This is an optimization exercise on Yosys and OpenROAD, whose aim is small area, not a production implementation.
The RTL was checked by simulation tests, not by an equivalence proof against the original design.
Not every run is shown, and edits may drop behaviour that the tests do not exercise.

==> flow/design.v <==
`timescale 1ns / 1ps
module SAA7113_decode(
							reset,llck,vpo,capture,error,flag, Img_mean,Iris_int,
							RAM_OE,RAM_WE,RAM_CE,laddr,ldata,
							enhance_enable, 
							addr_4newtable, data_4newtable,
							max_gray
							,vpo_dly,vpo_dly1,vpo_dly2
							);
		input reset;
		input llck;				 
		input [7:0] vpo;		 
		input capture;			 
		output error;				 
		output RAM_OE;
		output RAM_WE;
		output RAM_CE;
		output [19:0] laddr;		 
		output [15:0] ldata;		 
		output	flag;
		output	Iris_int;
		output	[7:0] Img_mean;
		output	[7:0] max_gray;
		reg	[7:0] max_gray;
		reg	[7:0] max_gray_buff;
		input		enhance_enable;
		output	[9:0]	addr_4newtable;		 
		input		[7:0] data_4newtable;				 	
		output	[7:0]vpo_dly;
		output	[7:0]vpo_dly1;
		output	[7:0]vpo_dly2;
		reg	[7:0] data_enhanced;
		wire	[7:0]	addr_4newtable_tmp;
		reg	[7:0]	addr_4newtable_tmppp;
		assign	addr_4newtable = (512*(!flag)) + addr_4newtable_tmp; 
		reg Iris_int;
		reg	[31:0]Img_mean_buff;
		assign	Img_mean = (Img_mean_buff>>17);
		reg [19:0] laddr;
		reg [15:0] ldata;
		reg RAM_OE;
		reg RAM_WE;
		reg RAM_CE;
		reg [7:0]LB_data;
		reg error;																    
		reg		[7:0]	vpo_dly;
		reg		[7:0]	vpo_dly1;
		reg		[7:0]	vpo_dly2;
		always @ (posedge llck or negedge reset) 
		begin
			if(~reset)
			begin
				vpo_dly <= 0;
				vpo_dly1 <= 0;
				vpo_dly2 <= 0;
			end
			else 
			begin
				vpo_dly  <= vpo;
				vpo_dly1  <= vpo_dly;
				vpo_dly2  <= vpo_dly1;
			end		
		end
		reg [3:0] State;
		reg [3:0] returnState;
		parameter 	stIdle = 4'b0000;					 
		parameter	stWaitForEscape = 4'b0001;		 
		parameter	stCheckEscape1 = 4'b0010;		 
		parameter	stCheckEscape2 = 4'b0011;		 
		parameter	stCheckForNewPage = 4'b0100;	 
		parameter	stCheckForFirstLine = 4'b0101; 
		parameter	stChromaBlue = 4'b0110;			 
		parameter	stLumaBlue = 4'b0111;			 
		parameter	stChromaRed = 4'b1000;			 
		parameter	stLumaRed = 4'b1001;				 
		parameter	stCheckForEndLine = 4'b1010;	 
		parameter	stCheckForNewLine = 4'b1011;	 
		parameter	stError = 4'b1100;				 
		reg [9:0] cntr_hori; 
		reg [9:0] cntr_vert; 
		reg [19:0] cntr_pixel;
		reg flag;
		reg field;
		assign	addr_4newtable_tmp = (enhance_enable && (State==stChromaBlue || State==stChromaRed))?vpo_dly:addr_4newtable_tmppp;
		wire [19:0] paraSUM_neg=(field==1'b0)? 20'h329FF :20'h653FF ; 
		always @(posedge llck or negedge reset)
		begin
			if (!reset)
				begin
					State <= stIdle;						
					returnState <= stIdle;							
					cntr_hori <= 10'h000;
					cntr_vert <= 10'h00;
					cntr_pixel <= 20'h00000;
					Img_mean_buff <= 32'h00000000;
					flag <= 1'b0;
					field <= 1'b0;
					Iris_int <= 1'b0;
					error <= 1'b0;
					RAM_OE <= 1'b1; 
					RAM_WE <= 1'b1;
					RAM_CE <= 1'b1;					
					max_gray <= 8'h00;
					max_gray_buff<=8'h00;
					addr_4newtable_tmppp <= 8'h00;
					laddr <=	20'h00000;	
				end
			else 
			begin
				case (State)
					stIdle: 
						begin
							if (capture == 1'b1)
								begin
									error <= 1'b0;											
									cntr_hori <= 10'h000; 
									cntr_vert <= 10'h000; 
									cntr_pixel <= 20'h00000;
									field <= 1'b0;
									flag <= ~flag;
									Img_mean_buff <= 32'h00000000;							
									Iris_int <= 1'b0;
									RAM_OE <= 1'b1; 
									RAM_WE <= 1'b1;
									RAM_CE <= 1'b1; 
									laddr	<= 20'h00000;
									max_gray<=max_gray_buff;
									State <= stWaitForEscape;	 
									returnState <= stCheckForNewPage; 
								end
							else
								State <= stIdle;
						end
					stWaitForEscape: 
						begin		
						if (vpo_dly1 == 8'hFF)
							begin	
							State <= stCheckEscape1;				
							end
						else
							State <= stWaitForEscape;
						end
					stCheckEscape1: 
						begin										
						if (vpo_dly1 == 8'h00)
								State <= stCheckEscape2;
						else
							State <= stError;
						end
					stCheckEscape2: 
						if (vpo_dly1 == 8'h00)
							State <= returnState;
						else
							State <= stError;
					stCheckForNewPage: 
						if (vpo_dly1[6:5] == 2'b01)  
							begin
								State <= stWaitForEscape;
								returnState <= stCheckForFirstLine;																			
								cntr_hori <= 10'h000; 
								cntr_vert <= 10'h000; 
								cntr_pixel <= 20'h00000;
							end
						else   
							begin
								State <= stWaitForEscape;
								returnState <= stCheckForNewPage;
							end
					stCheckForFirstLine: 
					begin
						if (vpo_dly1[6:4] == 3'b000)   
							begin
								State <= stChromaBlue;													
								RAM_CE <= 1'b0;														
							end
						else   
							begin
								State <= stWaitForEscape;
								returnState <= stCheckForFirstLine;
							end
					end
					stChromaBlue: 
					begin																	
						RAM_WE <= 1'b1; 						
						if (vpo_dly1 == 8'hFF)  
							begin
								State <= stCheckEscape1; 
								returnState <= stCheckForEndLine; 
							end
						else if (vpo_dly1 == 8'h00)
							State <= stError;			
						else  
							begin
								State <= stLumaBlue;	
								RAM_CE <= 1'b0;
								LB_data <= vpo_dly1;	
								cntr_hori <= cntr_hori+1;	 
								laddr <= (20'h32A00*(field)) +(720*(cntr_vert) + cntr_hori);
								addr_4newtable_tmppp<=addr_4newtable_tmp;																																																					 		
							end
					end
					stLumaBlue: 
						if ((vpo_dly1 !== 8'hFF) && (vpo_dly1 !== 8'h00))
							begin
								State <= stChromaRed;																							
								cntr_pixel <= cntr_pixel+1;
								if((field == 0)&&(cntr_hori>=104)&&(cntr_hori<616)&&(cntr_vert>=30)&&(cntr_vert<286))	
									Img_mean_buff <= Img_mean_buff + (vpo_dly1);
								if(vpo_dly1>=max_gray_buff)
									max_gray_buff <= vpo_dly1;
								RAM_WE <= 1'b0;
								ldata[7:0] <= LB_data;
								ldata[15:8] <=  (enhance_enable)? data_4newtable : (vpo_dly1);
							end
						else
							begin								
								State <= stError;
							end
					stChromaRed: 
					begin	
						RAM_WE <= 1'b1; 
						if ((vpo_dly1 !== 8'hFF) && (vpo_dly1 !== 8'h00))
							begin
								State <= stLumaRed;	
								LB_data <= vpo_dly1;		
								cntr_hori <= cntr_hori+1;	 
								laddr <= (20'h32A00*(field)) +(720*(cntr_vert) + cntr_hori);
								addr_4newtable_tmppp<=addr_4newtable_tmp;																										
							end
						else
							State <= stError;
					end
					stLumaRed: 
						if ((vpo_dly1 !== 8'hFF) && (vpo_dly1 !== 8'h00))
							begin
								State <= stChromaBlue;						
								cntr_pixel <= cntr_pixel+1;
								if((field == 0)&&(cntr_hori>=104)&&(cntr_hori<616)&&(cntr_vert>=30)&&(cntr_vert<286))	
									Img_mean_buff <= Img_mean_buff + (vpo_dly1);
								if(vpo_dly1>=max_gray_buff)
									max_gray_buff <= vpo_dly1;
								RAM_WE <= 1'b0;
								ldata[7:0] <= LB_data;
								ldata[15:8] <=  (enhance_enable)? data_4newtable : (vpo_dly1);
							end
						else
							State <= stError;
					stCheckForEndLine: 
					begin
						RAM_OE <= 1'b1; 
						RAM_WE <= 1'b1;
						RAM_CE <= 1'b1; 
						laddr	<= 20'h00000;						
						if (vpo_dly1[6:4] == 3'b111)  
							begin
								State <= stIdle;						
								field <= 0;
								cntr_hori <= 10'h000; 
								cntr_vert <= 10'h000; 
								cntr_pixel <= 20'h00000;
							end
						else if (vpo_dly1[6:4] == 3'b011)  
							begin
								State <= stWaitForEscape;
								returnState <= stCheckForNewLine; 
								field <= 1;
								Iris_int <= 1'b0;
								cntr_hori <= 10'h000;  
								cntr_vert <= 10'h000; 
								cntr_pixel <= 20'h00000;
							end
						else if (vpo_dly1[5:4] == 2'b01)  
								begin																		
									cntr_hori <= 10'h000;
									cntr_vert <= cntr_vert + 1;
									if((field == 0)&&(cntr_vert==286))
									begin	
										Iris_int <= 1'b1;
									end
									State <= stWaitForEscape;
									returnState <= stCheckForNewLine; 
								end
							else  
								State <= stError;
					end
					stCheckForNewLine: 
					begin						
						if (vpo_dly1[5:4] == 2'b00)
							begin
								State <= stChromaBlue; 
								RAM_CE <= 1'b0;	
 							end
						else	 
							begin
								State <= stWaitForEscape;
								returnState <= stCheckForNewLine;
							end
					end
					stError: 
						if (capture == 1'b1)
							begin
								State <= stIdle;
							end
						else
							begin
								RAM_OE <= 1'b1; 
								RAM_WE <= 1'b1;
								RAM_CE <= 1'b1; 
								laddr	<= 20'h00000;
								State <= stError;
								error <= 1'b1; 
							end
					default:
						State <= stError;
				endcase
			end
		end
endmodule
`timescale 1ns / 1ps
module adv7179_video_out(
								rst,					
								qd,
								clk,
								qd_out,
								clkout,
								field,
								data_saaSRAM,
								addr_saaSRAM,
								ce_saaSRAM,
								oe_saaSRAM,
								we_saaSRAM,
								config_done,
								video_zoom,
								cross_output,
								video_pip
								,qfv,qfv_cnt,qfv_cnt_2,qd_dly,qd_dly1
								);					
input		rst;
input		[7:0]	qd;
input		clk;
input		video_zoom;
input		cross_output;
input		video_pip;
input 	[15:0]data_saaSRAM;
output	[19:0]addr_saaSRAM;
output	ce_saaSRAM,oe_saaSRAM,we_saaSRAM;
output	[7:0]	qd_out; 
output   clkout;
output	field;
output	qfv;
output		[10:0]qfv_cnt;	 
output		[10:0]qfv_cnt_2;
output		[7:0]	qd_dly;
output		[7:0] qd_dly1;
input		config_done;
reg		ce_saaSRAM,oe_saaSRAM,we_saaSRAM;
wire		[19:0]addr_saaSRAM;
wire		[19:0]addr_saaSRAM_ZOOM;
wire		[19:0]addr_saaSRAM_PIP;
reg		[19:0]addr_saaSRAM_buff;
reg		video_pip_dly;
reg		video_pip_dly1;
	always @(posedge clk or negedge rst)
		begin
			if(!rst)
				begin
					video_pip_dly <= 1'b0;
					video_pip_dly1 <= 1'b0;
				end
			else
				begin
					video_pip_dly  <= video_pip;
					video_pip_dly1 <= video_pip_dly;	
				end	
		end
reg 		qfv;
reg		[10:0]qfv_cnt;	 
wire		[10:0]qfv_cnt_2;
reg		[7:0]	qd_dly,qd_dly1;
reg 		[7:0]	MP;
reg		[8:0] line_cnt;
wire 		clkout;
assign 	clkout = clk;
always @ (posedge clk or negedge rst) 
begin
	if(~rst)
	begin
		qd_dly <= 0;
		qd_dly1 <= 0;
	end
	else 
	begin
	qd_dly  <= qd;
	qd_dly1 <= qd_dly;
	end
end
reg video_zoom_dly;
reg video_zoom_dly1;
reg video_zoom_cmd;	
always @(posedge clk or negedge rst)
	begin
		if(!rst)
			begin
				video_zoom_dly <= 1'b0;
				video_zoom_dly1 <= 1'b0;
			end
		else
			begin
				video_zoom_dly  <= video_zoom;
				video_zoom_dly1 <= video_zoom_dly;	
			end	
	end
reg	flag_cross;
reg	error;
reg	field;
reg	[3:0]	STATE;
reg	[3:0] nextSTATE;
parameter stIdle			 		= 4'd0;
parameter stWaitForEscape 		= 4'd1;
parameter stCheckEscape1  		= 4'd2;
parameter stCheckEscape2  		= 4'd3;
parameter stCheckNEWpage   	= 4'd4;
parameter stCheckODD    		= 4'd5;
parameter stACTIVE    			= 4'd6;	
parameter stCheckForEndLine   = 4'd7;
parameter stCheckForNewLine   = 4'd8;
parameter stError 				= 4'd9;
reg [7:0] Y0,Y1;
reg [7:0] Cb,Cr;
reg [7:0] CbCr;	
assign qfv_cnt_2 = (qfv_cnt >> 1);
assign addr_saaSRAM_ZOOM = (qfv_cnt%8==0)?((20'h32A00*(field)) + 52020 + ((line_cnt>>1)*720) + (qfv_cnt_2>>1)):(addr_saaSRAM_buff+1); 
assign addr_saaSRAM = (video_zoom_dly1)? addr_saaSRAM_ZOOM: ((20'h32A00*(field)) + (line_cnt*720) + qfv_cnt_2 );	 
always @ (posedge clk or negedge rst)
begin
	if(!rst) 
		begin
			STATE <= stIdle;
			nextSTATE <= stIdle;
			qfv_cnt <= 11'b00000000000;
			qfv<=1'b0;
			line_cnt <= 9'h000;
			error <= 1'b0;
			MP <= 8'h00;
			ce_saaSRAM<=1'b1;
			oe_saaSRAM<=1'b1;
			we_saaSRAM<=1'b1;
			Y0	<= 8'h10;
			Y1	<= 8'h10;
			Cb	<= 8'h80; 
			Cr	<= 8'h80; 
			CbCr <= 8'h80;
			flag_cross  <= 0;
			addr_saaSRAM_buff <= 20'h00000;
			field <= 1'b0;
		end
	else
		begin
			case(STATE)
			stIdle:
					begin	
						if(config_done)
						begin
							STATE <= stWaitForEscape;
							nextSTATE <= stCheckNEWpage;
							qfv_cnt <= 11'b00000000000;
							qfv <= 1'b0;
							line_cnt <= 9'h000;
							error <= 1'b0;
							MP <= 8'h00;
							ce_saaSRAM<=1'b1;
							oe_saaSRAM<=1'b1;
							we_saaSRAM<=1'b1;
							Y0	<= 8'h10;
							Y1	<= 8'h10;
							Cb	<= 8'h80; 
							Cr	<= 8'h80; 
							CbCr <= 8'h80;
							flag_cross <= 0;
							field <= 1'b0;
						end
						else
						begin
							STATE <= stIdle;
							nextSTATE <= stIdle;
						end
					end
			stWaitForEscape: 			
					begin
						MP <= 8'h00;
						if(qd_dly==8'hff)
							STATE <= stCheckEscape1;
						else
							STATE <= stWaitForEscape;
					end
			stCheckEscape1:
					begin
						MP <= 8'h00;
						if(qd_dly==8'h00)
							STATE <= stCheckEscape2;
						else 
							STATE <= stError;
					end
			stCheckEscape2:	
					begin
						MP <= 8'h00;
						if(qd_dly==8'h00)
							STATE <= nextSTATE;
						else
							STATE <= stError;
					end
			stCheckNEWpage:
					begin
						MP <= 8'h00;
						if(qd_dly[6:5]==2'b01)
							begin
								STATE <= stWaitForEscape;
								nextSTATE <= stCheckODD;
							end
						else
							begin
								STATE <= stWaitForEscape;
								nextSTATE <= stCheckNEWpage;
							end	
					end
			stCheckODD:	
					begin
						MP <= 8'h00;
						if(qd_dly[6:4] == 3'b000)
							begin
								STATE <= stACTIVE;	 																
								field <= 1'b0;
								ce_saaSRAM<=1'b0;
								oe_saaSRAM<=1'b0;
								we_saaSRAM<=1'b1;
							end
						else
							begin
								STATE <= stWaitForEscape;
								nextSTATE <= stCheckODD;
							end
					end
			stACTIVE: 
					begin								
						if(qd_dly==8'hff)
							begin
								MP <= 8'h00;
								STATE <= stCheckEscape1;
								nextSTATE <= stCheckForEndLine;
							end	
						else
							begin					
								if(qfv_cnt == 11'd1439)
									begin					
										qfv_cnt <= 11'b00000000000;
										qfv <= 1'b0;												
										MP <= 8'h00;
										STATE <= stWaitForEscape;
										nextSTATE <= stCheckForEndLine;
									end
								else
									begin	  								
										qfv_cnt <= qfv_cnt + 1'b1;	
										qfv <= 1'b1;
										if(qfv_cnt%2==0)
											begin
												if( (cross_output == 1)&&(( (line_cnt == 144) && (qfv_cnt_2 >= 335) && (qfv_cnt_2 < 385) ) || ( (qfv_cnt_2 == 360) && (line_cnt > 134) && (line_cnt <= 154) )) )
													begin
														MP <= 8'h80;
													end
												else
												if(video_zoom_dly1) 
													begin
														if(qfv_cnt%8==0) 	
															begin													
																MP <= data_saaSRAM[7:0]; 
																Cb <= data_saaSRAM[7:0];
																Y0 <= data_saaSRAM[15:8];  
																addr_saaSRAM_buff<= addr_saaSRAM;
															end
														else
														if (qfv_cnt%8==2)
															begin
																MP <=data_saaSRAM[7:0]; 
																Cr <= data_saaSRAM[7:0];
																Y1 <= data_saaSRAM[15:8]; 
															end
														else
														if (qfv_cnt%8==4)
															MP <=189;  
														else
														if	(qfv_cnt%8==6)
															MP <= Cr;
													end														 
												else
													begin															
														MP <= 49;
													end																		
											end	
										else
											begin							
												if( (cross_output == 1)&&(( (line_cnt == 144) && (qfv_cnt_2 >= 335) && (qfv_cnt_2 < 385) ) || ( (qfv_cnt_2 == 360) && (line_cnt > 134) && (line_cnt <= 154) )) )
													begin
														MP <= (data_saaSRAM[15:8] > 128)? 20 : 220; 
													end
												else
												if(video_zoom_dly1)  
													begin
														if(qfv_cnt%8==1) 																	
															begin																			
																MP <= Y0;
															end
														else
														if(qfv_cnt%8==3)	 
															begin
																MP <= Y0;																			
															end
														else
														if(qfv_cnt%8==5)	 
															begin
																MP <= Y1;																			
															end
														else
														if(qfv_cnt%8==7)	 
															begin
																MP <= Y1;																			
															end		
													end
												else
													begin
														MP <= data_saaSRAM[15:8];
													end			
											end
										STATE <= stACTIVE;
									end
							end
					end
			stCheckForEndLine:
					begin
						ce_saaSRAM<=1'b1;
						oe_saaSRAM<=1'b1;
						we_saaSRAM<=1'b1;
						MP <= 8'h00;
						if (qd_dly[6:4] == 3'b111)  
								begin
									STATE <= stIdle;						
								end
							else if (qd_dly[6:4] == 3'b011)  
								begin
									STATE <= stWaitForEscape;
									nextSTATE <= stCheckForNewLine;
									field <= 1'b1;
									line_cnt <= 9'h000;	
								end
							else if (qd_dly[5:4] == 2'b01)  
										begin																					
											STATE <= stWaitForEscape;
											nextSTATE <= stCheckForNewLine;
											line_cnt <= line_cnt+1;							
										end
									else 
										STATE <= stError;
					end
			stCheckForNewLine:
					begin
						MP <= 8'h00;
						if (qd_dly[5:4] == 2'b00)
							begin
								STATE <= stACTIVE; 
								ce_saaSRAM<=1'b0;
								oe_saaSRAM<=1'b0;
								we_saaSRAM<=1'b1;																												
							end
						else
							begin
								STATE <= stWaitForEscape;
								nextSTATE <= stCheckForNewLine;
							end
					end
			stError:
					begin
						MP <= 8'h00;
						if (config_done)
						begin
							STATE <= stIdle;
							nextSTATE <= stIdle;
						end
						else
						begin
							STATE <= stError;
							error <= 1'b1; 
							ce_saaSRAM<=1'b1;
							oe_saaSRAM<=1'b1;
							we_saaSRAM<=1'b1;
						end
					end
			default:
						STATE <= stError;
			endcase
		end			
end
wire	[7:0]	qd_out = (qfv)?MP:qd_dly1;
endmodule
`timescale 1ns / 1ps
module bus_control(
							sram_flag,
							data_CH1,addr_CH1,ce_CH1,oe_CH1,we_CH1,
							data_CH2,addr_CH2,ce_CH2,oe_CH2,we_CH2,
							sram1_Ab,sram1_Din,sram1_Dout,sram1_Doe,sram1_ce,sram1_we,sram1_oe,
							sram2_Ab,sram2_Din,sram2_Dout,sram2_Doe,sram2_ce,sram2_we,sram2_oe
							);
	input	sram_flag;
	input		[19:0] addr_CH1;
	input		ce_CH1;
	input		oe_CH1;
	input		we_CH1;
	output	[15:0]data_CH1;
	input		[19:0]addr_CH2;	
	input		ce_CH2;
	input		oe_CH2;
	input		we_CH2;
	input		[15:0]data_CH2;
	output [19:0] 	sram1_Ab;
	input  [15:0] 	sram1_Din;
	output [15:0] 	sram1_Dout;
	output			sram1_Doe;
	output			sram1_ce;
	output			sram1_we;
	output			sram1_oe;
	output [19:0] 	sram2_Ab;
	input  [15:0] 	sram2_Din;
	output [15:0] 	sram2_Dout;
	output			sram2_Doe;
	output			sram2_ce;
	output			sram2_we;
	output			sram2_oe;
	assign	sram1_Ab = (sram_flag)?addr_CH2:addr_CH1;
	assign	sram1_ce = (sram_flag)?ce_CH2:ce_CH1;	
	assign	sram1_we = (sram_flag)?we_CH2:we_CH1;
	assign	sram1_oe	= (sram_flag)?oe_CH2:oe_CH1;
	assign	sram1_Dout = data_CH2;
	assign	sram1_Doe = sram_flag;
	assign	sram2_Ab = (!sram_flag)?addr_CH2:addr_CH1;
	assign	sram2_ce = (!sram_flag)?ce_CH2:ce_CH1;	
	assign	sram2_we = (!sram_flag)?we_CH2:we_CH1;
	assign	sram2_oe	= (!sram_flag)?oe_CH2:oe_CH1;
	assign	sram2_Dout = data_CH2;
	assign	sram2_Doe = !sram_flag;
	assign 	data_CH1 = (sram_flag)?sram2_Din:sram1_Din;
endmodule
`timescale 1ns / 1ps
module video_core(
	input         clk,
	input         rst_n,
	input  [7:0]  vpo,
	input         config_done,
	input         enhance_enable,
	input         video_zoom,
	input         cross_output,
	output [9:0]  lut_addr,
	input  [7:0]  lut_data,
	output [19:0] sram_a_addr,
	output        sram_a_ce_n,
	output        sram_a_we_n,
	output        sram_a_oe_n,
	output [15:0] sram_a_dout,
	output        sram_a_doe,
	input  [15:0] sram_a_din,
	output [19:0] sram_b_addr,
	output        sram_b_ce_n,
	output        sram_b_we_n,
	output        sram_b_oe_n,
	output [15:0] sram_b_dout,
	output        sram_b_doe,
	input  [15:0] sram_b_din,
	output [7:0]  enc_data,
	output        frame_flag,
	output        decode_error,
	output [7:0]  img_mean,
	output        iris_int,
	output [7:0]  max_gray
);
wire        oe_wr, we_wr, ce_wr;
wire [19:0] addr_wr;
wire [15:0] data_wr;
wire        ce_rd, oe_rd, we_rd;
wire [15:0] data_rd;
wire [19:0] addr_rd;
SAA7113_decode decode_u(
	.reset(rst_n),
	.llck(clk),
	.vpo(vpo),
	.capture(config_done),
	.error(decode_error),
	.flag(frame_flag),
	.Img_mean(img_mean),
	.Iris_int(iris_int),
	.max_gray(max_gray),
	.RAM_OE(oe_wr),
	.RAM_WE(we_wr),
	.RAM_CE(ce_wr),
	.laddr(addr_wr),
	.ldata(data_wr),
	.enhance_enable(enhance_enable),
	.addr_4newtable(lut_addr),
	.data_4newtable(lut_data),
	.vpo_dly(),
	.vpo_dly1(),
	.vpo_dly2()
);
adv7179_video_out video_out_u(
	.rst(rst_n),
	.config_done(config_done),
	.qd(vpo),
	.clk(clk),
	.qd_out(enc_data),
	.clkout(),
	.field(),
	.qfv(),
	.qfv_cnt(),
	.qfv_cnt_2(),
	.qd_dly(),
	.qd_dly1(),
	.data_saaSRAM(data_rd),
	.addr_saaSRAM(addr_rd),
	.ce_saaSRAM(ce_rd),
	.oe_saaSRAM(oe_rd),
	.we_saaSRAM(we_rd),
	.video_zoom(video_zoom),
	.cross_output(cross_output),
	.video_pip(1'b0)
);
bus_control bus_u(
	.sram_flag(frame_flag),
	.data_CH1(data_rd),
	.addr_CH1(addr_rd),
	.ce_CH1(ce_rd),
	.oe_CH1(oe_rd),
	.we_CH1(we_rd),
	.addr_CH2(addr_wr),
	.data_CH2(data_wr),
	.ce_CH2(ce_wr),
	.oe_CH2(oe_wr),
	.we_CH2(we_wr),
	.sram1_Ab(sram_b_addr),
	.sram1_Din(sram_b_din),
	.sram1_Dout(sram_b_dout),
	.sram1_Doe(sram_b_doe),
	.sram1_ce(sram_b_ce_n),
	.sram1_we(sram_b_we_n),
	.sram1_oe(sram_b_oe_n),
	.sram2_Ab(sram_a_addr),
	.sram2_Din(sram_a_din),
	.sram2_Dout(sram_a_dout),
	.sram2_Doe(sram_a_doe),
	.sram2_ce(sram_a_ce_n),
	.sram2_we(sram_a_we_n),
	.sram2_oe(sram_a_oe_n)
);
endmodule
==> flow/run.sh <==
#!/bin/bash
# synth_recipe.tcl (not shown) runs the flow's synth.tcl, then flattens the netlist and writes it again
# the make line also repeats each setting of config.mk as NAME=value (left out here)
make -C /OpenROAD-flow-scripts/flow DESIGN_CONFIG=/design/flow/config.mk WORK_HOME=/design/flow/orfs CLKGATE_MAP_FILE= SYNTH_SCRIPT=/design/flow/synth_recipe.tcl finish
==> flow/config.mk <==
export PLATFORM = sky130hd
export DESIGN_NAME = video_core
export DESIGN_NICKNAME = video_core
export VERILOG_FILES = /design/flow/design.v
export SDC_FILE = /design/flow/constraint.sdc
export NUM_CORES = 4
export LEC_CHECK = 0
export CAP_MARGIN = 20
export CORE_MARGIN = 2
export CORE_UTILIZATION = 40
export PLACE_DENSITY = 0.6
export SLEW_MARGIN = 20
==> flow/constraint.sdc <==
create_clock -name core_clock -period 10.0 [get_ports {clk}]
set_input_delay 2.0000 -clock core_clock [delete_from_list [all_inputs] [get_ports {clk}]]
set_output_delay 2.0000 -clock core_clock [all_outputs]
set_load 0.01 [all_outputs]
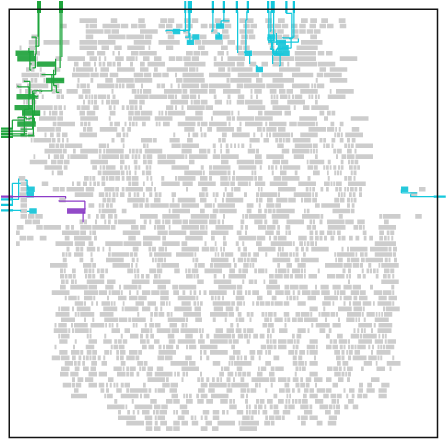
run_1/port_trees.png
(2 px per micron)
legend:
  `iris_int`:
    colour: purple
    bits: 1
    direction: output
    end_cells: 1
    buffers: 1
    wire: 51.2 microns
  `img_mean`:
    colour: green
    bits: 8
    direction: output
    end_cells: 8
    buffers: 8
    wire: 336 microns
  `sram_b_din`:
    colour: cyan
    bits: 16
    direction: input
    end_cells: 18
    buffers: 16
    wire: 365 microns
Ports: 171
port buffer count: 169

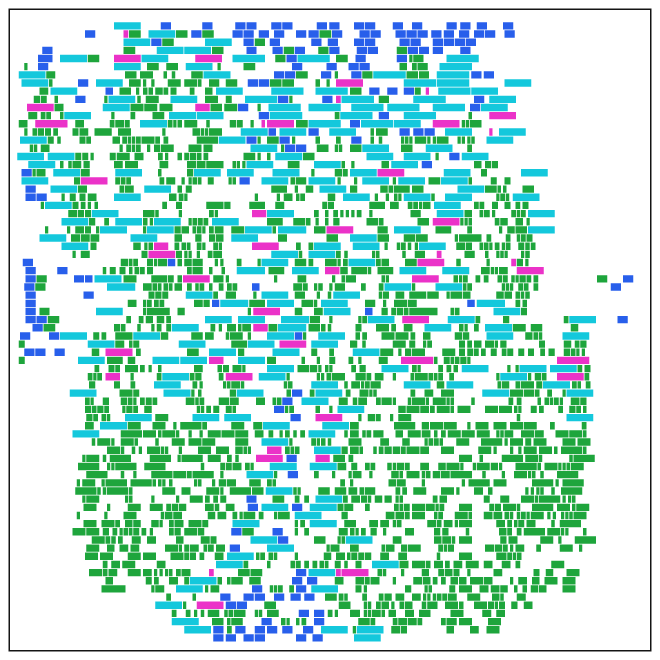
run_1/class_map.png
(3 px per micron)
legend:
  clock drivers and dummy loads:
    colour: magenta
    cells: 48
    share_of_their_area: 4.7%
  remaining logic cells:
    colour: green
    cells: 1601
    share_of_their_area: 57%
  registers:
    colour: cyan
    cells: 227
    share_of_their_area: 30%
  remaining buffers and delay cells:
    colour: blue
    cells: 178
    share_of_their_area: 9.0%
core footprint: 0.0432 sq mm
sequential cell area share: 0.285
post-route cell area: 0.0204 sq mm
placement row count: 76
Final Util: 0.473

==> flow_metrics.py, run 1 <==
metrics = {
    "outcome": {
        "outcome": "no timing/DRC/antenna violations",
    },
    "setup_path": {
        "critPathArrivalTime_ns": 6.25,
        "critical_path_class": "reg2out",
        "worstPathMaxFanout": 11,
        "crit_required_ns": 8.00,
        "crit_path_max_incr_delay_ns": 0.57,
        "cp_slowest_cell": "fa_1",
    },
    "logic_synthesis": {
        "synth_area_sq_mm": 0.0175,
        "synth-edff-count": 24,
        "synth_cells": 1939,
        "yosysUniqueCellTypes": 100,
        "ys_seq_elements": 227,
        "ys_seq_area_frac": 0.331,
    },
    "worst_hold_path": {
        "hold_path_class": "reg2reg",
    },
    "placement": {
        "hpwl_mm": 35.4,
        "place.gp.congestion": 0.867,
        "dpl_cell_area_sq_mm": 0.0195,
    },
    "clocking": {
        "numCtsBuffers": 26,
        "htree_levels": 1,
        "cts_max_path_buffers": 3,
        "clkTransAtPathRegs_ns": 0.06,
        "clock-root-buffer": "clkbuf_16",
        "cts_resized": 0,
        "cts_sinks": 227,
        "hold_buffers": 0,
    },
    "sta": {
        "worst_pin_slew_ns": 1.06,
        "fin_crit_sh": 0.825,
        "drv_slew": 0,
        "setup_violations": 0,
        "finalHoldViolCount": 0,
        "min_period_ns": 8.25,
        "relSlewSlack": 0.290,
        "tns_ns": 0,
        "fmax_ghz": 0.121,
    },
    "cells_and_area": {
        "finalNetCount": 2276,
        "mostFrequentLayoutCells": "dfrtp_1, nand2_1, clkdlybuf4s50_1",
        "drive_above_1_share": 0.0925,
        "antenna_cells": 0,
    },
    "detailed_routing": {
        "drt_iter0_drc": 833,
        "wl_mm": 47.1,
        "vias": 14300,
        "wire_per_inst_microns": 17.8,
        "routed_via_density": 5.41,
        "firstDrtPassIters": 5,
        "drc_errors": 0,
    },
    "grt": {
        "grt_pass1_wl_mm": 74.1,
        "grt_usage": 0.204,
        "first_global_vias": 13900,
        "grt_antenna_before_repair": 1,
        "overflow": 0,
    },
    "floorplan": {
        "fp.dieArea_sq_mm": 0.0455,
        "die_y_microns": 213,
        "die_x_microns": 213,
        "initial_core_util": 0.406,
    },
    "flow_run": {
        "maxCapViolations": 0,
    },
}
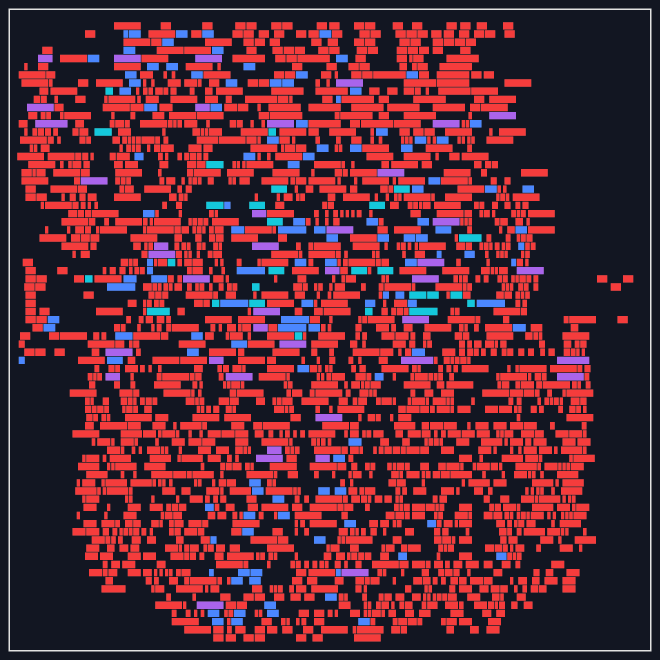
run_1/sizing.png
(3 px per micron)
legend:
  x3 and x4:
    colour: cyan
    cells: 27
  x1 and smaller:
    colour: red
    cells: 1864
    most_used: dfrtp_1
  x6 and larger:
    colour: purple
    cells: 40
    most_used: clkbuf_16
  x2:
    colour: blue
    cells: 123
    most_used: mux2_2
P&R area growth vs syn: 16.4%
Non-clk bufs: 178
setup ws final: 1.75 ns

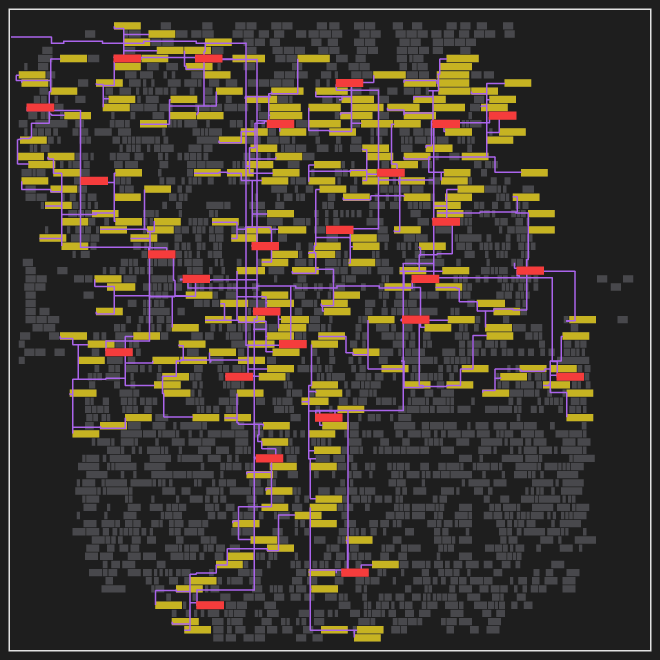
run_1/clock_wires.png
(3 px per micron)
legend:
  clock wires:
    colour: purple
    length: 3420 microns
  flip-flops:
    colour: yellow
    count: 227
  clock-net drivers:
    colour: red
    count: 26
routed clock nets: 27
worst-skew pair later-pin latency: 0.55 ns
Fin Clk Skew: 0.0161 ns

==> run 1: cell type report <==
cell class                      instances  area, sq um
Clock buffer                           39          811
Tap cell                              585          732
Sequential cell                       227         5810
Clock inverter                          9          120
Inverter                              157          589
Fill cell                            4146        22800
Timing Repair Buffer                  178         1760
Multi-Input combinational cell       1444        10600
==> run 1: synthesized netlist by cell type, drive strengths merged, types with 4 or more instances <==
cell     number  area, sq um
or2           6         37.5
nand3        48          245
nor4         10          111
xor2         62          543
clkbuf       52          195
a211oi        8         60.1
xnor2        51          447
o21a          9         67.6
mux2         92         1070
dfrtp       197         4930
o41ai         5         43.8
a21oi       107          551
and4          5         43.8
nand2b       20          125
or4           5         37.5
o2bb2ai       5         43.8
nand4        26          163
a22oi         4         30.0
nand2       170          646
o21bai        6         45.0
o31ai        21          163
inv         156          586
buf          59          362
mux2i        29          290
nor2b        21          131
nor2        168          643
a21o         22          165
nor3         31          183
a22o         11         96.3
or3          10         62.6
dfstp         6          158
o22ai         7         43.8
o221ai        4         58.8
a31oi        17          106
and2         10         62.6
o21ai       168          856
and3         36          225
ha          154         1930
o211ai       13          103
fa           34          681
edfxtp       24          721
==> run 1: worst max-delay path, delay by kind of cell (launching register included) <==
family	cells	cell delay (ns)
compound gates	10	1.73
buf+inv	3	0.67
flops	1	0.51
simple gates	4	0.68
fa+ha+maj	5	1.97
xor+xnor	1	0.15
==> run 1: cells by family after synthesis <==
kind of cell	share of synthesized area
flops	0.331
simple gates	0.162
xor+xnor	0.0577
other cells	0.000214
fa+ha+maj	0.149
buf+inv	0.0654
compound gates	0.158
mux	0.0776
==> run 1: registers in the layout, indices dropped and copies added, names as in the netlist, 4 cells and up <==
signal                         flops
video_out_u.Y0                     8
decode_u.max_gray_buff             8
video_out_u.qd_dly1                8
decode_u.LB_data                   8
decode_u.cntr_hori                10
video_out_u.line_cnt               9
decode_u.max_gray                  8
decode_u.cntr_vert                10
decode_u.Img_mean_buff            25
decode_u.State                     4
video_out_u.qfv_cnt               11
video_out_u.nextSTATE              4
decode_u.ldata                    16
video_out_u.Cr                     8
video_out_u.STATE                  4
video_out_u.addr_saaSRAM_buff     20
decode_u.addr_4newtable_tmppp      8
video_out_u.MP                     8
video_out_u.qd_dly                 8
video_out_u.Y1                     8
decode_u.laddr                    20
==> run 1: worst paths after layout <==
check	slack, ns	to	depth (start not counted)	from
max	1.75	sram_b_addr[18]	23	video_out_u.line_cnt[1]
min	0.42	decode_u.ldata[2]	0	decode_u.LB_data[2]
max reg2reg	4.79	video_out_u.addr_saaSRAM_buff[19]	22	video_out_u.line_cnt[1]
min reg2reg	0.42	decode_u.ldata[2]	0	decode_u.LB_data[2]
max in group asynchronous	7.19	video_out_u.line_cnt[8]	2	rst_n
min in group asynchronous	1.50	decode_u.max_gray_buff[5]	1	rst_n
==> run 1: per-layer routing <==
layer | vias to the layer above | global-route usage | wire length, microns | share of wire
li1 | 6966 | - | - | -
met1 | 6959 | 0.272 | 20900 | 0.44
met2 | 277 | 0.349 | 23200 | 0.49
met3 | 66 | 0.0246 | 1710 | 0.036
met4 | 0 | 0.0599 | 1300 | 0.028
met5 | - | 0 | 0 | 0
==> run 1: metrics by stage <==
step	std cells	hold WS (ns)	setup slack, ns
floorplan	1939	0.331	3.25
global placement	2591	0.403	2.43
detailed placement	2591	0.405	2.36
CTS	2639	0.419	1.76
global route	2639	0.427	1.33
finish	2639	0.419	1.75
==> run 2: a larger rewrite; changed files in full <==
==> flow/design.v <==
`timescale 1ns / 1ps
module video_core(
	input         clk,
	input         rst_n,
	input  [7:0]  vpo,
	input         config_done,
	input         enhance_enable,
	input         video_zoom,
	input         cross_output,
	output [9:0]  lut_addr,
	input  [7:0]  lut_data,
	output [19:0] sram_a_addr,
	output        sram_a_ce_n,
	output        sram_a_we_n,
	output        sram_a_oe_n,
	output [15:0] sram_a_dout,
	output        sram_a_doe,
	input  [15:0] sram_a_din,
	output [19:0] sram_b_addr,
	output        sram_b_ce_n,
	output        sram_b_we_n,
	output        sram_b_oe_n,
	output [15:0] sram_b_dout,
	output        sram_b_doe,
	input  [15:0] sram_b_din,
	output [7:0]  enc_data,
	output        frame_flag,
	output        decode_error,
	output [7:0]  img_mean,
	output        iris_int,
	output [7:0]  max_gray
);
function [19:0] radd;
	input [19:0] a;
	input [19:0] b;
	input        ci;
	integer i;
	reg c;
	begin
		c = ci;
		for (i = 0; i < 20; i = i + 1) begin
			radd[i] = a[i] ^ b[i] ^ c;
			c = (a[i] & b[i]) | (a[i] & c) | (b[i] & c);
		end
	end
endfunction
reg [7:0] d1, d2;
always @(posedge clk or negedge rst_n)
	if (!rst_n) begin
		d1 <= 8'h00;
		d2 <= 8'h00;
	end else begin
		d1 <= vpo;
		d2 <= d1;
	end
localparam DI  = 4'd0,  DW  = 4'd1,  DE1 = 4'd2,  DE2 = 4'd3,
           DNP = 4'd4,  DFL = 4'd5,  DCB = 4'd6,  DLB = 4'd7,
           DCR = 4'd8,  DLR = 4'd9,  DEL = 4'd10, DNL = 4'd11, DER = 4'd12;
localparam RNP = 2'd0, RFL = 2'd1, REL = 2'd2, RNL = 2'd3;
reg [3:0]  ds;
reg [1:0]  dr;
reg [9:0]  hp;           
reg [9:0]  vc;           
reg        fld;
reg        flag;
reg        iris;
reg        err;
reg        we_w;
reg        ce_w;
reg [7:0]  mgb;          
reg [7:0]  mg;
reg [7:0]  lutr;
reg [24:17] img_hi;
reg [16:0] img_lo;
reg [7:0]  dlo, dhi;     
wire d_ff = (d2 == 8'hFF);
wire d_00 = (d2 == 8'h00);
wire d_ok = !d_ff && !d_00;
wire is_chroma = (ds == DCB) || (ds == DCR);
wire is_luma   = (ds == DLB) || (ds == DLR);
wire [7:0] lut_lo = (enhance_enable && is_chroma) ? d1 : lutr;
assign lut_addr = {!flag, 1'b0, lut_lo};
wire [19:0] img_lo_sum = radd({3'd0, img_lo}, {12'd0, d2}, 1'b0);
wire img_cy = img_lo_sum[17];
wire win = !fld && (hp >= 10'd103) && (hp < 10'd615) && (vc >= 10'd30) && (vc < 10'd286);
always @(posedge clk or negedge rst_n)
	if (!rst_n) begin
		ds <= DI;
		flag <= 1'b0;
		iris <= 1'b0;
		err <= 1'b0;
		we_w <= 1'b1;
		ce_w <= 1'b1;
		mgb <= 8'h00;
		mg <= 8'h00;
		lutr <= 8'h00;
		img_hi <= 8'h00;
	end else begin
		case (ds)
		DI:
			if (config_done) begin
				err <= 1'b0;
				flag <= ~flag;
				img_hi <= 8'h00;
				iris <= 1'b0;
				we_w <= 1'b1;
				ce_w <= 1'b1;
				mg <= mgb;
				ds <= DW;
			end
		DW:
			if (d_ff) ds <= DE1;
		DE1:
			ds <= d_00 ? DE2 : DER;
		DE2:
			if (!d_00) ds <= DER;
			else case (dr)
				RNP: ds <= DNP;
				RFL: ds <= DFL;
				REL: ds <= DEL;
				default: ds <= DNL;
			endcase
		DNP:
			ds <= DW;
		DFL:
			if (d2[6:4] == 3'b000) begin
				ds <= DCB;
				ce_w <= 1'b0;
			end else
				ds <= DW;
		DCB: begin
			we_w <= 1'b1;
			if (d_ff) ds <= DE1;
			else if (d_00) ds <= DER;
			else ds <= DLB;
		end
		DCR: begin
			we_w <= 1'b1;
			if (d_ok) ds <= DLR;
			else ds <= DER;
		end
		DLB, DLR:
			if (d_ok) begin
				ds <= (ds == DLB) ? DCR : DCB;
				if (win) img_hi <= radd({12'd0, img_hi}, 20'd0, img_cy);
				if (d2 >= mgb) mgb <= d2;
				we_w <= 1'b0;
			end else
				ds <= DER;
		DEL: begin
			we_w <= 1'b1;
			ce_w <= 1'b1;
			if (d2[6:4] == 3'b111)
				ds <= DI;
			else if (d2[6:4] == 3'b011) begin
				ds <= DW;
				iris <= 1'b0;
			end else if (d2[5:4] == 2'b01) begin
				if (!fld && vc == 10'd286) iris <= 1'b1;
				ds <= DW;
			end else
				ds <= DER;
		end
		DNL:
			if (d2[5:4] == 2'b00) begin
				ds <= DCB;
				ce_w <= 1'b0;
			end else
				ds <= DW;
		DER:
			if (config_done)
				ds <= DI;
			else begin
				we_w <= 1'b1;
				ce_w <= 1'b1;
				err <= 1'b1;
			end
		default:
			ds <= DER;
		endcase
		if (is_chroma && d_ok && enhance_enable) lutr <= d1;
	end
always @(posedge clk) begin
	case (ds)
	DI:
		if (config_done) begin
			dr <= RNP;
			hp <= 10'h3FF;
			vc <= 10'd0;
			fld <= 1'b0;
			img_lo <= 17'd0;
		end
	DNP:
		if (d2[6:5] == 2'b01) begin
			dr <= RFL;
			hp <= 10'h3FF;
			vc <= 10'd0;
		end
	DCB:
		if (d_ff) dr <= REL;
		else if (!d_00) hp <= radd({10'd0, hp}, 20'd0, 1'b1);
	DCR:
		if (d_ok) hp <= radd({10'd0, hp}, 20'd0, 1'b1);
	DLB, DLR:
		if (d_ok && win) img_lo <= img_lo_sum[16:0];
	DEL:
		if (d2[6:4] == 3'b111) begin
			fld <= 1'b0;
			hp <= 10'h3FF;
			vc <= 10'd0;
		end else if (d2[6:4] == 3'b011) begin
			dr <= RNL;
			fld <= 1'b1;
			hp <= 10'h3FF;
			vc <= 10'd0;
		end else if (d2[5:4] == 2'b01) begin
			hp <= 10'h3FF;
			vc <= radd({10'd0, vc}, 20'd0, 1'b1);
			dr <= RNL;
		end
	default: ;
	endcase
	if (!is_luma) dlo <= d2;
	dhi <= enhance_enable ? lut_data : d2;
end
wire [19:0] vf   = radd({10'd0, vc}, {11'd0, fld, 2'd0, fld, 5'd0}, 1'b0);
wire [19:0] vf5  = radd(vf, {vf[17:0], 2'd0}, 1'b0);
wire [19:0] vf45 = radd(vf5, {vf5[16:0], 3'd0}, 1'b0);
wire [19:0] wr_hi = radd(vf45, {14'd0, hp[9:4]}, 1'b0);
wire [19:0] wr_addr = {wr_hi[15:0], hp[3:0]};
wire [15:0] wr_data = {dhi, dlo};
assign img_mean = img_hi;
assign max_gray = mg;
assign iris_int = iris;
assign decode_error = err;
assign frame_flag = flag;
localparam EI  = 4'd0, EW  = 4'd1, EE1 = 4'd2, EE2 = 4'd3, ENP = 4'd4,
           EOD = 4'd5, EAC = 4'd6, EEL = 4'd7, ENL = 4'd8, EER = 4'd9;
localparam NNP = 2'd0, NOD = 2'd1, NEL = 2'd2, NNL = 2'd3;
reg [3:0]  es;
reg [1:0]  en;
reg        zd, zd1;
reg [10:0] q;
reg        qfv;
reg [8:0]  lc;
reg [7:0]  mp;
reg        ce_r;
reg        fe;
reg [7:0]  y0, y1, cr;
reg [19:1] bf;
wire [15:0] rd_data = flag ? sram_a_din : sram_b_din;
wire [9:0]  q2 = q[10:1];
wire [8:0]  rx  = zd1 ? {1'b0, lc[8:1]} : lc;
wire [9:0]  ry  = zd1 ? {1'b0, q[10:2]} : q[10:1];
wire [19:0] rxf = radd({11'd0, rx}, {11'd0, fe, 1'b0, zd1, fe, 1'b0, zd1, 3'd0}, 1'b0);
wire [19:0] ryk = radd({10'd0, ry}, {12'd0, zd1, 1'b0, zd1, zd1, 1'b0, zd1, 2'd0}, 1'b0);
wire [19:0] rx5  = radd(rxf, {rxf[17:0], 2'd0}, 1'b0);
wire [19:0] rx45 = radd(rx5, {rx5[16:0], 3'd0}, 1'b0);
wire [19:0] rd_hi = radd(rx45, {14'd0, ryk[9:4]}, 1'b0);
wire [19:0] a_calc = {rd_hi[15:0], ryk[3:0]};
wire [19:0] rd_addr = (zd1 && q[2:0] != 3'd0) ? {bf, 1'b1} : a_calc;
wire e_ff = (d1 == 8'hFF);
wire e_00 = (d1 == 8'h00);
wire xhair = cross_output && (((lc == 9'd144) && (q2 >= 10'd335) && (q2 < 10'd385)) ||
                              ((q2 == 10'd360) && (lc > 9'd134) && (lc <= 9'd154)));
always @(posedge clk or negedge rst_n)
	if (!rst_n) begin
		es <= EI;
		qfv <= 1'b0;
		ce_r <= 1'b1;
		bf <= 19'd0;
	end else begin
		case (es)
		EI:
			if (config_done) begin
				es <= EW;
				qfv <= 1'b0;
				ce_r <= 1'b1;
			end
		EW:
			if (e_ff) es <= EE1;
		EE1:
			es <= e_00 ? EE2 : EER;
		EE2:
			if (!e_00) es <= EER;
			else case (en)
				NNP: es <= ENP;
				NOD: es <= EOD;
				NEL: es <= EEL;
				default: es <= ENL;
			endcase
		ENP:
			es <= EW;
		EOD:
			if (d1[6:4] == 3'b000) begin
				es <= EAC;
				ce_r <= 1'b0;
			end else
				es <= EW;
		EAC:
			if (e_ff)
				es <= EE1;
			else if (q == 11'd1439) begin
				qfv <= 1'b0;
				es <= EW;
			end else begin
				qfv <= 1'b1;
				if (!q[0] && !xhair && zd1 && q[2:1] == 2'd0)
					bf <= a_calc[19:1];
			end
		EEL: begin
			ce_r <= 1'b1;
			if (d1[6:4] == 3'b111)
				es <= EI;
			else if (d1[6:4] == 3'b011 || d1[5:4] == 2'b01)
				es <= EW;
			else
				es <= EER;
		end
		ENL:
			if (d1[5:4] == 2'b00) begin
				es <= EAC;
				ce_r <= 1'b0;
			end else
				es <= EW;
		EER:
			if (config_done)
				es <= EI;
			else
				ce_r <= 1'b1;
		default:
			es <= EER;
		endcase
	end
always @(posedge clk) begin
	zd <= video_zoom;
	zd1 <= zd;
	mp <= 8'h00;
	case (es)
	EI:
		if (config_done) begin
			en <= NNP;
			q <= 11'd0;
			lc <= 9'd0;
			y0 <= 8'h10;
			y1 <= 8'h10;
			cr <= 8'h80;
			fe <= 1'b0;
		end else
			mp <= mp;
	ENP:
		if (d1[6:5] == 2'b01) en <= NOD;
	EOD:
		if (d1[6:4] == 3'b000) fe <= 1'b0;
	EAC:
		if (e_ff)
			en <= NEL;
		else if (q == 11'd1439) begin
			q <= 11'd0;
			en <= NEL;
		end else begin
			q <= radd({9'd0, q}, 20'd0, 1'b1);
			if (!q[0]) begin
				if (xhair)
					mp <= 8'h80;
				else if (zd1)
					case (q[2:1])
					2'd0: begin
						mp <= rd_data[7:0];
						y0 <= rd_data[15:8];
					end
					2'd1: begin
						mp <= rd_data[7:0];
						cr <= rd_data[7:0];
						y1 <= rd_data[15:8];
					end
					2'd2: mp <= 8'd189;
					default: mp <= cr;
					endcase
				else
					mp <= 8'd49;
			end else begin
				if (xhair)
					mp <= (rd_data[15:8] > 8'd128) ? 8'd20 : 8'd220;
				else if (zd1)
					mp <= q[2] ? y1 : y0;
				else
					mp <= rd_data[15:8];
			end
		end
	EEL:
		if (d1[6:4] == 3'b111)
			;
		else if (d1[6:4] == 3'b011) begin
			en <= NNL;
			fe <= 1'b1;
			lc <= 9'd0;
		end else if (d1[5:4] == 2'b01) begin
			en <= NNL;
			lc <= radd({11'd0, lc}, 20'd0, 1'b1);
		end
	default: ;
	endcase
end
assign enc_data = qfv ? mp : d2;
assign sram_b_addr = flag ? wr_addr : rd_addr;
assign sram_b_ce_n = flag ? ce_w : ce_r;
assign sram_b_we_n = flag ? we_w : 1'b1;
assign sram_b_oe_n = flag ? 1'b1 : ce_r;
assign sram_b_dout = wr_data;
assign sram_b_doe  = flag;
assign sram_a_addr = flag ? rd_addr : wr_addr;
assign sram_a_ce_n = flag ? ce_r : ce_w;
assign sram_a_we_n = flag ? 1'b1 : we_w;
assign sram_a_oe_n = flag ? ce_r : 1'b1;
assign sram_a_dout = wr_data;
assign sram_a_doe  = !flag;
endmodule
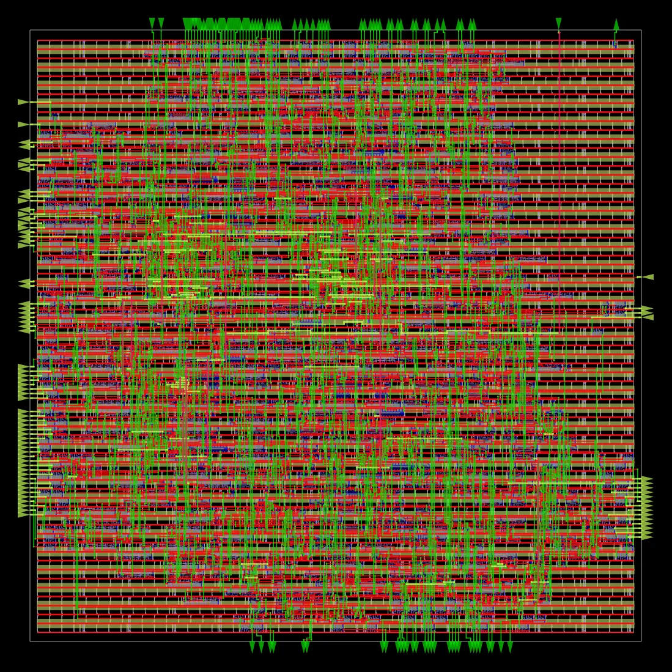
run_2/routed.png
vias: 9617
met3 WL post-DR: 1.12 mm

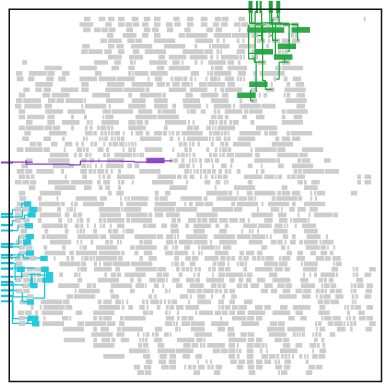
run_2/port_trees.png
(2 px per micron)
legend:
  `img_mean`:
    colour: green
    bits: 8
    direction: output
    end_cells: 8
    buffers: 8
    wire: 326 microns
  `iris_int`:
    colour: purple
    bits: 1
    direction: output
    end_cells: 1
    buffers: 1
    wire: 88.9 microns
  `sram_b_din`:
    colour: cyan
    bits: 16
    direction: input
    end_cells: 19
    buffers: 16
    wire: 222 microns

==> flow_metrics.py, run 2 <==
metrics = {
    "grt": {
        "grt_usage": 0.183,
        "grt_pass1_wl_mm": 49.6,
        "grt_antenna_before_repair": 1,
    },
    "detailed_routing": {
        "drt_iter0_drc": 727,
        "firstDrtPassIters": 5,
        "drc_errors": 0,
        "highest_layer": "met4",
        "wire_per_inst_microns": 16.8,
        "wl_met1_mm": 14.4,
        "wl_mm": 30.9,
    },
    "cells_and_area": {
        "mostFrequentLayoutCells": "clkdlybuf4s50_1, edfxtp_1, ha_1",
        "antenna_cells": 0,
        "largest_reg_flops": 19,
        "finalNetCount": 1572,
        "top_regs": "bf (19), img_lo (17), q (11)",
    },
    "outcome": {
        "outcome": "no timing/DRC/antenna violations",
    },
    "placement": {
        "hpwl_mm": 23.0,
        "post-place-ws_ns": 0.924,
    },
    "sta": {
        "fmax_ghz": 0.105,
        "relSlewSlack": 0.289,
        "setup_violations": 0,
        "tns_ns": 0,
        "final.setup_skew_ns": 0.0151,
        "worst_pin_slew_ns": 1.06,
    },
    "setup_path": {
        "worstPathMaxFanout": 8,
    },
    "logic_synthesis": {
        "ys_seq_area_frac": 0.406,
        "synth_cells": 1258,
        "yosys.area.top_type": "edfxtp_1",
        "yosysUniqueCellTypes": 83,
    },
    "floorplan": {
        "initial_core_util": 0.406,
        "rows": 66,
        "fp.dieArea_sq_mm": 0.0344,
    },
    "clocking": {
        "clock-root-buffer": "clkbuf_16",
        "htree_levels": 4,
        "cts_resized": 0,
        "cts_max_path_buffers": 2,
        "hold_buffers": 0,
        "clk_latency_ns": 0.44,
    },
}
run 2: cell count changes in the layout (fill, tap and decap cells not counted), moves of 18 or more:
cell      before  now
a21o_1        22    3
dfrtp_1      196   78
edfxtp_1      24  103
o21ai_0      164   59
ha_1         154  102
and2_1        10   35
nand2_1      169   76
inv_1        156   76
nor2_1       165  101
xor2_1        62   12
nand4_1       26    7
mux2_2        82   62
a21oi_1      105   59
mux2i_1       29   47
run 2: worst max-delay path, stage by stage, from the launching register on:
cell	delay, ns
edfxtp_1	0.52
inv_1	0.11
fa_1	0.46
fa_1	0.40
fa_1	0.40
fa_1	0.40
fa_1	0.40
fa_1	0.40
fa_1	0.39
fa_1	0.58
o31ai_1	0.42
a22oi_4	0.13
maj3_2	0.36
xor2_1	0.17
ha_1	0.20
ha_1	0.18
ha_1	0.19
xor2_1	0.28
inv_1	0.12
nand3_1	0.12
mux2i_1	0.09
a311o_1	0.32
clkdlybuf4s50_1	0.49
run 2: logic make-up (layout without fill, tap and decap cells):
logic type,count (synthesis),after routing,synth area share
compound gates,221,221,0.109
xor+xnor,48,48,0.0319
other cells,1,1,0.000285
simple gates,374,374,0.144
fa+ha+maj,144,144,0.157
mux,120,120,0.0982
flops,195,195,0.406
buf+inv,155,289,0.0530
run 2: through the flow:
stage               hold WS, ns  area, sq um  instances  utilization
finish                    0.438        15700       1834        0.483
global route              0.456        15700       1834        0.483
CTS                       0.448        15700       1834        0.483
detailed placement        0.416        15100       1802        0.465
global placement          0.428        15100       1802        0.465
floorplan                 0.310        13200       1258            -
run 2: layout make-up:
class,count,area (sq um)
Fill cell,3024,16800
Tap cell,442,553
Clock buffer,19,464
Timing Repair Buffer,180,1770
Multi-Input combinational cell,908,7120
Inverter,77,289
Clock inverter,13,133
Sequential cell,195,5350
run 2: metal layers:
metal  up-vias  track usage
met5         -            0
met4         0       0.0505
met3        32       0.0236
met2       234        0.307
met1      4653        0.248
li1       4698            -
run 2: worst paths after layout:
check / from / end / slack [ns] / depth (start not counted)
max in group asynchronous: rst_n / flag / 7.41 / 2
setup reg to reg: d2[0] / img_hi[24] / 3.11 / 28
setup / recovery: vc[1] / sram_b_addr[19] / 0.44 / 22
min in group asynchronous: rst_n / d1[3] / 1.54 / 1
hold / removal: zd / zd1 / 0.44 / 0
hold reg to reg: zd / zd1 / 0.44 / 0
==> run 3: a larger rewrite; changed files in full <==
removed: flow/run.sh
==> flow/design.v <==
`timescale 1ns / 1ps
module video_core(
	input         clk,
	input         rst_n,
	input  [7:0]  vpo,
	input         config_done,
	input         enhance_enable,
	input         video_zoom,
	input         cross_output,
	output [9:0]  lut_addr,
	input  [7:0]  lut_data,
	output [19:0] sram_a_addr,
	output        sram_a_ce_n,
	output        sram_a_we_n,
	output        sram_a_oe_n,
	output [15:0] sram_a_dout,
	output        sram_a_doe,
	input  [15:0] sram_a_din,
	output [19:0] sram_b_addr,
	output        sram_b_ce_n,
	output        sram_b_we_n,
	output        sram_b_oe_n,
	output [15:0] sram_b_dout,
	output        sram_b_doe,
	input  [15:0] sram_b_din,
	output [7:0]  enc_data,
	output        frame_flag,
	output        decode_error,
	output [7:0]  img_mean,
	output        iris_int,
	output [7:0]  max_gray
);
function [19:0] radd;
	input [19:0] a;
	input [19:0] b;
	input        ci;
	integer i;
	reg c;
	begin
		c = ci;
		for (i = 0; i < 20; i = i + 1) begin
			radd[i] = a[i] ^ b[i] ^ c;
			c = (a[i] & b[i]) | (a[i] & c) | (b[i] & c);
		end
	end
endfunction
reg [7:0] d1, d2;
always @(posedge clk or negedge rst_n)
	if (!rst_n) begin
		d1 <= 8'h00;
		d2 <= 8'h00;
	end else begin
		d1 <= vpo;
		d2 <= d1;
	end
localparam DI  = 4'b0000, DW  = 4'b0001, DE1 = 4'b0010, DE2 = 4'b0011,
           DCB = 4'b0100, DLB = 4'b0101, DCR = 4'b0110, DLR = 4'b0111,
           DNP = 4'b1000, DFL = 4'b1001, DEL = 4'b1010, DNL = 4'b1011,
           DER = 4'b1100;
localparam RNP = 2'b00, RFL = 2'b01, REL = 2'b10, RNL = 2'b11;
reg [3:0]  ds;
reg [1:0]  dr;
reg [9:0]  hp;           
reg [9:0]  vc;           
reg        fld;
reg        flag;
reg        iris;
reg        err;
reg        we_w;
reg        ce_w;
reg [7:0]  mgb;          
reg [7:0]  mg;
reg [7:0]  lutr;
reg [7:0]  img_hi;       
reg [16:0] img_lo;
reg [7:0]  dlo, dhi;     
wire d_ff = (d2 == 8'hFF);
wire d_00 = (d2 == 8'h00);
wire d_ok = !d_ff && !d_00;
wire in_line   = (ds[3:2] == 2'b01);
wire is_chroma = in_line && !ds[0];
wire is_luma   = in_line && ds[0];
wire st_di  = (ds == DI);
wire st_del = (ds == DEL);
wire cap_go = st_di && config_done;
wire [7:0] lut_lo = (enhance_enable && is_chroma) ? d1 : lutr;
assign lut_addr = {!flag, 1'b0, lut_lo};
wire win = !fld && (hp >= 10'd103) && (hp < 10'd615) && (vc >= 10'd30) && (vc < 10'd286);
wire acc = is_luma && d_ok && win;
wire [19:0] img_lo_sum = radd({3'd0, img_lo}, {12'd0, acc ? d2 : 8'd0}, 1'b0);
always @(posedge clk or negedge rst_n)
	if (!rst_n) begin
		ds <= DI;
		flag <= 1'b0;
		iris <= 1'b0;
		err <= 1'b0;
		we_w <= 1'b1;
		ce_w <= 1'b1;
		mgb <= 8'h00;
		mg <= 8'h00;
		lutr <= 8'h00;
		img_hi <= 8'h00;
	end else begin
		case (ds)
		DI:
			if (config_done) begin
				err <= 1'b0;
				flag <= ~flag;
				iris <= 1'b0;
				we_w <= 1'b1;
				ce_w <= 1'b1;
				mg <= mgb;
				ds <= DW;
			end
		DW:
			if (d_ff) ds <= DE1;
		DE1:
			ds <= d_00 ? DE2 : DER;
		DE2:
			ds <= d_00 ? {2'b10, dr} : DER;
		DNP:
			ds <= DW;
		DFL:
			if (d2[6:4] == 3'b000) begin
				ds <= DCB;
				ce_w <= 1'b0;
			end else
				ds <= DW;
		DCB: begin
			we_w <= 1'b1;
			if (d_ff) ds <= DE1;
			else if (d_00) ds <= DER;
			else ds <= DLB;
		end
		DCR: begin
			we_w <= 1'b1;
			ds <= d_ok ? DLR : DER;
		end
		DLB, DLR:
			if (d_ok) begin
				ds <= ds[1] ? DCB : DCR;
				if (d2 >= mgb) mgb <= d2;
				we_w <= 1'b0;
			end else
				ds <= DER;
		DEL: begin
			we_w <= 1'b1;
			ce_w <= 1'b1;
			if (d2[6:4] == 3'b111)
				ds <= DI;
			else if (d2[6:4] == 3'b011) begin
				ds <= DW;
				iris <= 1'b0;
			end else if (d2[5:4] == 2'b01) begin
				if (!fld && vc == 10'd286) iris <= 1'b1;
				ds <= DW;
			end else
				ds <= DER;
		end
		DNL:
			if (d2[5:4] == 2'b00) begin
				ds <= DCB;
				ce_w <= 1'b0;
			end else
				ds <= DW;
		DER:
			if (config_done)
				ds <= DI;
			else begin
				we_w <= 1'b1;
				ce_w <= 1'b1;
				err <= 1'b1;
			end
		default:
			ds <= DER;
		endcase
		if (is_chroma && d_ok && enhance_enable) lutr <= d1;
		img_hi <= cap_go ? 8'h00 : radd({12'd0, img_hi}, 20'd0, img_lo_sum[17]);
	end
always @(posedge clk) begin
	if (st_di) dr <= RNP;
	else if (ds == DNP && d2[6:5] == 2'b01) dr <= RFL;
	else if (in_line) dr <= REL;
	else if (st_del) dr <= RNL;
	hp <= in_line ? radd({10'd0, hp}, 20'd0, is_chroma && d_ok) : 10'h3FF;
	vc <= (st_di || (st_del && d2[6:4] == 3'b011)) ? 10'd0 :
	      radd({10'd0, vc}, 20'd0, st_del && d2[5:4] == 2'b01);
	if (st_di) fld <= 1'b0;
	else if (st_del && d2[6:4] == 3'b011) fld <= 1'b1;
	img_lo <= st_di ? 17'd0 : img_lo_sum[16:0];
	if (!is_luma) dlo <= d2;
	dhi <= enhance_enable ? lut_data : d2;
end
wire [19:0] vf   = radd({10'd0, vc}, {11'd0, fld, 2'd0, fld, 5'd0}, 1'b0);
wire [19:0] vf5  = radd(vf, {vf[17:0], 2'd0}, 1'b0);
wire [19:0] vf45 = radd(vf5, {vf5[16:0], 3'd0}, 1'b0);
wire [19:0] wr_hi = radd(vf45, {14'd0, hp[9:4]}, 1'b0);
wire [19:0] wr_addr = {wr_hi[15:0], hp[3:0]};
wire [15:0] wr_data = {dhi, dlo};
assign img_mean = img_hi;
assign max_gray = mg;
assign iris_int = iris;
assign decode_error = err;
assign frame_flag = flag;
localparam EI  = 4'b0000, EW  = 4'b0001, EE1 = 4'b0010, EE2 = 4'b0011,
           EAC = 4'b0100, EER = 4'b0101,
           ENP = 4'b1000, EOD = 4'b1001, EEL = 4'b1010, ENL = 4'b1011;
localparam NNP = 2'b00, NOD = 2'b01, NEL = 2'b10, NNL = 2'b11;
reg [3:0]  es;
reg [1:0]  en;
reg        zd, zd1;
reg [10:0] q;
reg        qfv;
reg [8:0]  lc;
reg [7:0]  mp;
reg        ce_r;
reg        fe;
reg [7:0]  y0, y1, cr;
reg [19:1] bf;
wire [15:0] rd_data = flag ? sram_a_din : sram_b_din;
wire [9:0]  q2 = q[10:1];
wire [8:0]  rx  = zd1 ? {1'b0, lc[8:1]} : lc;
wire [9:0]  ry  = zd1 ? {1'b0, q[10:2]} : q[10:1];
wire [19:0] rxf = radd({11'd0, rx}, {11'd0, fe, 1'b0, zd1, fe, 1'b0, zd1, 3'd0}, 1'b0);
wire [19:0] ryk = radd({10'd0, ry}, {12'd0, zd1, 1'b0, zd1, zd1, 1'b0, zd1, 2'd0}, 1'b0);
wire [19:0] rx5  = radd(rxf, {rxf[17:0], 2'd0}, 1'b0);
wire [19:0] rx45 = radd(rx5, {rx5[16:0], 3'd0}, 1'b0);
wire [19:0] rd_hi = radd(rx45, {14'd0, ryk[9:4]}, 1'b0);
wire [19:0] a_calc = {rd_hi[15:0], ryk[3:0]};
wire [19:0] rd_addr = (zd1 && q[2:0] != 3'd0) ? {bf, 1'b1} : a_calc;
wire e_ff = (d1 == 8'hFF);
wire e_00 = (d1 == 8'h00);
wire st_ei  = (es == EI);
wire st_eac = (es == EAC);
wire st_eel = (es == EEL);
wire enc_go = st_ei && config_done;
wire q_end  = (q == 11'd1439);
wire run    = st_eac && !e_ff && !q_end;
wire xhair = cross_output && (((lc == 9'd144) && (q2 >= 10'd335) && (q2 < 10'd385)) ||
                              ((q2 == 10'd360) && (lc > 9'd134) && (lc <= 9'd154)));
wire zload  = run && !q[0] && !xhair && zd1;
wire load0  = zload && (q[2:1] == 2'd0);
wire load2  = zload && (q[2:1] == 2'd1);
always @(posedge clk or negedge rst_n)
	if (!rst_n) begin
		es <= EI;
		qfv <= 1'b0;
		ce_r <= 1'b1;
		bf <= 19'd0;
	end else begin
		case (es)
		EI:
			if (config_done) begin
				es <= EW;
				qfv <= 1'b0;
				ce_r <= 1'b1;
			end
		EW:
			if (e_ff) es <= EE1;
		EE1:
			es <= e_00 ? EE2 : EER;
		EE2:
			es <= e_00 ? {2'b10, en} : EER;
		ENP:
			es <= EW;
		EOD:
			if (d1[6:4] == 3'b000) begin
				es <= EAC;
				ce_r <= 1'b0;
			end else
				es <= EW;
		EAC:
			if (e_ff)
				es <= EE1;
			else if (q_end) begin
				qfv <= 1'b0;
				es <= EW;
			end else
				qfv <= 1'b1;
		EEL: begin
			ce_r <= 1'b1;
			if (d1[6:4] == 3'b111)
				es <= EI;
			else if (d1[6:4] == 3'b011 || d1[5:4] == 2'b01)
				es <= EW;
			else
				es <= EER;
		end
		ENL:
			if (d1[5:4] == 2'b00) begin
				es <= EAC;
				ce_r <= 1'b0;
			end else
				es <= EW;
		EER:
			if (config_done)
				es <= EI;
			else
				ce_r <= 1'b1;
		default:
			es <= EER;
		endcase
		if (load0) bf <= a_calc[19:1];
	end
always @(posedge clk) begin
	zd <= video_zoom;
	zd1 <= zd;
	if (st_ei) en <= NNP;
	else if (es == ENP && d1[6:5] == 2'b01) en <= NOD;
	else if (st_eac) en <= NEL;
	else if (st_eel) en <= NNL;
	q <= (enc_go || (st_eac && !e_ff && q_end)) ? 11'd0 : radd({9'd0, q}, 20'd0, run);
	lc <= (enc_go || (st_eel && d1[6:4] == 3'b011)) ? 9'd0 :
	      radd({11'd0, lc}, 20'd0, st_eel && d1[5:4] == 2'b01);
	if (enc_go) fe <= 1'b0;
	else if (st_eel && d1[6:4] == 3'b011) fe <= 1'b1;
	if (enc_go) begin
		y0 <= 8'h10;
		y1 <= 8'h10;
		cr <= 8'h80;
	end else begin
		if (load0) y0 <= rd_data[15:8];
		if (load2) begin
			y1 <= rd_data[15:8];
			cr <= rd_data[7:0];
		end
	end
	mp <= 8'h00;
	if (run) begin
		if (!q[0]) begin
			if (xhair)
				mp <= 8'h80;
			else if (zd1)
				case (q[2:1])
				2'd0, 2'd1: mp <= rd_data[7:0];
				2'd2: mp <= 8'd189;
				default: mp <= cr;
				endcase
			else
				mp <= 8'd49;
		end else begin
			if (xhair)
				mp <= (rd_data[15:8] > 8'd128) ? 8'd20 : 8'd220;
			else if (zd1)
				mp <= q[2] ? y1 : y0;
			else
				mp <= rd_data[15:8];
		end
	end
end
assign enc_data = qfv ? mp : d2;
assign sram_b_addr = flag ? wr_addr : rd_addr;
assign sram_b_ce_n = flag ? ce_w : ce_r;
assign sram_b_we_n = flag ? we_w : 1'b1;
assign sram_b_oe_n = flag ? 1'b1 : ce_r;
assign sram_b_dout = wr_data;
assign sram_b_doe  = flag;
assign sram_a_addr = flag ? rd_addr : wr_addr;
assign sram_a_ce_n = flag ? ce_r : ce_w;
assign sram_a_we_n = flag ? 1'b1 : we_w;
assign sram_a_oe_n = flag ? ce_r : 1'b1;
assign sram_a_dout = wr_data;
assign sram_a_doe  = !flag;
endmodule
==> flow/flow/run.sh <==
#!/bin/bash
# Standard layout, with the port buffers made from the smallest buffer cell.
set -euo pipefail
export BUFFER_PORTS_ARGS="-buffer_cell sky130_fd_sc_hd__buf_1"
bash standard.sh > standard_flow.log 2>&1
==> flow/standard.sh <==
#!/bin/bash
# synth_recipe.tcl (not shown) runs the flow's synth.tcl, then flattens the netlist and writes it again
# the make line also repeats each setting of config.mk as NAME=value (left out here)
make -C /OpenROAD-flow-scripts/flow DESIGN_CONFIG=/design/flow/config.mk WORK_HOME=/design/flow/orfs CLKGATE_MAP_FILE= SYNTH_SCRIPT=/design/flow/synth_recipe.tcl "${@:-finish}"
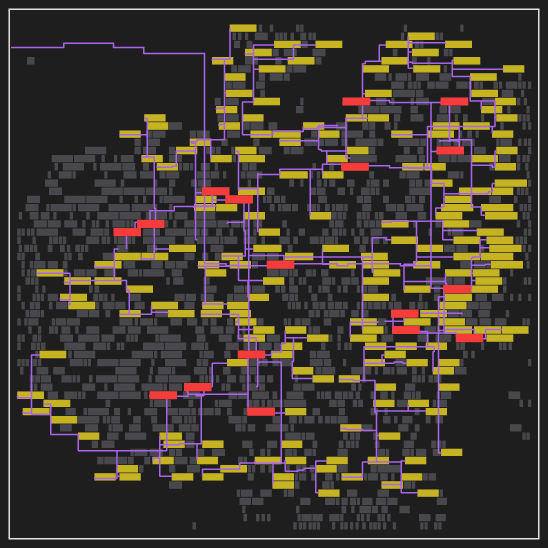
run_3/clock_wires.png
(3 px per micron)
legend:
  clock-net drivers:
    colour: red
    count: 17
  flip-flops:
    colour: yellow
    count: 195
  clock wires:
    colour: purple
    length: 2520 microns
routed clock nets: 18
flops lie: spread over the die
Fin Clk Skew: 0.0201 ns
worst-skew pair later-pin latency: 0.45 ns

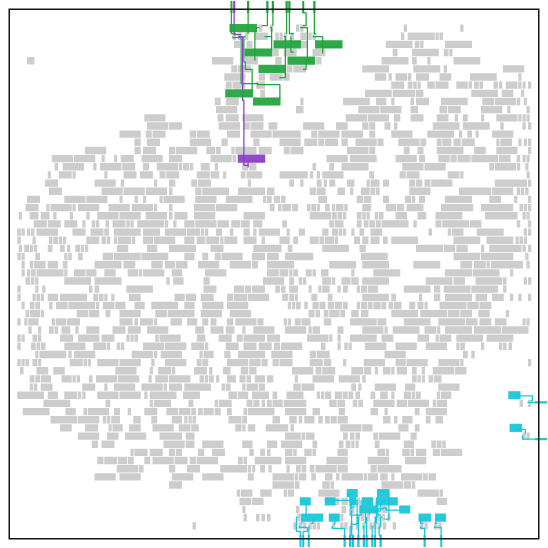
run_3/port_trees.png
(3 px per micron)
legend:
  `sram_b_din`:
    colour: cyan
    bits: 16
    direction: input
    end_cells: 18
    buffers: 16
    wire: 225 microns
  `img_mean`:
    colour: green
    bits: 8
    direction: output
    end_cells: 8
    buffers: 8
    wire: 200 microns
  `iris_int`:
    colour: purple
    bits: 1
    direction: output
    end_cells: 1
    buffers: 1
    wire: 63.9 microns

==> flow_metrics.py, run 3 <==
metrics = {
    "cells_and_area": {
        "largest_reg_flops": 19,
        "finalNetCount": 1492,
        "largest-register": "bf",
        "antenna_cells": 0,
        "top_regs": "bf (19), img_lo (17), q (11)",
        "mostFrequentLayoutCells": "buf_1, dfxtp_1, nor2_1, ha_1, inv_1",
    },
    "detailed_routing": {
        "wl_mm": 27.3,
        "firstDrtPassIters": 5,
        "drt_iter0_drc": 396,
        "wire_per_inst_microns": 16.3,
        "drc_errors": 0,
        "vias": 8608,
    },
    "clocking": {
        "hold_buffers": 0,
        "cts_max_path_buffers": 2,
        "clock-root-buffer": "clkbuf_16",
        "cts_resized": 0,
        "htree_levels": 4,
    },
    "floorplan": {
        "fp.dieArea_sq_mm": 0.0310,
        "die_x_microns": 176,
        "rows": 62,
        "initial_core_util": 0.409,
        "die_y_microns": 176,
    },
    "logic_synthesis": {
        "yosysUniqueCellTypes": 74,
        "yosys.area.top_type": "dfxtp_1",
        "synth_cells": 1159,
        "ys_seq_area_frac": 0.372,
        "syn-num-nets": 1370,
        "ys_top_cells_by_area": "dfxtp_1, dfrtp_1, ha_1, fa_1, mux2_2",
    },
    "sta": {
        "min_period_ns": 9.35,
        "worst_pin_slew_ns": 0.863,
        "fmax_ghz": 0.107,
        "tns_ns": 0,
        "relSlewSlack": 0.424,
        "setup_violations": 0,
    },
    "grt": {
        "grt_antenna_before_repair": 0,
        "grt_pass1_wl_mm": 44.8,
        "grt_usage": 0.184,
    },
    "placement": {
        "place.gp.congestion": 0.830,
        "hpwl_mm": 20.5,
    },
    "setup_path": {
        "rrSetupSlack_ns": 1.90,
        "endpoint": "sram_b_addr[19]",
        "r2r_start": "d2[5]",
        "r2r_end": "img_hi[7]",
        "reg2reg_depth": 31,
        "worstPathMaxFanout": 37,
        "crit_start": "zd1",
    },
    "outcome": {
        "outcome": "no timing/DRC/antenna violations",
    },
}
## run 3: changes by cell type in the layout (fill, tap and decap cells not counted), moves of 13 or more
cell	delta
and3_1	-16
edfxtp_1	-95
o21ai_0	-14
buf_1	+168
nand3_1	-26
clkdlybuf4s50_1	-168
xnor2_1	-23
nand2_1	-31
fa_1	+19
a211oi_1	+13
dfxtp_1	+94
mux2i_1	+14
## run 3: layout make-up
cell class              instances  area, sq um
inverters                      89          334
fillers                      2786        15600
flip-flops and latches        195         4400
clock buffers                  19          475
clock inverters                13          148
multi-input cells             798         6730
well taps                     384          480
repair buffers                180          728
## run 3: kinds of logic (layout without fill, tap and decap cells)
| family | count (synthesis) | count (layout) | synth area share |
|---|---|---|---|
| multiplexers | 130 | 130 | 0.118 |
| flip-flops | 195 | 195 | 0.372 |
| other | 1 | 1 | 0.000317 |
| buffers and inverters | 166 | 301 | 0.0609 |
| AND/OR/NAND/NOR | 310 | 310 | 0.139 |
| XOR/XNOR | 15 | 15 | 0.0111 |
| adder cells (fa/ha/maj) | 157 | 157 | 0.201 |
| AO/OA/AOI/OAI | 185 | 185 | 0.0973 |
## run 3: routing by layer
layer | vias to the layer above | GRT usage | share of wire
met3 | 14 | 0.0340 | 0.044
met4 | 0 | 0.0420 | 0.0099
met1 | 4168 | 0.259 | 0.49
met5 | - | 0 | 0
li1 | 4222 | - | -
met2 | 204 | 0.297 | 0.45
## run 3: worst min path at each step
stage | from | cells past startpoint | endpoint
final | zd | 0 | zd1
after CTS | zd | 0 | zd1
after detailed placement | zd | 0 | zd1
after global placement | zd | 0 | zd1
after floorplan | zd | 0 | zd1
after global routing | zd | 0 | zd1
## run 3: worst max-delay path, cell delays in order (launching register included)
cell and delay, ns:
dfxtp_2 0.47, buf_4 0.44, nand2_1 0.10, o21ai_0 0.12, ha_1 0.21, fa_1 0.42, inv_1 0.13, fa_1 0.47
fa_1 0.46, fa_1 0.38, fa_1 0.39, fa_1 0.39, fa_1 0.39, fa_1 0.39, fa_1 0.37, inv_1 0.08
fa_1 0.16, ha_1 0.13, inv_1 0.05, fa_1 0.47, inv_1 0.04, ha_1 0.20, xor2_1 0.18, nor2_1 0.06
a21oi_1 0.18, mux2i_1 0.09, buf_1 0.15
## run 3: metrics by stage
step | instance area, sq um | hold WS, ns | std cells | util | setup slack, ns
after detailed placement | 12700 | 0.339 | 1645 | 0.438 | 1.08
after floorplan | 11800 | 0.310 | 1159 | - | 1.03
final | 13300 | 0.370 | 1678 | 0.460 | 0.649
after global routing | 13300 | 0.383 | 1678 | 0.460 | 0.204
after CTS | 13300 | 0.371 | 1677 | 0.459 | 0.591
after global placement | 12700 | 0.364 | 1645 | 0.438 | 1.24
==> run 3 -> run 4 <==
==> flow/run.sh (new file) <==
#!/bin/bash
# synth_recipe.tcl (not shown) runs the flow's synth.tcl, then flattens the netlist and writes it again
# the make line also repeats each setting of config.mk as NAME=value (left out here)
make -C /OpenROAD-flow-scripts/flow DESIGN_CONFIG=/design/flow/config.mk WORK_HOME=/design/flow/orfs CLKGATE_MAP_FILE= SYNTH_SCRIPT=/design/flow/synth_recipe.tcl finish
removed: flow/flow/run.sh
removed: flow/standard.sh
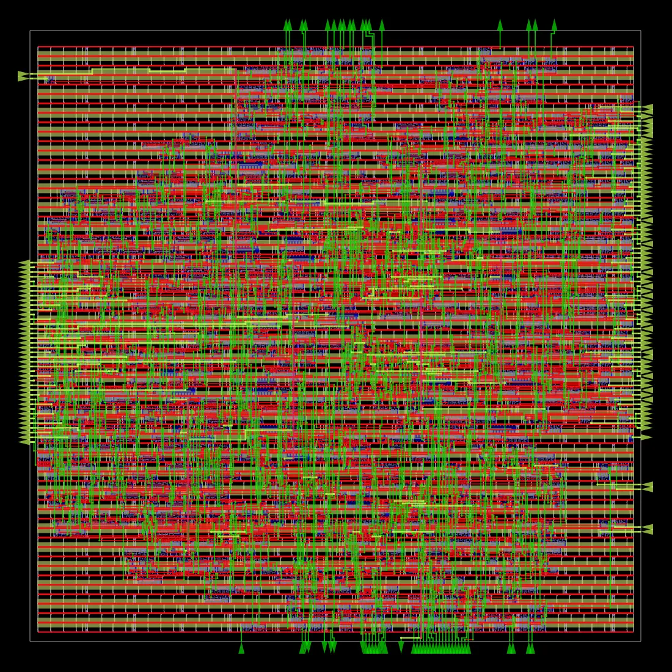
run_4/routed.png
met3 WL post-DR: 1.68 mm
metal2 WL: 13.0 mm

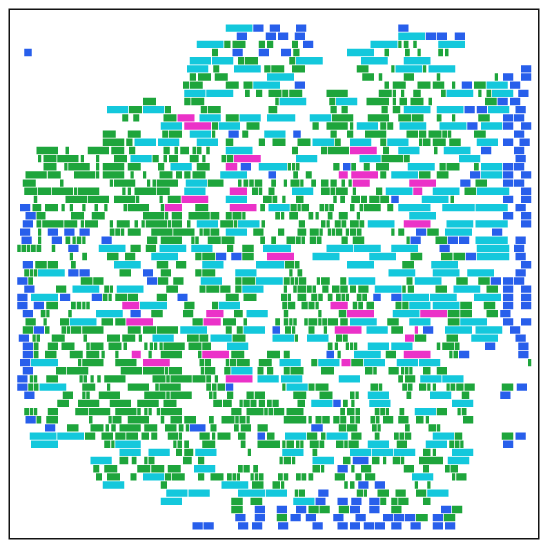
run_4/class_map.png
(3 px per micron)
legend:
  registers:
    colour: cyan
    cells: 195
    share_of_their_area: 32%
  clock drivers and dummy loads:
    colour: magenta
    cells: 32
    share_of_their_area: 4.4%
  remaining buffers and delay cells:
    colour: blue
    cells: 182
    share_of_their_area: 13%
  remaining logic cells:
    colour: green
    cells: 887
    share_of_their_area: 51%
core footprint: 0.0289 sq mm
sequential cell area share: 0.306
post-route cell area: 0.0144 sq mm
placement row count: 62
Final Util: 0.497

==> flow_metrics.py, run 4 <==
metrics = {
    "logic_synthesis": {
        "syn-num-nets": 1370,
        "ys_seq_area_frac": 0.372,
        "yosys.area_share.adder": 0.201,
        "synthMuxAreaShare": 0.118,
        "synth_compound_area_frac": 0.0973,
        "ys_top_cells_by_area": "dfxtp_1, dfrtp_1, ha_1, fa_1, mux2_2",
        "yosysUniqueCellTypes": 74,
        "synthXorXnorAreaFrac": 0.0111,
        "yosys.area.top_type": "dfxtp_1",
        "synth_top_family_by_area": "adder cells",
        "synth_cells": 1159,
        "synthSimpleGateAreaFrac": 0.139,
    },
    "sta": {
        "whs_ns": 0.352,
        "fmax_ghz": 0.105,
        "rsz0062_at_grt": "no",
        "setup_ws_ns": 0.469,
        "relSlewSlack": 0.447,
        "tns_ns": 0,
        "setup_violations": 0,
        "worst_pin_slew_ns": 0.830,
        "min_period_ns": 9.53,
        "final.setup_skew_ns": 0.0234,
    },
    "detailed_routing": {
        "wl_met1_mm": 13.2,
        "wire_per_inst_microns": 16.8,
        "drt_iter0_drc": 547,
        "firstDrtPassIters": 4,
        "wl_mm": 28.2,
        "drc_errors": 0,
        "vias": 8649,
    },
    "cells_and_area": {
        "largest_reg_flops": 19,
        "final_common_cell": "clkdlybuf4s50_1",
        "nFillCells": 2677,
        "largest-register": "bf",
        "mostFrequentLayoutCells": "clkdlybuf4s50_1, dfxtp_1, nor2_1, ha_1, inv_1",
        "top_regs": "bf (19), img_lo (17), q (11)",
        "finalNetCount": 1494,
    },
    "grt": {
        "grt_usage": 0.191,
        "grt_pass1_wl_mm": 46.6,
    },
    "placement": {
        "hpwl_mm": 21.1,
        "post-place-ws_ns": 0.771,
    },
    "clocking": {
        "htree_levels": 4,
        "clk_latency_ns": 0.45,
        "cts_max_path_buffers": 2,
        "hold_buffers": 0,
        "clock-root-buffer": "clkbuf_16",
    },
    "floorplan": {
        "initial_core_util": 0.409,
        "die_y_microns": 176,
        "fp.dieArea_sq_mm": 0.0310,
        "die_x_microns": 176,
    },
    "outcome": {
        "outcome": "no timing/DRC/antenna violations",
    },
    "setup_path": {
        "worstPathMaxFanout": 12,
    },
}
[run 4: cell counts after synthesis]
No cell type changed its count.
[run 4: per-layer routing]
layer  vias to the layer above  track usage
met1                      4185        0.258
li1                       4228            -
met5                         -            0
met4                         0       0.0427
met3                        20       0.0454
met2                       216        0.310
[run 4: critical path: stages (launching register included)]
cell	delay [ns]
dfxtp_4	0.44
mux2_2	0.39
ha_1	0.21
fa_1	0.35
inv_1	0.07
fa_1	0.45
inv_1	0.10
fa_1	0.16
inv_1	0.04
fa_1	0.38
fa_1	0.39
fa_1	0.39
fa_1	0.39
fa_1	0.39
fa_1	0.40
fa_1	0.37
inv_1	0.08
fa_1	0.16
ha_1	0.13
inv_1	0.04
fa_1	0.47
inv_1	0.05
ha_1	0.20
xor2_1	0.17
nor2_1	0.06
a21oi_1	0.20
mux2i_1	0.10
clkdlybuf4s50_1	0.51
[run 4: what timing repair did]
item                                    CTS  global route
endpoints found under the setup margin    0             4
buffers inserted                          0             0
hold endpoints to repair                  0             0
gates resized for setup                   0             3
[run 4: layout make-up]
type,count,area (sq um),share of cell area
clock inverters,14,185,0.0129
inverters,89,334,0.0232
clock buffers,18,429,0.0299
multi-input cells,798,6730,0.468
well taps,384,480,0.0334
flip-flops and latches,195,4400,0.306
repair buffers,182,1810,0.126
[run 4: cell families (layout without fill, tap and decap cells)]
group / Yosys count / in the layout
AND/OR/NAND/NOR: 310 / 310
flip-flops: 195 / 195
AO/OA/AOI/OAI: 185 / 185
buffers and inverters: 166 / 303
adder cells (fa/ha/maj): 157 / 157
multiplexers: 130 / 130
XOR/XNOR: 15 / 15
other: 1 / 1
[run 4: worst paths after layout]
kind / start / endpoint / slack, ns / depth (start not counted)
max: zd1 / sram_b_addr[19] / 0.47 / 27
min: zd / zd1 / 0.35 / 0
max reg2reg: d2[5] / img_hi[7] / 1.80 / 31
min reg2reg: zd / zd1 / 0.35 / 0
max in group asynchronous: rst_n / bf[17] / 7.42 / 2
min in group asynchronous: rst_n / img_hi[5] / 1.45 / 1
[run 4: through the flow]
stage               area [sq um]  cells  utilization
floorplan                  11800   1159            -
global placement           13700   1646        0.474
detailed placement         13700   1646        0.474
CTS                        14300   1678        0.495
global route               14400   1680        0.497
finish                     14400   1680        0.497
==> run 4 -> run 5 <==
--- a/flow/design.v
+++ b/flow/design.v
@@ -61,7 +61,7 @@
 reg [3:0]  ds;
 reg [1:0]  dr;
 reg [9:0]  hp;           
-reg [9:0]  vc;           
+reg [15:0] pv;           
 reg        fld;
 reg        flag;
 reg        iris;
@@ -85,7 +85,9 @@
 wire cap_go = st_di && config_done;
 wire [7:0] lut_lo = (enhance_enable && is_chroma) ? d1 : lutr;
 assign lut_addr = {!flag, 1'b0, lut_lo};
-wire win = !fld && (hp >= 10'd103) && (hp < 10'd615) && (vc >= 10'd30) && (vc < 10'd286);
+wire pv_last = (pv == (fld ? 16'd58995 : 16'd46035));
+wire pv_inc  = st_del && d2[5:4] == 2'b01;
+wire win = !fld && (hp >= 10'd103) && (hp < 10'd615) && (pv >= 16'd1350) && (pv < 16'd12870);
 wire acc = is_luma && d_ok && win;
 wire [19:0] img_lo_sum = radd({3'd0, img_lo}, {12'd0, acc ? d2 : 8'd0}, 1'b0);
 always @(posedge clk or negedge rst_n)
@@ -152,7 +154,7 @@
 				ds <= DW;
 				iris <= 1'b0;
 			end else if (d2[5:4] == 2'b01) begin
-				if (!fld && vc == 10'd286) iris <= 1'b1;
+				if (!fld && pv == 16'd12870) iris <= 1'b1;
 				ds <= DW;
 			end else
 				ds <= DER;
@@ -183,18 +185,21 @@
 	else if (in_line) dr <= REL;
 	else if (st_del) dr <= RNL;
 	hp <= in_line ? radd({10'd0, hp}, 20'd0, is_chroma && d_ok) : 10'h3FF;
-	vc <= (st_di || (st_del && d2[6:4] == 3'b011)) ? 10'd0 :
-	      radd({10'd0, vc}, 20'd0, st_del && d2[5:4] == 2'b01);
+	if (st_di)
+		pv <= 16'd0;
+	else if ((st_del && d2[6:4] == 3'b011) || (pv_inc && pv_last && fld))
+		pv <= 16'd12960;
+	else if (pv_inc && pv_last)
+		pv <= 16'd0;
+	else
+		pv <= radd({4'd0, pv}, {14'd0, pv_inc, 1'b0, pv_inc, pv_inc, 1'b0, pv_inc}, 1'b0);
 	if (st_di) fld <= 1'b0;
 	else if (st_del && d2[6:4] == 3'b011) fld <= 1'b1;
 	img_lo <= st_di ? 17'd0 : img_lo_sum[16:0];
 	if (!is_luma) dlo <= d2;
 	dhi <= enhance_enable ? lut_data : d2;
 end
-wire [19:0] vf   = radd({10'd0, vc}, {11'd0, fld, 2'd0, fld, 5'd0}, 1'b0);
-wire [19:0] vf5  = radd(vf, {vf[17:0], 2'd0}, 1'b0);
-wire [19:0] vf45 = radd(vf5, {vf5[16:0], 3'd0}, 1'b0);
-wire [19:0] wr_hi = radd(vf45, {14'd0, hp[9:4]}, 1'b0);
+wire [19:0] wr_hi = radd({4'd0, pv}, {14'd0, hp[9:4]}, 1'b0);
 wire [19:0] wr_addr = {wr_hi[15:0], hp[3:0]};
 wire [15:0] wr_data = {dhi, dlo};
 assign img_mean = img_hi;
==> flow/flow/run.sh (new file) <==
#!/bin/bash
# Standard layout, with the port buffers made from the smallest buffer cell
# and a clock tree of mid-size buffers without dummy loads.
set -euo pipefail
export BUFFER_PORTS_ARGS="-buffer_cell sky130_fd_sc_hd__buf_1"
export CTS_ARGS="-sink_clustering_enable -repair_clock_nets -dont_use_dummy_load -buf_list sky130_fd_sc_hd__clkbuf_8 -sink_clustering_size 30"
bash standard.sh > standard_flow.log 2>&1
==> flow/standard.sh (new file) <==
#!/bin/bash
# synth_recipe.tcl (not shown) runs the flow's synth.tcl, then flattens the netlist and writes it again
# the make line also repeats each setting of config.mk as NAME=value (left out here)
make -C /OpenROAD-flow-scripts/flow DESIGN_CONFIG=/design/flow/config.mk WORK_HOME=/design/flow/orfs CLKGATE_MAP_FILE= SYNTH_SCRIPT=/design/flow/synth_recipe.tcl "${@:-finish}"
removed: flow/run.sh
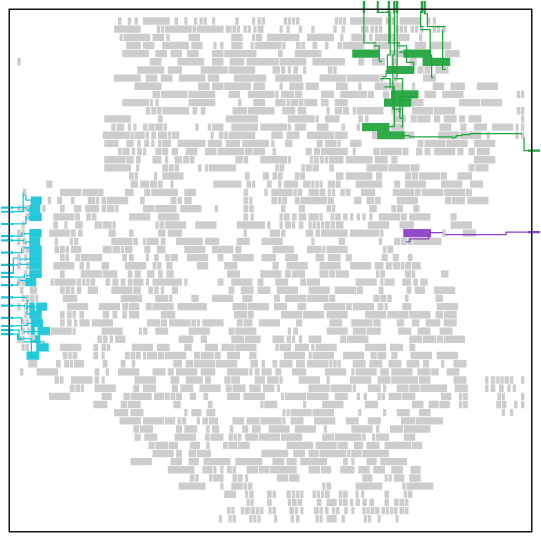
run_5/port_trees.png
(3 px per micron)
legend:
  `iris_int`:
    colour: purple
    bits: 1
    direction: output
    end_cells: 1
    buffers: 1
    wire: 43.5 microns
  `sram_b_din`:
    colour: cyan
    bits: 16
    direction: input
    end_cells: 19
    buffers: 16
    wire: 169 microns
  `img_mean`:
    colour: green
    bits: 8
    direction: output
    end_cells: 8
    buffers: 8
    wire: 305 microns

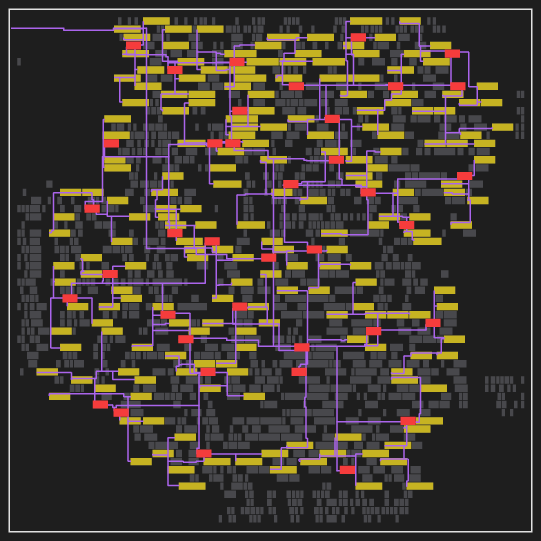
run_5/clock_wires.png
(3 px per micron)
legend:
  flip-flops:
    colour: yellow
    count: 201
  clock-net drivers:
    colour: red
    count: 38
  clock wires:
    colour: purple
    length: 2900 microns
flops lie: spread over the die
Fin Clk Skew: 0.0663 ns
worst-skew pair later-pin latency: 0.54 ns

==> flow_metrics.py, run 5 <==
metrics = {
    "outcome": {
        "outcome": "no timing/DRC/antenna violations",
    },
    "placement": {
        "post-place-ws_ns": 0.977,
        "hpwl_mm": 19.9,
    },
    "cells_and_area": {
        "nFillCells": 2841,
        "antenna_cells": 0,
        "largest_reg_flops": 19,
        "largest-register": "bf",
        "mostFrequentLayoutCells": "buf_1, dfxtp_1, ha_1",
        "finalNetCount": 1484,
        "final_common_cell": "buf_1",
        "final_util": 0.451,
        "top_regs": "bf (19), img_lo (17), pv (16)",
    },
    "sta": {
        "fmax_ghz": 0.105,
        "relSlewSlack": 0.356,
        "worst_pin_slew_ns": 0.957,
        "whs_ns": 0.427,
        "tns_ns": 0,
        "setup_ws_ns": 0.489,
        "setup_violations": 0,
    },
    "clocking": {
        "cts_resized": 0,
        "hold_buffers": 0,
        "clock-root-buffer": "clkbuf_8",
        "cts_setup_buffers": 0,
        "htree_levels": 2,
    },
    "detailed_routing": {
        "drt_iter0_drc": 558,
        "vias": 8703,
        "wire_per_inst_microns": 16.2,
        "wl_mm": 27.2,
        "drc_errors": 0,
        "firstDrtPassIters": 5,
    },
    "logic_synthesis": {
        "ys_top_cells_by_area": "dfxtp_1, dfrtp_1, ha_1, mux2_2, fa_1",
        "yosysMostFrequentCell": "dfxtp_1",
        "yosys.area.top_type": "dfxtp_1",
        "yosysUniqueCellTypes": 69,
        "synth_cells": 1152,
        "syn-num-nets": 1340,
    },
    "floorplan": {
        "core_sq_mm": 0.0285,
        "initial_core_util": 0.403,
        "die_x_microns": 174,
        "rows": 62,
        "die_y_microns": 174,
    },
    "setup_path": {
        "end_kind": "output pin",
        "cp_slowest_cell": "dfxtp_1",
        "crit_path_max_incr_delay_ns": 0.59,
        "worstPathMaxFanout": 14,
        "crit_top_cell": "fa_1",
    },
    "grt": {
        "grt_usage": 0.179,
        "grt_pass1_wl_mm": 43.8,
    },
    "flow_run": {
        "maxCapViolations": 0,
    },
}
## run 5: worst paths after layout
path                                         to  slack, ns  startpoint  cells after the start
worst min-delay path                        zd1       0.43          zd                      0
max in group asynchronous                 es[3]       7.45       rst_n                      2
worst max register to register        img_hi[7]       1.71       d2[7]                     32
worst max-delay path            sram_a_addr[19]       0.49         zd1                     27
worst min register to register              zd1       0.43          zd                      0
min in group asynchronous             img_hi[1]       1.42       rst_n                      1
## run 5: layer usage
layer,up-vias,GRT usage,part of all wire
met5,-,0,0
met4,0,0.0483,0.014
met3,38,0.0283,0.040
met2,203,0.302,0.49
met1,4182,0.239,0.46
li1,4280,-,-
## run 5: worst max-delay path, delay by kind of cell, from the launching register on
family                   cells  cell delay, ns
AND/OR/NAND/NOR              1            0.06
flip-flops                   1            0.59
AO/OA/AOI/OAI                1            0.20
buffers and inverters        7            0.55
XOR/XNOR                     1            0.18
multiplexers                 2            0.53
adder cells (fa/ha/maj)     15            4.91
## run 5: cell type report
class	count	area (sq um)	share of cell area
Clock buffer	38	523	0.0406
Inverter	59	221	0.0172
Multi-Input combinational cell	812	6390	0.496
Sequential cell	201	4520	0.351
Tap cell	384	480	0.0373
Timing Repair Buffer	184	751	0.0583
## run 5: kinds of logic after synthesis
| family | Yosys count | share of synthesized area |
|---|---|---|
| AO/OA/AOI/OAI | 215 | 0.114 |
| XOR/XNOR | 14 | 0.0106 |
| adder cells (fa/ha/maj) | 134 | 0.171 |
| buffers and inverters | 139 | 0.0536 |
| flip-flops | 201 | 0.392 |
| multiplexers | 117 | 0.110 |
| other | 1 | 0.000326 |
| AND/OR/NAND/NOR | 331 | 0.148 |
## run 5: stage by stage
stage	instances	instance area [sq um]
after CTS	1678	12900
after global routing	1678	12900
final	1678	12900
after floorplan	1152	11500
after detailed placement	1640	12400
after global placement	1640	12400
==> run 5 -> run 6 <==
==> flow/flow/run.sh (replaced) <==
#!/bin/bash
# Standard layout, with the port buffers made from the smallest buffer cell
# and a clock tree of mid-size buffers without dummy loads.
set -euo pipefail
export BUFFER_PORTS_ARGS="-buffer_cell sky130_fd_sc_hd__buf_1"
export CTS_ARGS="-sink_clustering_enable -repair_clock_nets -dont_use_dummy_load -buf_list sky130_fd_sc_hd__clkbuf_4 -sink_clustering_size 20"
bash standard.sh > standard_flow.log 2>&1
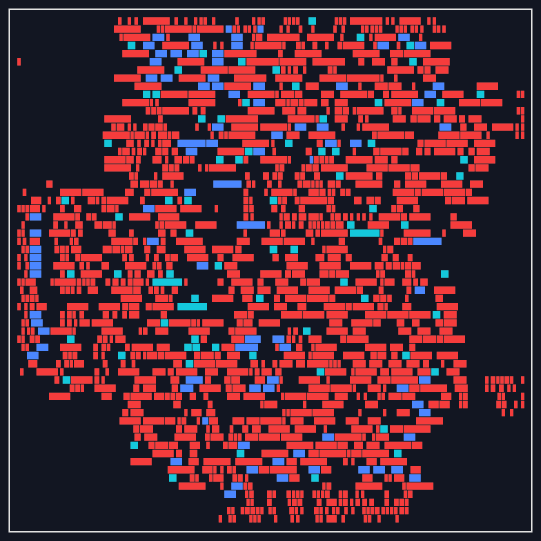
run_6/sizing.png
(3 px per micron)
legend:
  x2:
    colour: blue
    cells: 89
    most_used: mux2_2
  x3 and x4:
    colour: cyan
    cells: 74
    most_used: clkbuf_4
  x1 and smaller:
    colour: red
    cells: 1148
    most_used: buf_1
setup ws final: 0.477 ns
P&R area growth vs syn: 11.0%

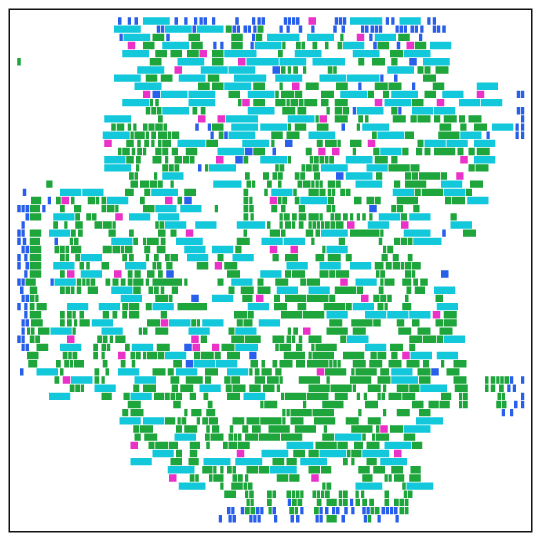
run_6/class_map.png
(3 px per micron)
legend:
  remaining buffers and delay cells:
    colour: blue
    cells: 184
    share_of_their_area: 6.1%
  remaining logic cells:
    colour: green
    cells: 871
    share_of_their_area: 54%
  clock-net drivers:
    colour: magenta
    cells: 55
    share_of_their_area: 3.4%
  registers:
    colour: cyan
    cells: 201
    share_of_their_area: 37%
post-route cell area: 0.0128 sq mm
core footprint: 0.0285 sq mm
Final Util: 0.448
sequential cell area share: 0.354

==> flow_metrics.py, run 6 <==
metrics = {
    "outcome": {
        "outcome": "no timing/DRC/antenna violations",
    },
    "floorplan": {
        "rows": 62,
        "die_x_microns": 174,
        "die_y_microns": 174,
        "initial_core_util": 0.403,
    },
    "cells_and_area": {
        "final_common_cell": "buf_1",
        "instances_no_fill": 1696,
        "largest-register": "bf",
        "regArea_sq_mm": 0.00452,
        "multi_input_area_sq_mm": 0.00639,
        "largest_reg_flops": 19,
        "top_regs": "bf (19), img_lo (17), pv (16)",
        "mostFrequentLayoutCells": "buf_1, dfxtp_1, ha_1",
        "finalNetCount": 1501,
        "nFillCells": 2865,
    },
    "clocking": {
        "cts_setup_buffers": 0,
        "clock-root-buffer": "clkbuf_4",
        "cts_tree": "yes",
        "clk_latency_ns": 0.68,
        "cts_resized": 0,
        "htree_levels": 2,
        "hold_buffers": 0,
    },
    "placement": {
        "post-place-ws_ns": 0.977,
        "hpwl_mm": 19.9,
        "dp.cells": 1640,
    },
    "flow_run": {
        "maxCapViolations": 0,
    },
    "detailed_routing": {
        "drc_errors": 0,
        "wl_mm": 27.2,
        "firstDrtPassIters": 5,
        "wire_per_inst_microns": 16.0,
        "vias": 8799,
        "drt_iter0_drc": 576,
    },
    "logic_synthesis": {
        "ys_seq_elements": 201,
        "synth.top_cell.area_share": 0.193,
        "yosysMostFrequentCell": "dfxtp_1",
        "syn-num-nets": 1340,
        "yosysUniqueCellTypes": 69,
        "ys_top_cells_by_area": "dfxtp_1, dfrtp_1, ha_1, mux2_2, fa_1",
        "synth_area_sq_mm": 0.0115,
        "yosys.area.top_type": "dfxtp_1",
        "synth_cells": 1152,
    },
    "grt": {
        "grt_usage": 0.179,
        "grt_pass1_wl_mm": 43.7,
    },
    "sta": {
        "setup_violations": 0,
        "fmax_ghz": 0.105,
        "tns_ns": 0,
        "whs_ns": 0.398,
        "relSlewSlack": 0.353,
        "rsz0062_at_grt": "no",
        "final.setup_skew_ns": 0.0874,
        "finalHoldViolCount": 0,
        "worst_pin_slew_ns": 0.962,
    },
    "setup_path": {
        "end_kind": "output pin",
        "rrSetupSlack_ns": 1.67,
        "worstPathMaxFanout": 14,
    },
}
[run 6: changes by cell type in the layout (fill, tap and decap cells not counted), sizes merged]
cell / delta
clkbuf: +17
diode: +1
[run 6: final timing paths]
| kind | from | end | depth (start not counted) |
|---|---|---|---|
| hold / removal | zd | zd1 | 0 |
| setup reg to reg | d2[7] | img_hi[7] | 32 |
| setup / recovery | zd1 | sram_a_addr[19] | 27 |
| min in group asynchronous | rst_n | img_hi[0] | 1 |
| max in group asynchronous | rst_n | qfv | 2 |
| hold reg to reg | zd | zd1 | 0 |
[run 6: cell type report]
type	count	share of cell area
inverter	59	0.0173
multi-input combinational	812	0.500
tap	384	0.0376
sequential	201	0.354
antenna	1	0.000196
clock buffer	55	0.0323
timing repair buffer	184	0.0587
[run 6: critical path: stages, from the launching register on]
cell	delay (ns)
dfxtp_2	0.47
mux2_2	0.41
ha_1	0.20
fa_1	0.36
inv_1	0.08
fa_1	0.45
inv_1	0.10
fa_1	0.16
inv_1	0.05
fa_1	0.37
fa_1	0.39
fa_1	0.41
fa_1	0.39
fa_1	0.42
fa_1	0.41
fa_1	0.38
inv_1	0.08
fa_1	0.17
ha_1	0.14
inv_1	0.05
fa_1	0.47
inv_1	0.04
ha_1	0.19
xor2_1	0.18
nor2_1	0.06
a21oi_1	0.20
mux2i_1	0.10
buf_1	0.16
[run 6: logic make-up after synthesis]
logic type | after synthesis | synth area share
DFF | 201 | 0.392
other | 1 | 0.000326
muxes | 117 | 0.110
AOI/OAI and AO/OA | 215 | 0.114
and+or+nand+nor | 331 | 0.148
xor gates and xnor gates | 14 | 0.0106
buffers and inverters | 139 | 0.0536
adders and majority gates | 134 | 0.171
[run 6: layer usage]
metal,wire [microns],GRT usage
met1,12200,0.237
met2,13100,0.298
met3,1290,0.0338
met4,604,0.0550
met5,0,0
[run 6: per-stage QoR]
step | utilization | cell area [sq um]
global placement | 0.433 | 12400
finish | 0.448 | 12800
CTS | 0.448 | 12800
detailed placement | 0.433 | 12400
global route | 0.448 | 12800
floorplan | - | 11500
==> run 6 -> run 7 <==
==> flow/flow/run.sh (replaced) <==
#!/bin/bash
# Standard layout, with the port buffers made from the smallest buffer cell
# and a clock tree of mid-size buffers without dummy loads.
set -euo pipefail
export BUFFER_PORTS_ARGS="-buffer_cell sky130_fd_sc_hd__buf_1"
export CTS_ARGS="-sink_clustering_enable -repair_clock_nets -dont_use_dummy_load -buf_list sky130_fd_sc_hd__clkbuf_16 -sink_clustering_size 28 -sink_clustering_max_diameter 80 -sink_buffer_max_cap_derate 1.0"
bash standard.sh > standard_flow.log 2>&1
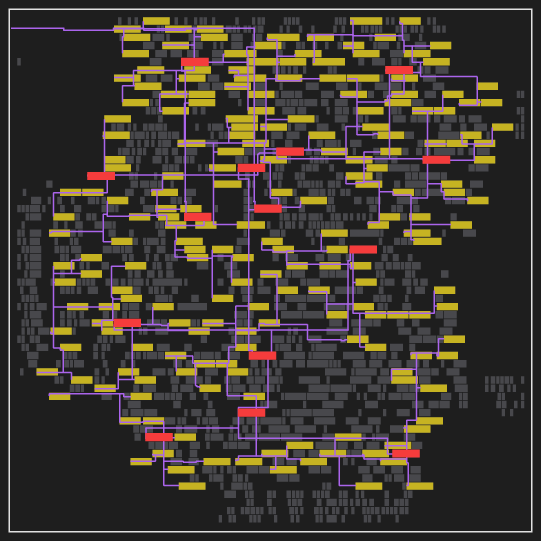
run_7/clock_wires.png
(3 px per micron)
legend:
  flip-flops:
    colour: yellow
    count: 201
  clock wires:
    colour: purple
    length: 2570 microns
  clock-net drivers:
    colour: red
    count: 14
flops lie: spread over the die
routed clock nets: 15
Fin Clk Skew: 0.0513 ns
worst-skew pair later-pin latency: 0.49 ns

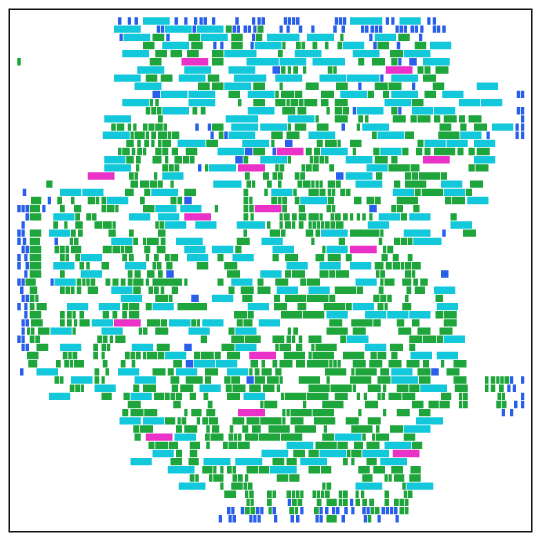
run_7/class_map.png
(3 px per micron)
legend:
  remaining buffers and delay cells:
    colour: blue
    cells: 184
    share_of_their_area: 6.1%
  registers:
    colour: cyan
    cells: 201
    share_of_their_area: 37%
  remaining logic cells:
    colour: green
    cells: 871
    share_of_their_area: 54%
  clock-net drivers:
    colour: magenta
    cells: 14
    share_of_their_area: 2.9%
sequential cell area share: 0.355
Final Util: 0.445
post-route cell area: 0.0127 sq mm

==> flow_metrics.py, run 7 <==
metrics = {
    "placement": {
        "post-place-ws_ns": 0.977,
        "hpwl_mm": 19.9,
        "dpl_cell_area_sq_mm": 0.0124,
        "dp.cells": 1640,
    },
    "sta": {
        "relSlewSlack": 0.349,
        "tns_ns": 0,
    },
    "setup_path": {
        "cp_slowest_cell": "dfxtp_1",
        "crit_path_max_incr_delay_ns": 0.61,
        "endpoint": "sram_a_addr[19]",
        "crit_family": "adder cells",
        "reg2reg_depth": 32,
        "worstPathMaxFanout": 14,
    },
    "clocking": {
        "cts_setup_buffers": 0,
        "cts_tree": "yes",
        "cts_resized": 0,
        "hold_buffers": 0,
    },
    "logic_synthesis": {
        "synth_area_sq_mm": 0.0115,
        "synth_cells": 1152,
        "synth.top_cell.area_share": 0.193,
        "yosysUniqueCellTypes": 69,
        "yosysMostFrequentCell": "dfxtp_1",
        "ys_top_cells_by_area": "dfxtp_1, dfrtp_1, ha_1, mux2_2, fa_1",
        "syn-num-nets": 1340,
        "yosys.area.top_type": "dfxtp_1",
    },
    "floorplan": {
        "core_sq_mm": 0.0285,
        "die_x_microns": 174,
        "rows": 62,
    },
    "detailed_routing": {
        "highest_layer": "met4",
        "wl_mm": 26.8,
        "dr_wl_met2_mm": 13.0,
        "drc_errors": 0,
        "wl_met1_mm": 12.2,
        "firstDrtPassIters": 5,
        "vias": 8599,
    },
    "cells_and_area": {
        "finalNetCount": 1460,
        "antenna_cells": 0,
        "largest_reg_flops": 19,
        "nFillCells": 2840,
        "instances_no_fill": 1654,
    },
    "flow_run": {
        "maxCapViolations": 0,
    },
    "outcome": {
        "outcome": "no timing/DRC/antenna violations",
    },
    "grt": {
        "grt_usage": 0.176,
    },
}
## run 7: cell counts after synthesis
Identical to the previous run, type by type.
## run 7: final cells by class
cell class | instances | area [sq um] | area share
clock buffers | 14 | 350 | 0.0276
inverters | 59 | 221 | 0.0174
multi-input cells | 812 | 6390 | 0.503
flip-flops and latches | 201 | 4520 | 0.355
well taps | 384 | 480 | 0.0378
repair buffers | 184 | 751 | 0.0590
## run 7: kinds of logic after synthesis
logic type | share of synthesized area
compound gates | 0.114
xor+xnor | 0.0106
fa+ha+maj | 0.171
buf+inv | 0.0536
flops | 0.392
mux | 0.110
other cells | 0.000326
simple gates | 0.148
## run 7: how the worst min path moves through the flow
stage | startpoint | to | depth (start not counted)
3_5_place_dp | zd | zd1 | 0
2_1_floorplan | zd | zd1 | 0
3_3_place_gp | zd | zd1 | 0
6_report | zd | zd1 | 0
4_1_cts | zd | zd1 | 0
5_1_grt | zd | zd1 | 0
## run 7: stage by stage
stage	hold slack, ns
2_1_floorplan	0.310
3_3_place_gp	0.396
3_5_place_dp	0.392
4_1_cts	0.407
5_1_grt	0.415
6_report	0.402
## run 7: per-layer routing
metal,up-vias,track usage
li1,4246,-
met1,4128,0.243
met2,194,0.297
met3,31,0.0193
met4,0,0.0392
met5,-,0
## run 7: worst register-to-register path, delay by kind of cell (launching register included)
kind	cells	cell delay, ns
and+or+nand+nor	5	1.22
adders and majority gates	24	5.92
xor gates and xnor gates	1	0.19
AOI/OAI and AO/OA	2	0.24
DFF	1	0.65
==> run 7 -> run 8 <==
==> flow/flow/run.sh (replaced) <==
#!/bin/bash
# Standard layout, with the port buffers made from the smallest buffer cell
# and a clock tree of mid-size buffers without dummy loads.
set -euo pipefail
export BUFFER_PORTS_ARGS="-buffer_cell sky130_fd_sc_hd__buf_1"
export CTS_ARGS="-sink_clustering_enable -repair_clock_nets -dont_use_dummy_load -buf_list sky130_fd_sc_hd__clkbuf_8 -sink_clustering_size 15 -sink_clustering_max_diameter 60 -sink_buffer_max_cap_derate 1.0"
bash standard.sh > standard_flow.log 2>&1
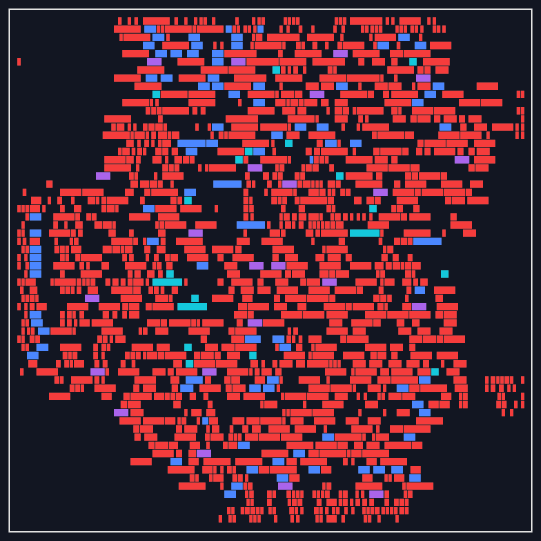
run_8/sizing.png
(3 px per micron)
legend:
  x1 and smaller:
    colour: red
    cells: 1149
    most_used: buf_1
  x6 and larger:
    colour: purple
    cells: 23
    most_used: clkbuf_8
  x2:
    colour: blue
    cells: 88
    most_used: mux2_2
  x3 and x4:
    colour: cyan
    cells: 19
    most_used: buf_4
Non-clk bufs: 184
post-route cell area: 0.0127 sq mm
setup ws final: 0.431 ns

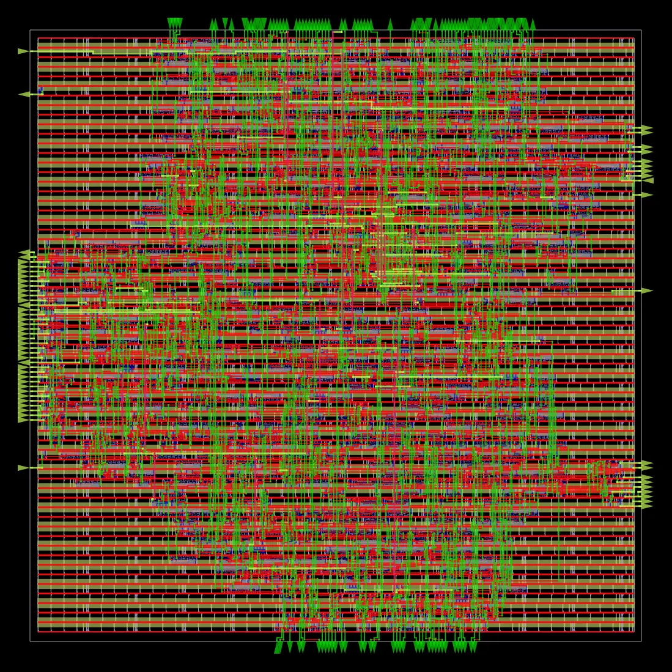
run_8/routed.png
metal2 WL: 12.9 mm
met1 wire length: 12.5 mm
vias: 8603

==> flow_metrics.py, run 8 <==
metrics = {
    "logic_synthesis": {
        "synth_area_sq_mm": 0.0115,
        "yosys.area.top_type": "dfxtp_1",
        "syn_area_per_cell_sq_um": 10.0,
        "yosysUniqueCellTypes": 69,
        "syn-num-nets": 1340,
        "synth_cells": 1152,
        "ys_top_cells_by_area": "dfxtp_1, dfrtp_1, ha_1, mux2_2, fa_1",
        "yosysMostFrequentCell": "dfxtp_1",
    },
    "placement": {
        "dp.cells": 1640,
        "hpwl_mm": 19.9,
    },
    "setup_path": {
        "cp_slowest_cell": "dfxtp_1",
        "worstPathMaxFanout": 14,
        "crit_path_max_incr_delay_ns": 0.60,
        "reg2reg_depth": 32,
        "critical_path_class": "reg2out",
        "crit_top_cell": "fa_1",
    },
    "clocking": {
        "clock-root-buffer": "clkbuf_8",
        "hold_buffers": 0,
        "cts_tree": "yes",
        "cts_setup_buffers": 0,
        "cts_resized": 0,
    },
    "worst_hold_path": {
        "hold_depth": 0,
        "min_to": "zd1",
        "min-delay-start": "zd",
    },
    "detailed_routing": {
        "firstDrtPassIters": 5,
        "drc_errors": 0,
        "wl_mm": 27.0,
    },
    "floorplan": {
        "die_x_microns": 174,
        "core_sq_mm": 0.0285,
        "rows": 62,
    },
    "cells_and_area": {
        "finalNetCount": 1469,
        "mostFrequentLayoutCells": "buf_1, dfxtp_1, ha_1",
        "largest_reg_flops": 19,
        "instances_no_fill": 1663,
    },
    "sta": {
        "relSlewSlack": 0.342,
        "tns_ns": 0,
    },
    "outcome": {
        "outcome": "no timing/DRC/antenna violations",
    },
}
## run 8: cell counts after synthesis
Identical to the previous run, type by type.
## run 8: worst max-delay path by stage
stage	startpoint	end	slack (ns)	depth (start not counted)
floorplan	zd1	sram_a_addr[19]	1.04	26
global placement	zd1	sram_a_addr[19]	1.12	27
detailed placement	zd1	sram_a_addr[19]	0.98	27
CTS	zd1	sram_a_addr[19]	0.37	27
global route	zd1	sram_a_addr[19]	0.03	27
finish	zd1	sram_a_addr[19]	0.43	27
## run 8: cells by family (layout without fill, tap and decap cells)
kind of cell               Yosys count  count (layout)  synth area share
and+or+nand+nor                    331             331             0.148
AOI/OAI and AO/OA                  215             215             0.114
DFF                                201             201             0.392
buffers and inverters              139             266            0.0536
adders and majority gates          134             134             0.171
muxes                              117             117             0.110
xor gates and xnor gates            14              14            0.0106
other                                1               1          0.000326
## run 8: cell type report
class,instances,area (sq um)
flip-flops and latches,201,4520
well taps,384,480
clock buffers,23,317
repair buffers,184,751
multi-input cells,812,6390
fillers,2849,15900
inverters,59,221
## run 8: through the flow
| stage | cell area [sq um] | utilization | worst slack (ns) | hold slack [ns] |
|---|---|---|---|---|
| finish | 12700 | 0.444 | 0.431 | 0.376 |
| global route | 12700 | 0.444 | 0.0301 | 0.368 |
| CTS | 12700 | 0.444 | 0.373 | 0.365 |
| detailed placement | 12400 | 0.433 | 0.977 | 0.392 |
| global placement | 12400 | 0.433 | 1.12 | 0.396 |
| floorplan | 11500 | - | 1.04 | 0.310 |
## run 8: worst max-delay path, delay by kind of cell (launching register included)
kind            cells  cell delay (ns)
compound gates      1             0.20
xor+xnor            1             0.18
fa+ha+maj          15             4.89
buf+inv             7             0.55
flops               1             0.60
mux                 2             0.53
simple gates        1             0.06
## run 8: metal layers
metal	vias up	GRT usage	part of all wire
li1	4263	-	-
met1	4122	0.241	0.46
met2	175	0.296	0.48
met3	43	0.0246	0.042
met4	0	0.0431	0.019
met5	-	0	0
==> run 8 -> run 9 <==
==> flow/flow/run.sh (replaced) <==
#!/bin/bash
# Standard layout with three changes: an area-oriented ABC script in
# synthesis, port buffers made from the smallest buffer cell, and a clock
# tree of mid-size buffers without dummy loads.
set -euo pipefail
W="$(cd "$(dirname "$0")/.." && pwd)"
export AREA_ABC_SCRIPT="$W/flow/area.abc"
export FLOW_SYNTH_TCL="$W/synth_recipe.tcl"
export BUFFER_PORTS_ARGS="-buffer_cell sky130_fd_sc_hd__buf_1"
export CTS_ARGS="-sink_clustering_enable -repair_clock_nets -dont_use_dummy_load -buf_list sky130_fd_sc_hd__clkbuf_8 -sink_clustering_size 15 -sink_clustering_max_diameter 60 -sink_buffer_max_cap_derate 1.0"
sed "s|SYNTH_SCRIPT=[^ ]*|SYNTH_SCRIPT=$W/flow/synth_area.tcl|" "$W/standard.sh" > "$W/standard_area.sh"
grep -q "SYNTH_SCRIPT=$W/flow/synth_area.tcl" "$W/standard_area.sh"
bash "$W/standard_area.sh" > "$W/standard_flow.log" 2>&1
==> flow/flow/area.abc (new file) <==
strash
dch
amap
topo
stime -c
dnsize -c
==> flow/flow/synth_area.tcl (new file) <==
# The standard flow's synthesis script, with the ABC step run on an area-oriented script
# (flow/area.abc) instead of ORFS's delay-oriented one.  Everything else,
# including flip-flop mapping, is synth_recipe.tcl unchanged.
proc abc {args} {
  set i [lsearch $args -script]
  if {$i >= 0} { lset args [expr {$i + 1}] $::env(AREA_ABC_SCRIPT) }
  yosys abc {*}$args
}
source $::env(FLOW_SYNTH_TCL)
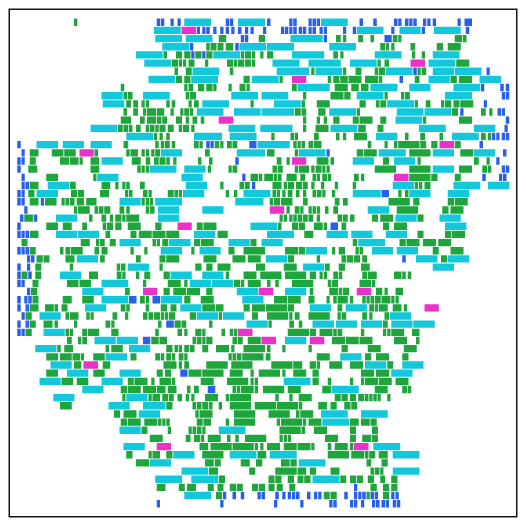
run_9/class_map.png
(3 px per micron)
legend:
  remaining buffers and delay cells:
    colour: blue
    cells: 179
    share_of_their_area: 6.1%
  remaining logic cells:
    colour: green
    cells: 919
    share_of_their_area: 53%
  registers:
    colour: cyan
    cells: 201
    share_of_their_area: 39%
  clock-net drivers:
    colour: magenta
    cells: 20
    share_of_their_area: 2.3%
post-route cell area: 0.0121 sq mm
core footprint: 0.0268 sq mm
Final Util: 0.453
placement row count: 60
sequential cell area share: 0.372

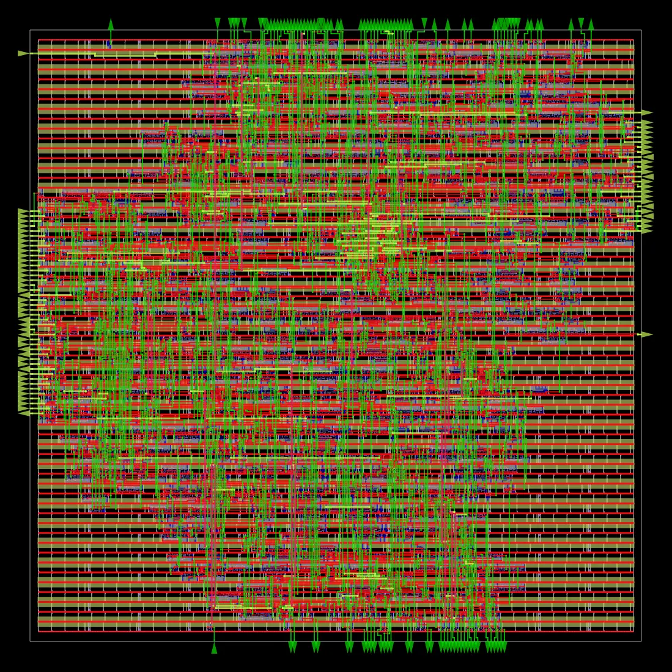
run_9/routed.png
vias: 8946
met1 wire length: 12.2 mm
WL/cell: 16.6 microns

==> flow_metrics.py, run 9 <==
metrics = {
    "logic_synthesis": {
        "syn_area_per_cell_sq_um": 9.52,
        "syn-num-nets": 1327,
        "ys_top_cells_by_area": "dfxtp_1, dfrtp_1, ha_1, fa_1, o22ai_1",
        "yosys.area.top_type": "dfxtp_1",
        "yosysMostFrequentCell": "clkinv_1",
        "synth_area_sq_mm": 0.0108,
        "synth_cells": 1139,
    },
    "clocking": {
        "cts_setup_buffers": 0,
        "hold_buffers": 0,
        "clock-root-buffer": "clkbuf_8",
        "cts_resized": 0,
    },
    "setup_path": {
        "critical_path_class": "reg2out",
        "reg2reg_depth": 34,
        "worstPathMaxFanout": 12,
        "crit_top_cell": "fa_1",
        "cp_slowest_cell": "dfxtp_2",
        "crit_family": "adder cells",
    },
    "outcome": {
        "outcome": "no timing/DRC/antenna violations",
    },
    "placement": {
        "post-place-ws_ns": 0.640,
        "dpl_cell_area_sq_mm": 0.0118,
        "hpwl_mm": 20.8,
    },
    "sta": {
        "relSlewSlack": 0.391,
        "tns_ns": 0,
        "setup_ws_ns": 0.374,
    },
    "cells_and_area": {
        "nFillCells": 2572,
        "multi_input_area_sq_mm": 0.00561,
        "finalNetCount": 1509,
        "largest_reg_flops": 19,
        "mostFrequentLayoutCells": "buf_1, clkinv_1, nor2_1",
    },
    "detailed_routing": {
        "wl_mm": 27.6,
        "firstDrtPassIters": 5,
    },
    "worst_hold_path": {
        "hold_depth": 0,
    },
    "floorplan": {
        "die_x_microns": 169,
    },
}
==> run 9: cell count changes after synthesis, sizes merged, moves of 21 or more <==
cell,before,now
a21oi,80,37
o22ai,10,106
clkinv,0,157
a22o,2,24
mux2i,41,0
nor2b,6,51
and2,56,0
mux2,76,0
nor2,81,119
o221a,0,21
inv,59,0
nand3,33,10
clkbuf,45,0
==> run 9: cell families after synthesis <==
family | Yosys count | synth area share
adder cells (fa/ha/maj) | 134 | 0.182
flip-flops | 201 | 0.417
other | 1 | 0.000346
buffers and inverters | 176 | 0.0675
AND/OR/NAND/NOR | 328 | 0.144
AO/OA/AOI/OAI | 299 | 0.190
==> run 9: metrics by stage <==
step                       util  std cells
after detailed placement  0.442       1640
after CTS                 0.452       1660
after global routing      0.453       1660
after floorplan               -       1139
after global placement    0.442       1640
final                     0.453       1660
==> run 9: path summary, 6_finish.rpt <==
check / start / to / slack [ns]
worst max register to register: d2[3] / img_hi[6] / 1.31
min in group asynchronous: rst_n / img_hi[7] / 1.49
worst min register to register: d1[7] / d2[7] / 0.41
max in group asynchronous: rst_n / ce_w / 7.45
worst min-delay path: d1[7] / d2[7] / 0.41
worst max-delay path: zd1 / sram_a_addr[19] / 0.37
==> run 9: cell type report <==
cell class              count  area share
clock buffers              20      0.0227
inverters                 157      0.0488
multi-input cells         762       0.462
flip-flops and latches    201       0.372
well taps                 341      0.0351
repair buffers            179      0.0587
==> run 9: worst reg2reg max path, delay by kind of cell (launching register included) <==
family / cells / cell delay [ns]
fa+ha+maj: 24 / 5.91
simple gates: 7 / 1.60
flops: 1 / 0.43
compound gates: 2 / 0.39
buf+inv: 1 / 0.25
==> run 9: routing by layer <==
metal	routed length (microns)	track usage	share of wire
met5	0	0	0
met4	777	0.0622	0.028
met3	1310	0.0257	0.047
met2	13300	0.324	0.48
met1	12200	0.258	0.44
==> run 9 -> run 10 <==
==> flow/flow/area.abc (replaced) <==
strash
dc2
dch -f
amap -m -F 2 -A 8
topo
stime -c
dnsize -c
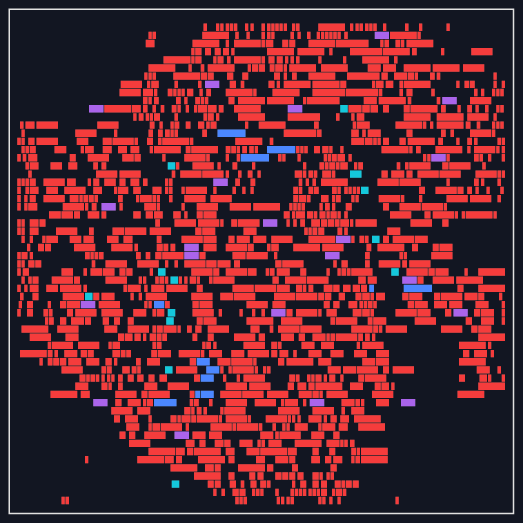
run_10/sizing.png
(3 px per micron)
legend:
  x6 and larger:
    colour: purple
    cells: 21
    most_used: clkbuf_8
  x3 and x4:
    colour: cyan
    cells: 13
    most_used: buf_4
  x2:
    colour: blue
    cells: 12
    most_used: o22ai_2
  x1 and smaller:
    colour: red
    cells: 1243
    most_used: buf_1
setup ws final: 0.410 ns
P&R area growth vs syn: 12.4%

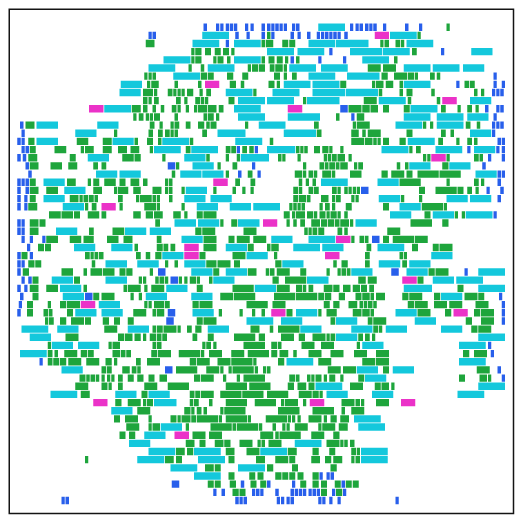
run_10/class_map.png
(3 px per micron)
legend:
  remaining logic cells:
    colour: green
    cells: 887
    share_of_their_area: 52%
  clock-net drivers:
    colour: magenta
    cells: 21
    share_of_their_area: 2.5%
  registers:
    colour: cyan
    cells: 201
    share_of_their_area: 39%
  remaining buffers and delay cells:
    colour: blue
    cells: 180
    share_of_their_area: 6.2%
post-route cell area: 0.0120 sq mm
placement row count: 59
core footprint: 0.0261 sq mm
sequential cell area share: 0.376

==> flow_metrics.py, run 10 <==
metrics = {
    "logic_synthesis": {
        "yosysMostFrequentCell": "clkinv_1",
        "syn-num-nets": 1295,
        "ys_top_cells_by_area": "dfxtp_1, dfrtp_1, ha_1, fa_1, o22ai_1",
        "synth_cells": 1107,
        "synth_area_sq_mm": 0.0107,
        "syn_area_per_cell_sq_um": 9.67,
        "synth-edff-count": 8,
        "yosys.area.top_type": "dfxtp_1",
        "yosysUniqueCellTypes": 49,
    },
    "sta": {
        "tns_ns": 0,
        "drv_slew": 0,
        "relSlewSlack": 0.243,
    },
    "setup_path": {
        "rrSetupSlack_ns": 1.44,
        "worstPathMaxFanout": 15,
        "cp_slowest_cell": "fa_1",
        "crit_top_cell": "fa_1",
        "critical_path_class": "reg2out",
    },
    "grt": {
        "grt_antenna_before_repair": 0,
        "grt_usage": 0.196,
    },
    "clocking": {
        "cts_setup_buffers": 0,
        "hold_buffers": 0,
        "clock-root-buffer": "clkbuf_8",
    },
    "detailed_routing": {
        "dr_wl_met2_mm": 12.8,
        "wire_per_inst_microns": 17.1,
        "highest_layer": "met4",
        "routed_via_density": 5.38,
        "postRouteAntennaNets": 0,
        "firstDrtPassIters": 5,
        "wl_met3_mm": 1.11,
        "wl_met1_mm": 13.1,
        "vias": 8741,
        "wl_mm": 27.8,
    },
    "placement": {
        "dpl_cell_area_sq_mm": 0.0117,
        "hpwl_mm": 20.6,
        "post-place-ws_ns": 0.569,
        "dp.cells": 1603,
    },
    "cells_and_area": {
        "mostFrequentLayoutCells": "buf_1, clkinv_1, nor2_1",
        "finalNetCount": 1479,
        "multi_input_area_sq_mm": 0.00552,
        "nFillCells": 2670,
        "instances_no_fill": 1624,
        "largest_reg_flops": 19,
    },
    "floorplan": {
        "num_io_pins": 171,
        "die_x_microns": 168,
    },
    "outcome": {
        "outcome": "no timing/DRC/antenna violations",
    },
}
==> run 10: logic make-up after synthesis <==
kind of cell | synth area share
AOI/OAI and AO/OA | 0.190
other | 0.000350
buffers and inverters | 0.0652
adders and majority gates | 0.184
DFF | 0.422
and+or+nand+nor | 0.139
==> run 10: area by class of cell <==
class,count,area share
tap,335,0.0348
timing repair buffer,180,0.0599
clock buffer,21,0.0240
inverter,148,0.0464
multi-input combinational,739,0.459
sequential,201,0.376
==> run 10: worst max-delay path, delay by kind of cell (launching register included) <==
family / cells / cell delay [ns]
buf+inv: 9 / 0.94
simple gates: 1 / 0.05
compound gates: 4 / 0.68
fa+ha+maj: 15 / 4.94
flops: 1 / 0.47
==> run 10: repair_timing <==
item | in CTS | in global routing
resized for setup | 1 | 5
endpoints found under the hold margin | 0 | 0
endpoints found under the setup margin | 2 | 4
==> run 10: final timing paths <==
check                       from  cells past startpoint               to
max in group asynchronous  rst_n                      2             flag
setup / recovery             zd1                     29  sram_a_addr[19]
setup reg to reg           d2[2]                     37        img_hi[6]
hold reg to reg               zd                      0              zd1
hold / removal                zd                      0              zd1
min in group asynchronous  rst_n                      1              err
==> run 10: stage by stage <==
stage,utilization
after floorplan,-
final,0.460
after global routing,0.460
after CTS,0.459
after global placement,0.448
after detailed placement,0.448
==> run 10: metal layers <==
metal / up-vias / global-route usage
li1: 4331 / -
met3: 50 / 0.0246
met1: 4152 / 0.278
met2: 208 / 0.312
met5: - / 0
met4: 0 / 0.0597

[afterwards: timing with drivers on the ports]
No port has a modelled driver above. Below, the same layouts with a new extraction and two added sets of constraints.
Step 1 (the two cells are an assumption about what drives the block):
set clk [get_ports {clk}]
set_driving_cell -lib_cell sky130_fd_sc_hd__clkbuf_16 $clk
set_driving_cell -lib_cell sky130_fd_sc_hd__buf_2 [delete_from_list [all_inputs] $clk]
Step 2 times the ports against the registers' clock, not the clock port: input delays grow and output delays shrink by t, the midpoint of the rising clock arrivals with the driver on.
a / b / c = ideal / step 1 / step 2; a / b = the first two.
run | t, ns | setup slack, ns | worst setup path after step 2
run 1 | 0.598 | 1.745 / 1.693 / 2.291 | register to output
run 2 | 0.480 | 0.438 / 0.389 / 0.869 | register to output
run 3 | 0.486 | 0.649 / 0.602 / 1.088 | register to output
run 4 | 0.488 | 0.469 / 0.421 / 0.909 | register to output
run 5 | 0.552 | 0.489 / 0.442 / 0.994 | register to output
run 6 | 0.684 | 0.477 / 0.431 / 1.116 | register to output
run 7 | 0.510 | 0.466 / 0.419 / 0.929 | register to output
run 8 | 0.566 | 0.431 / 0.383 / 0.949 | register to output
run 9 | 0.545 | 0.374 / 0.329 / 0.874 | register to output
run 10 | 0.551 | 0.410 / 0.367 / 0.918 | register to output
After both steps every run listed still meets setup and hold.
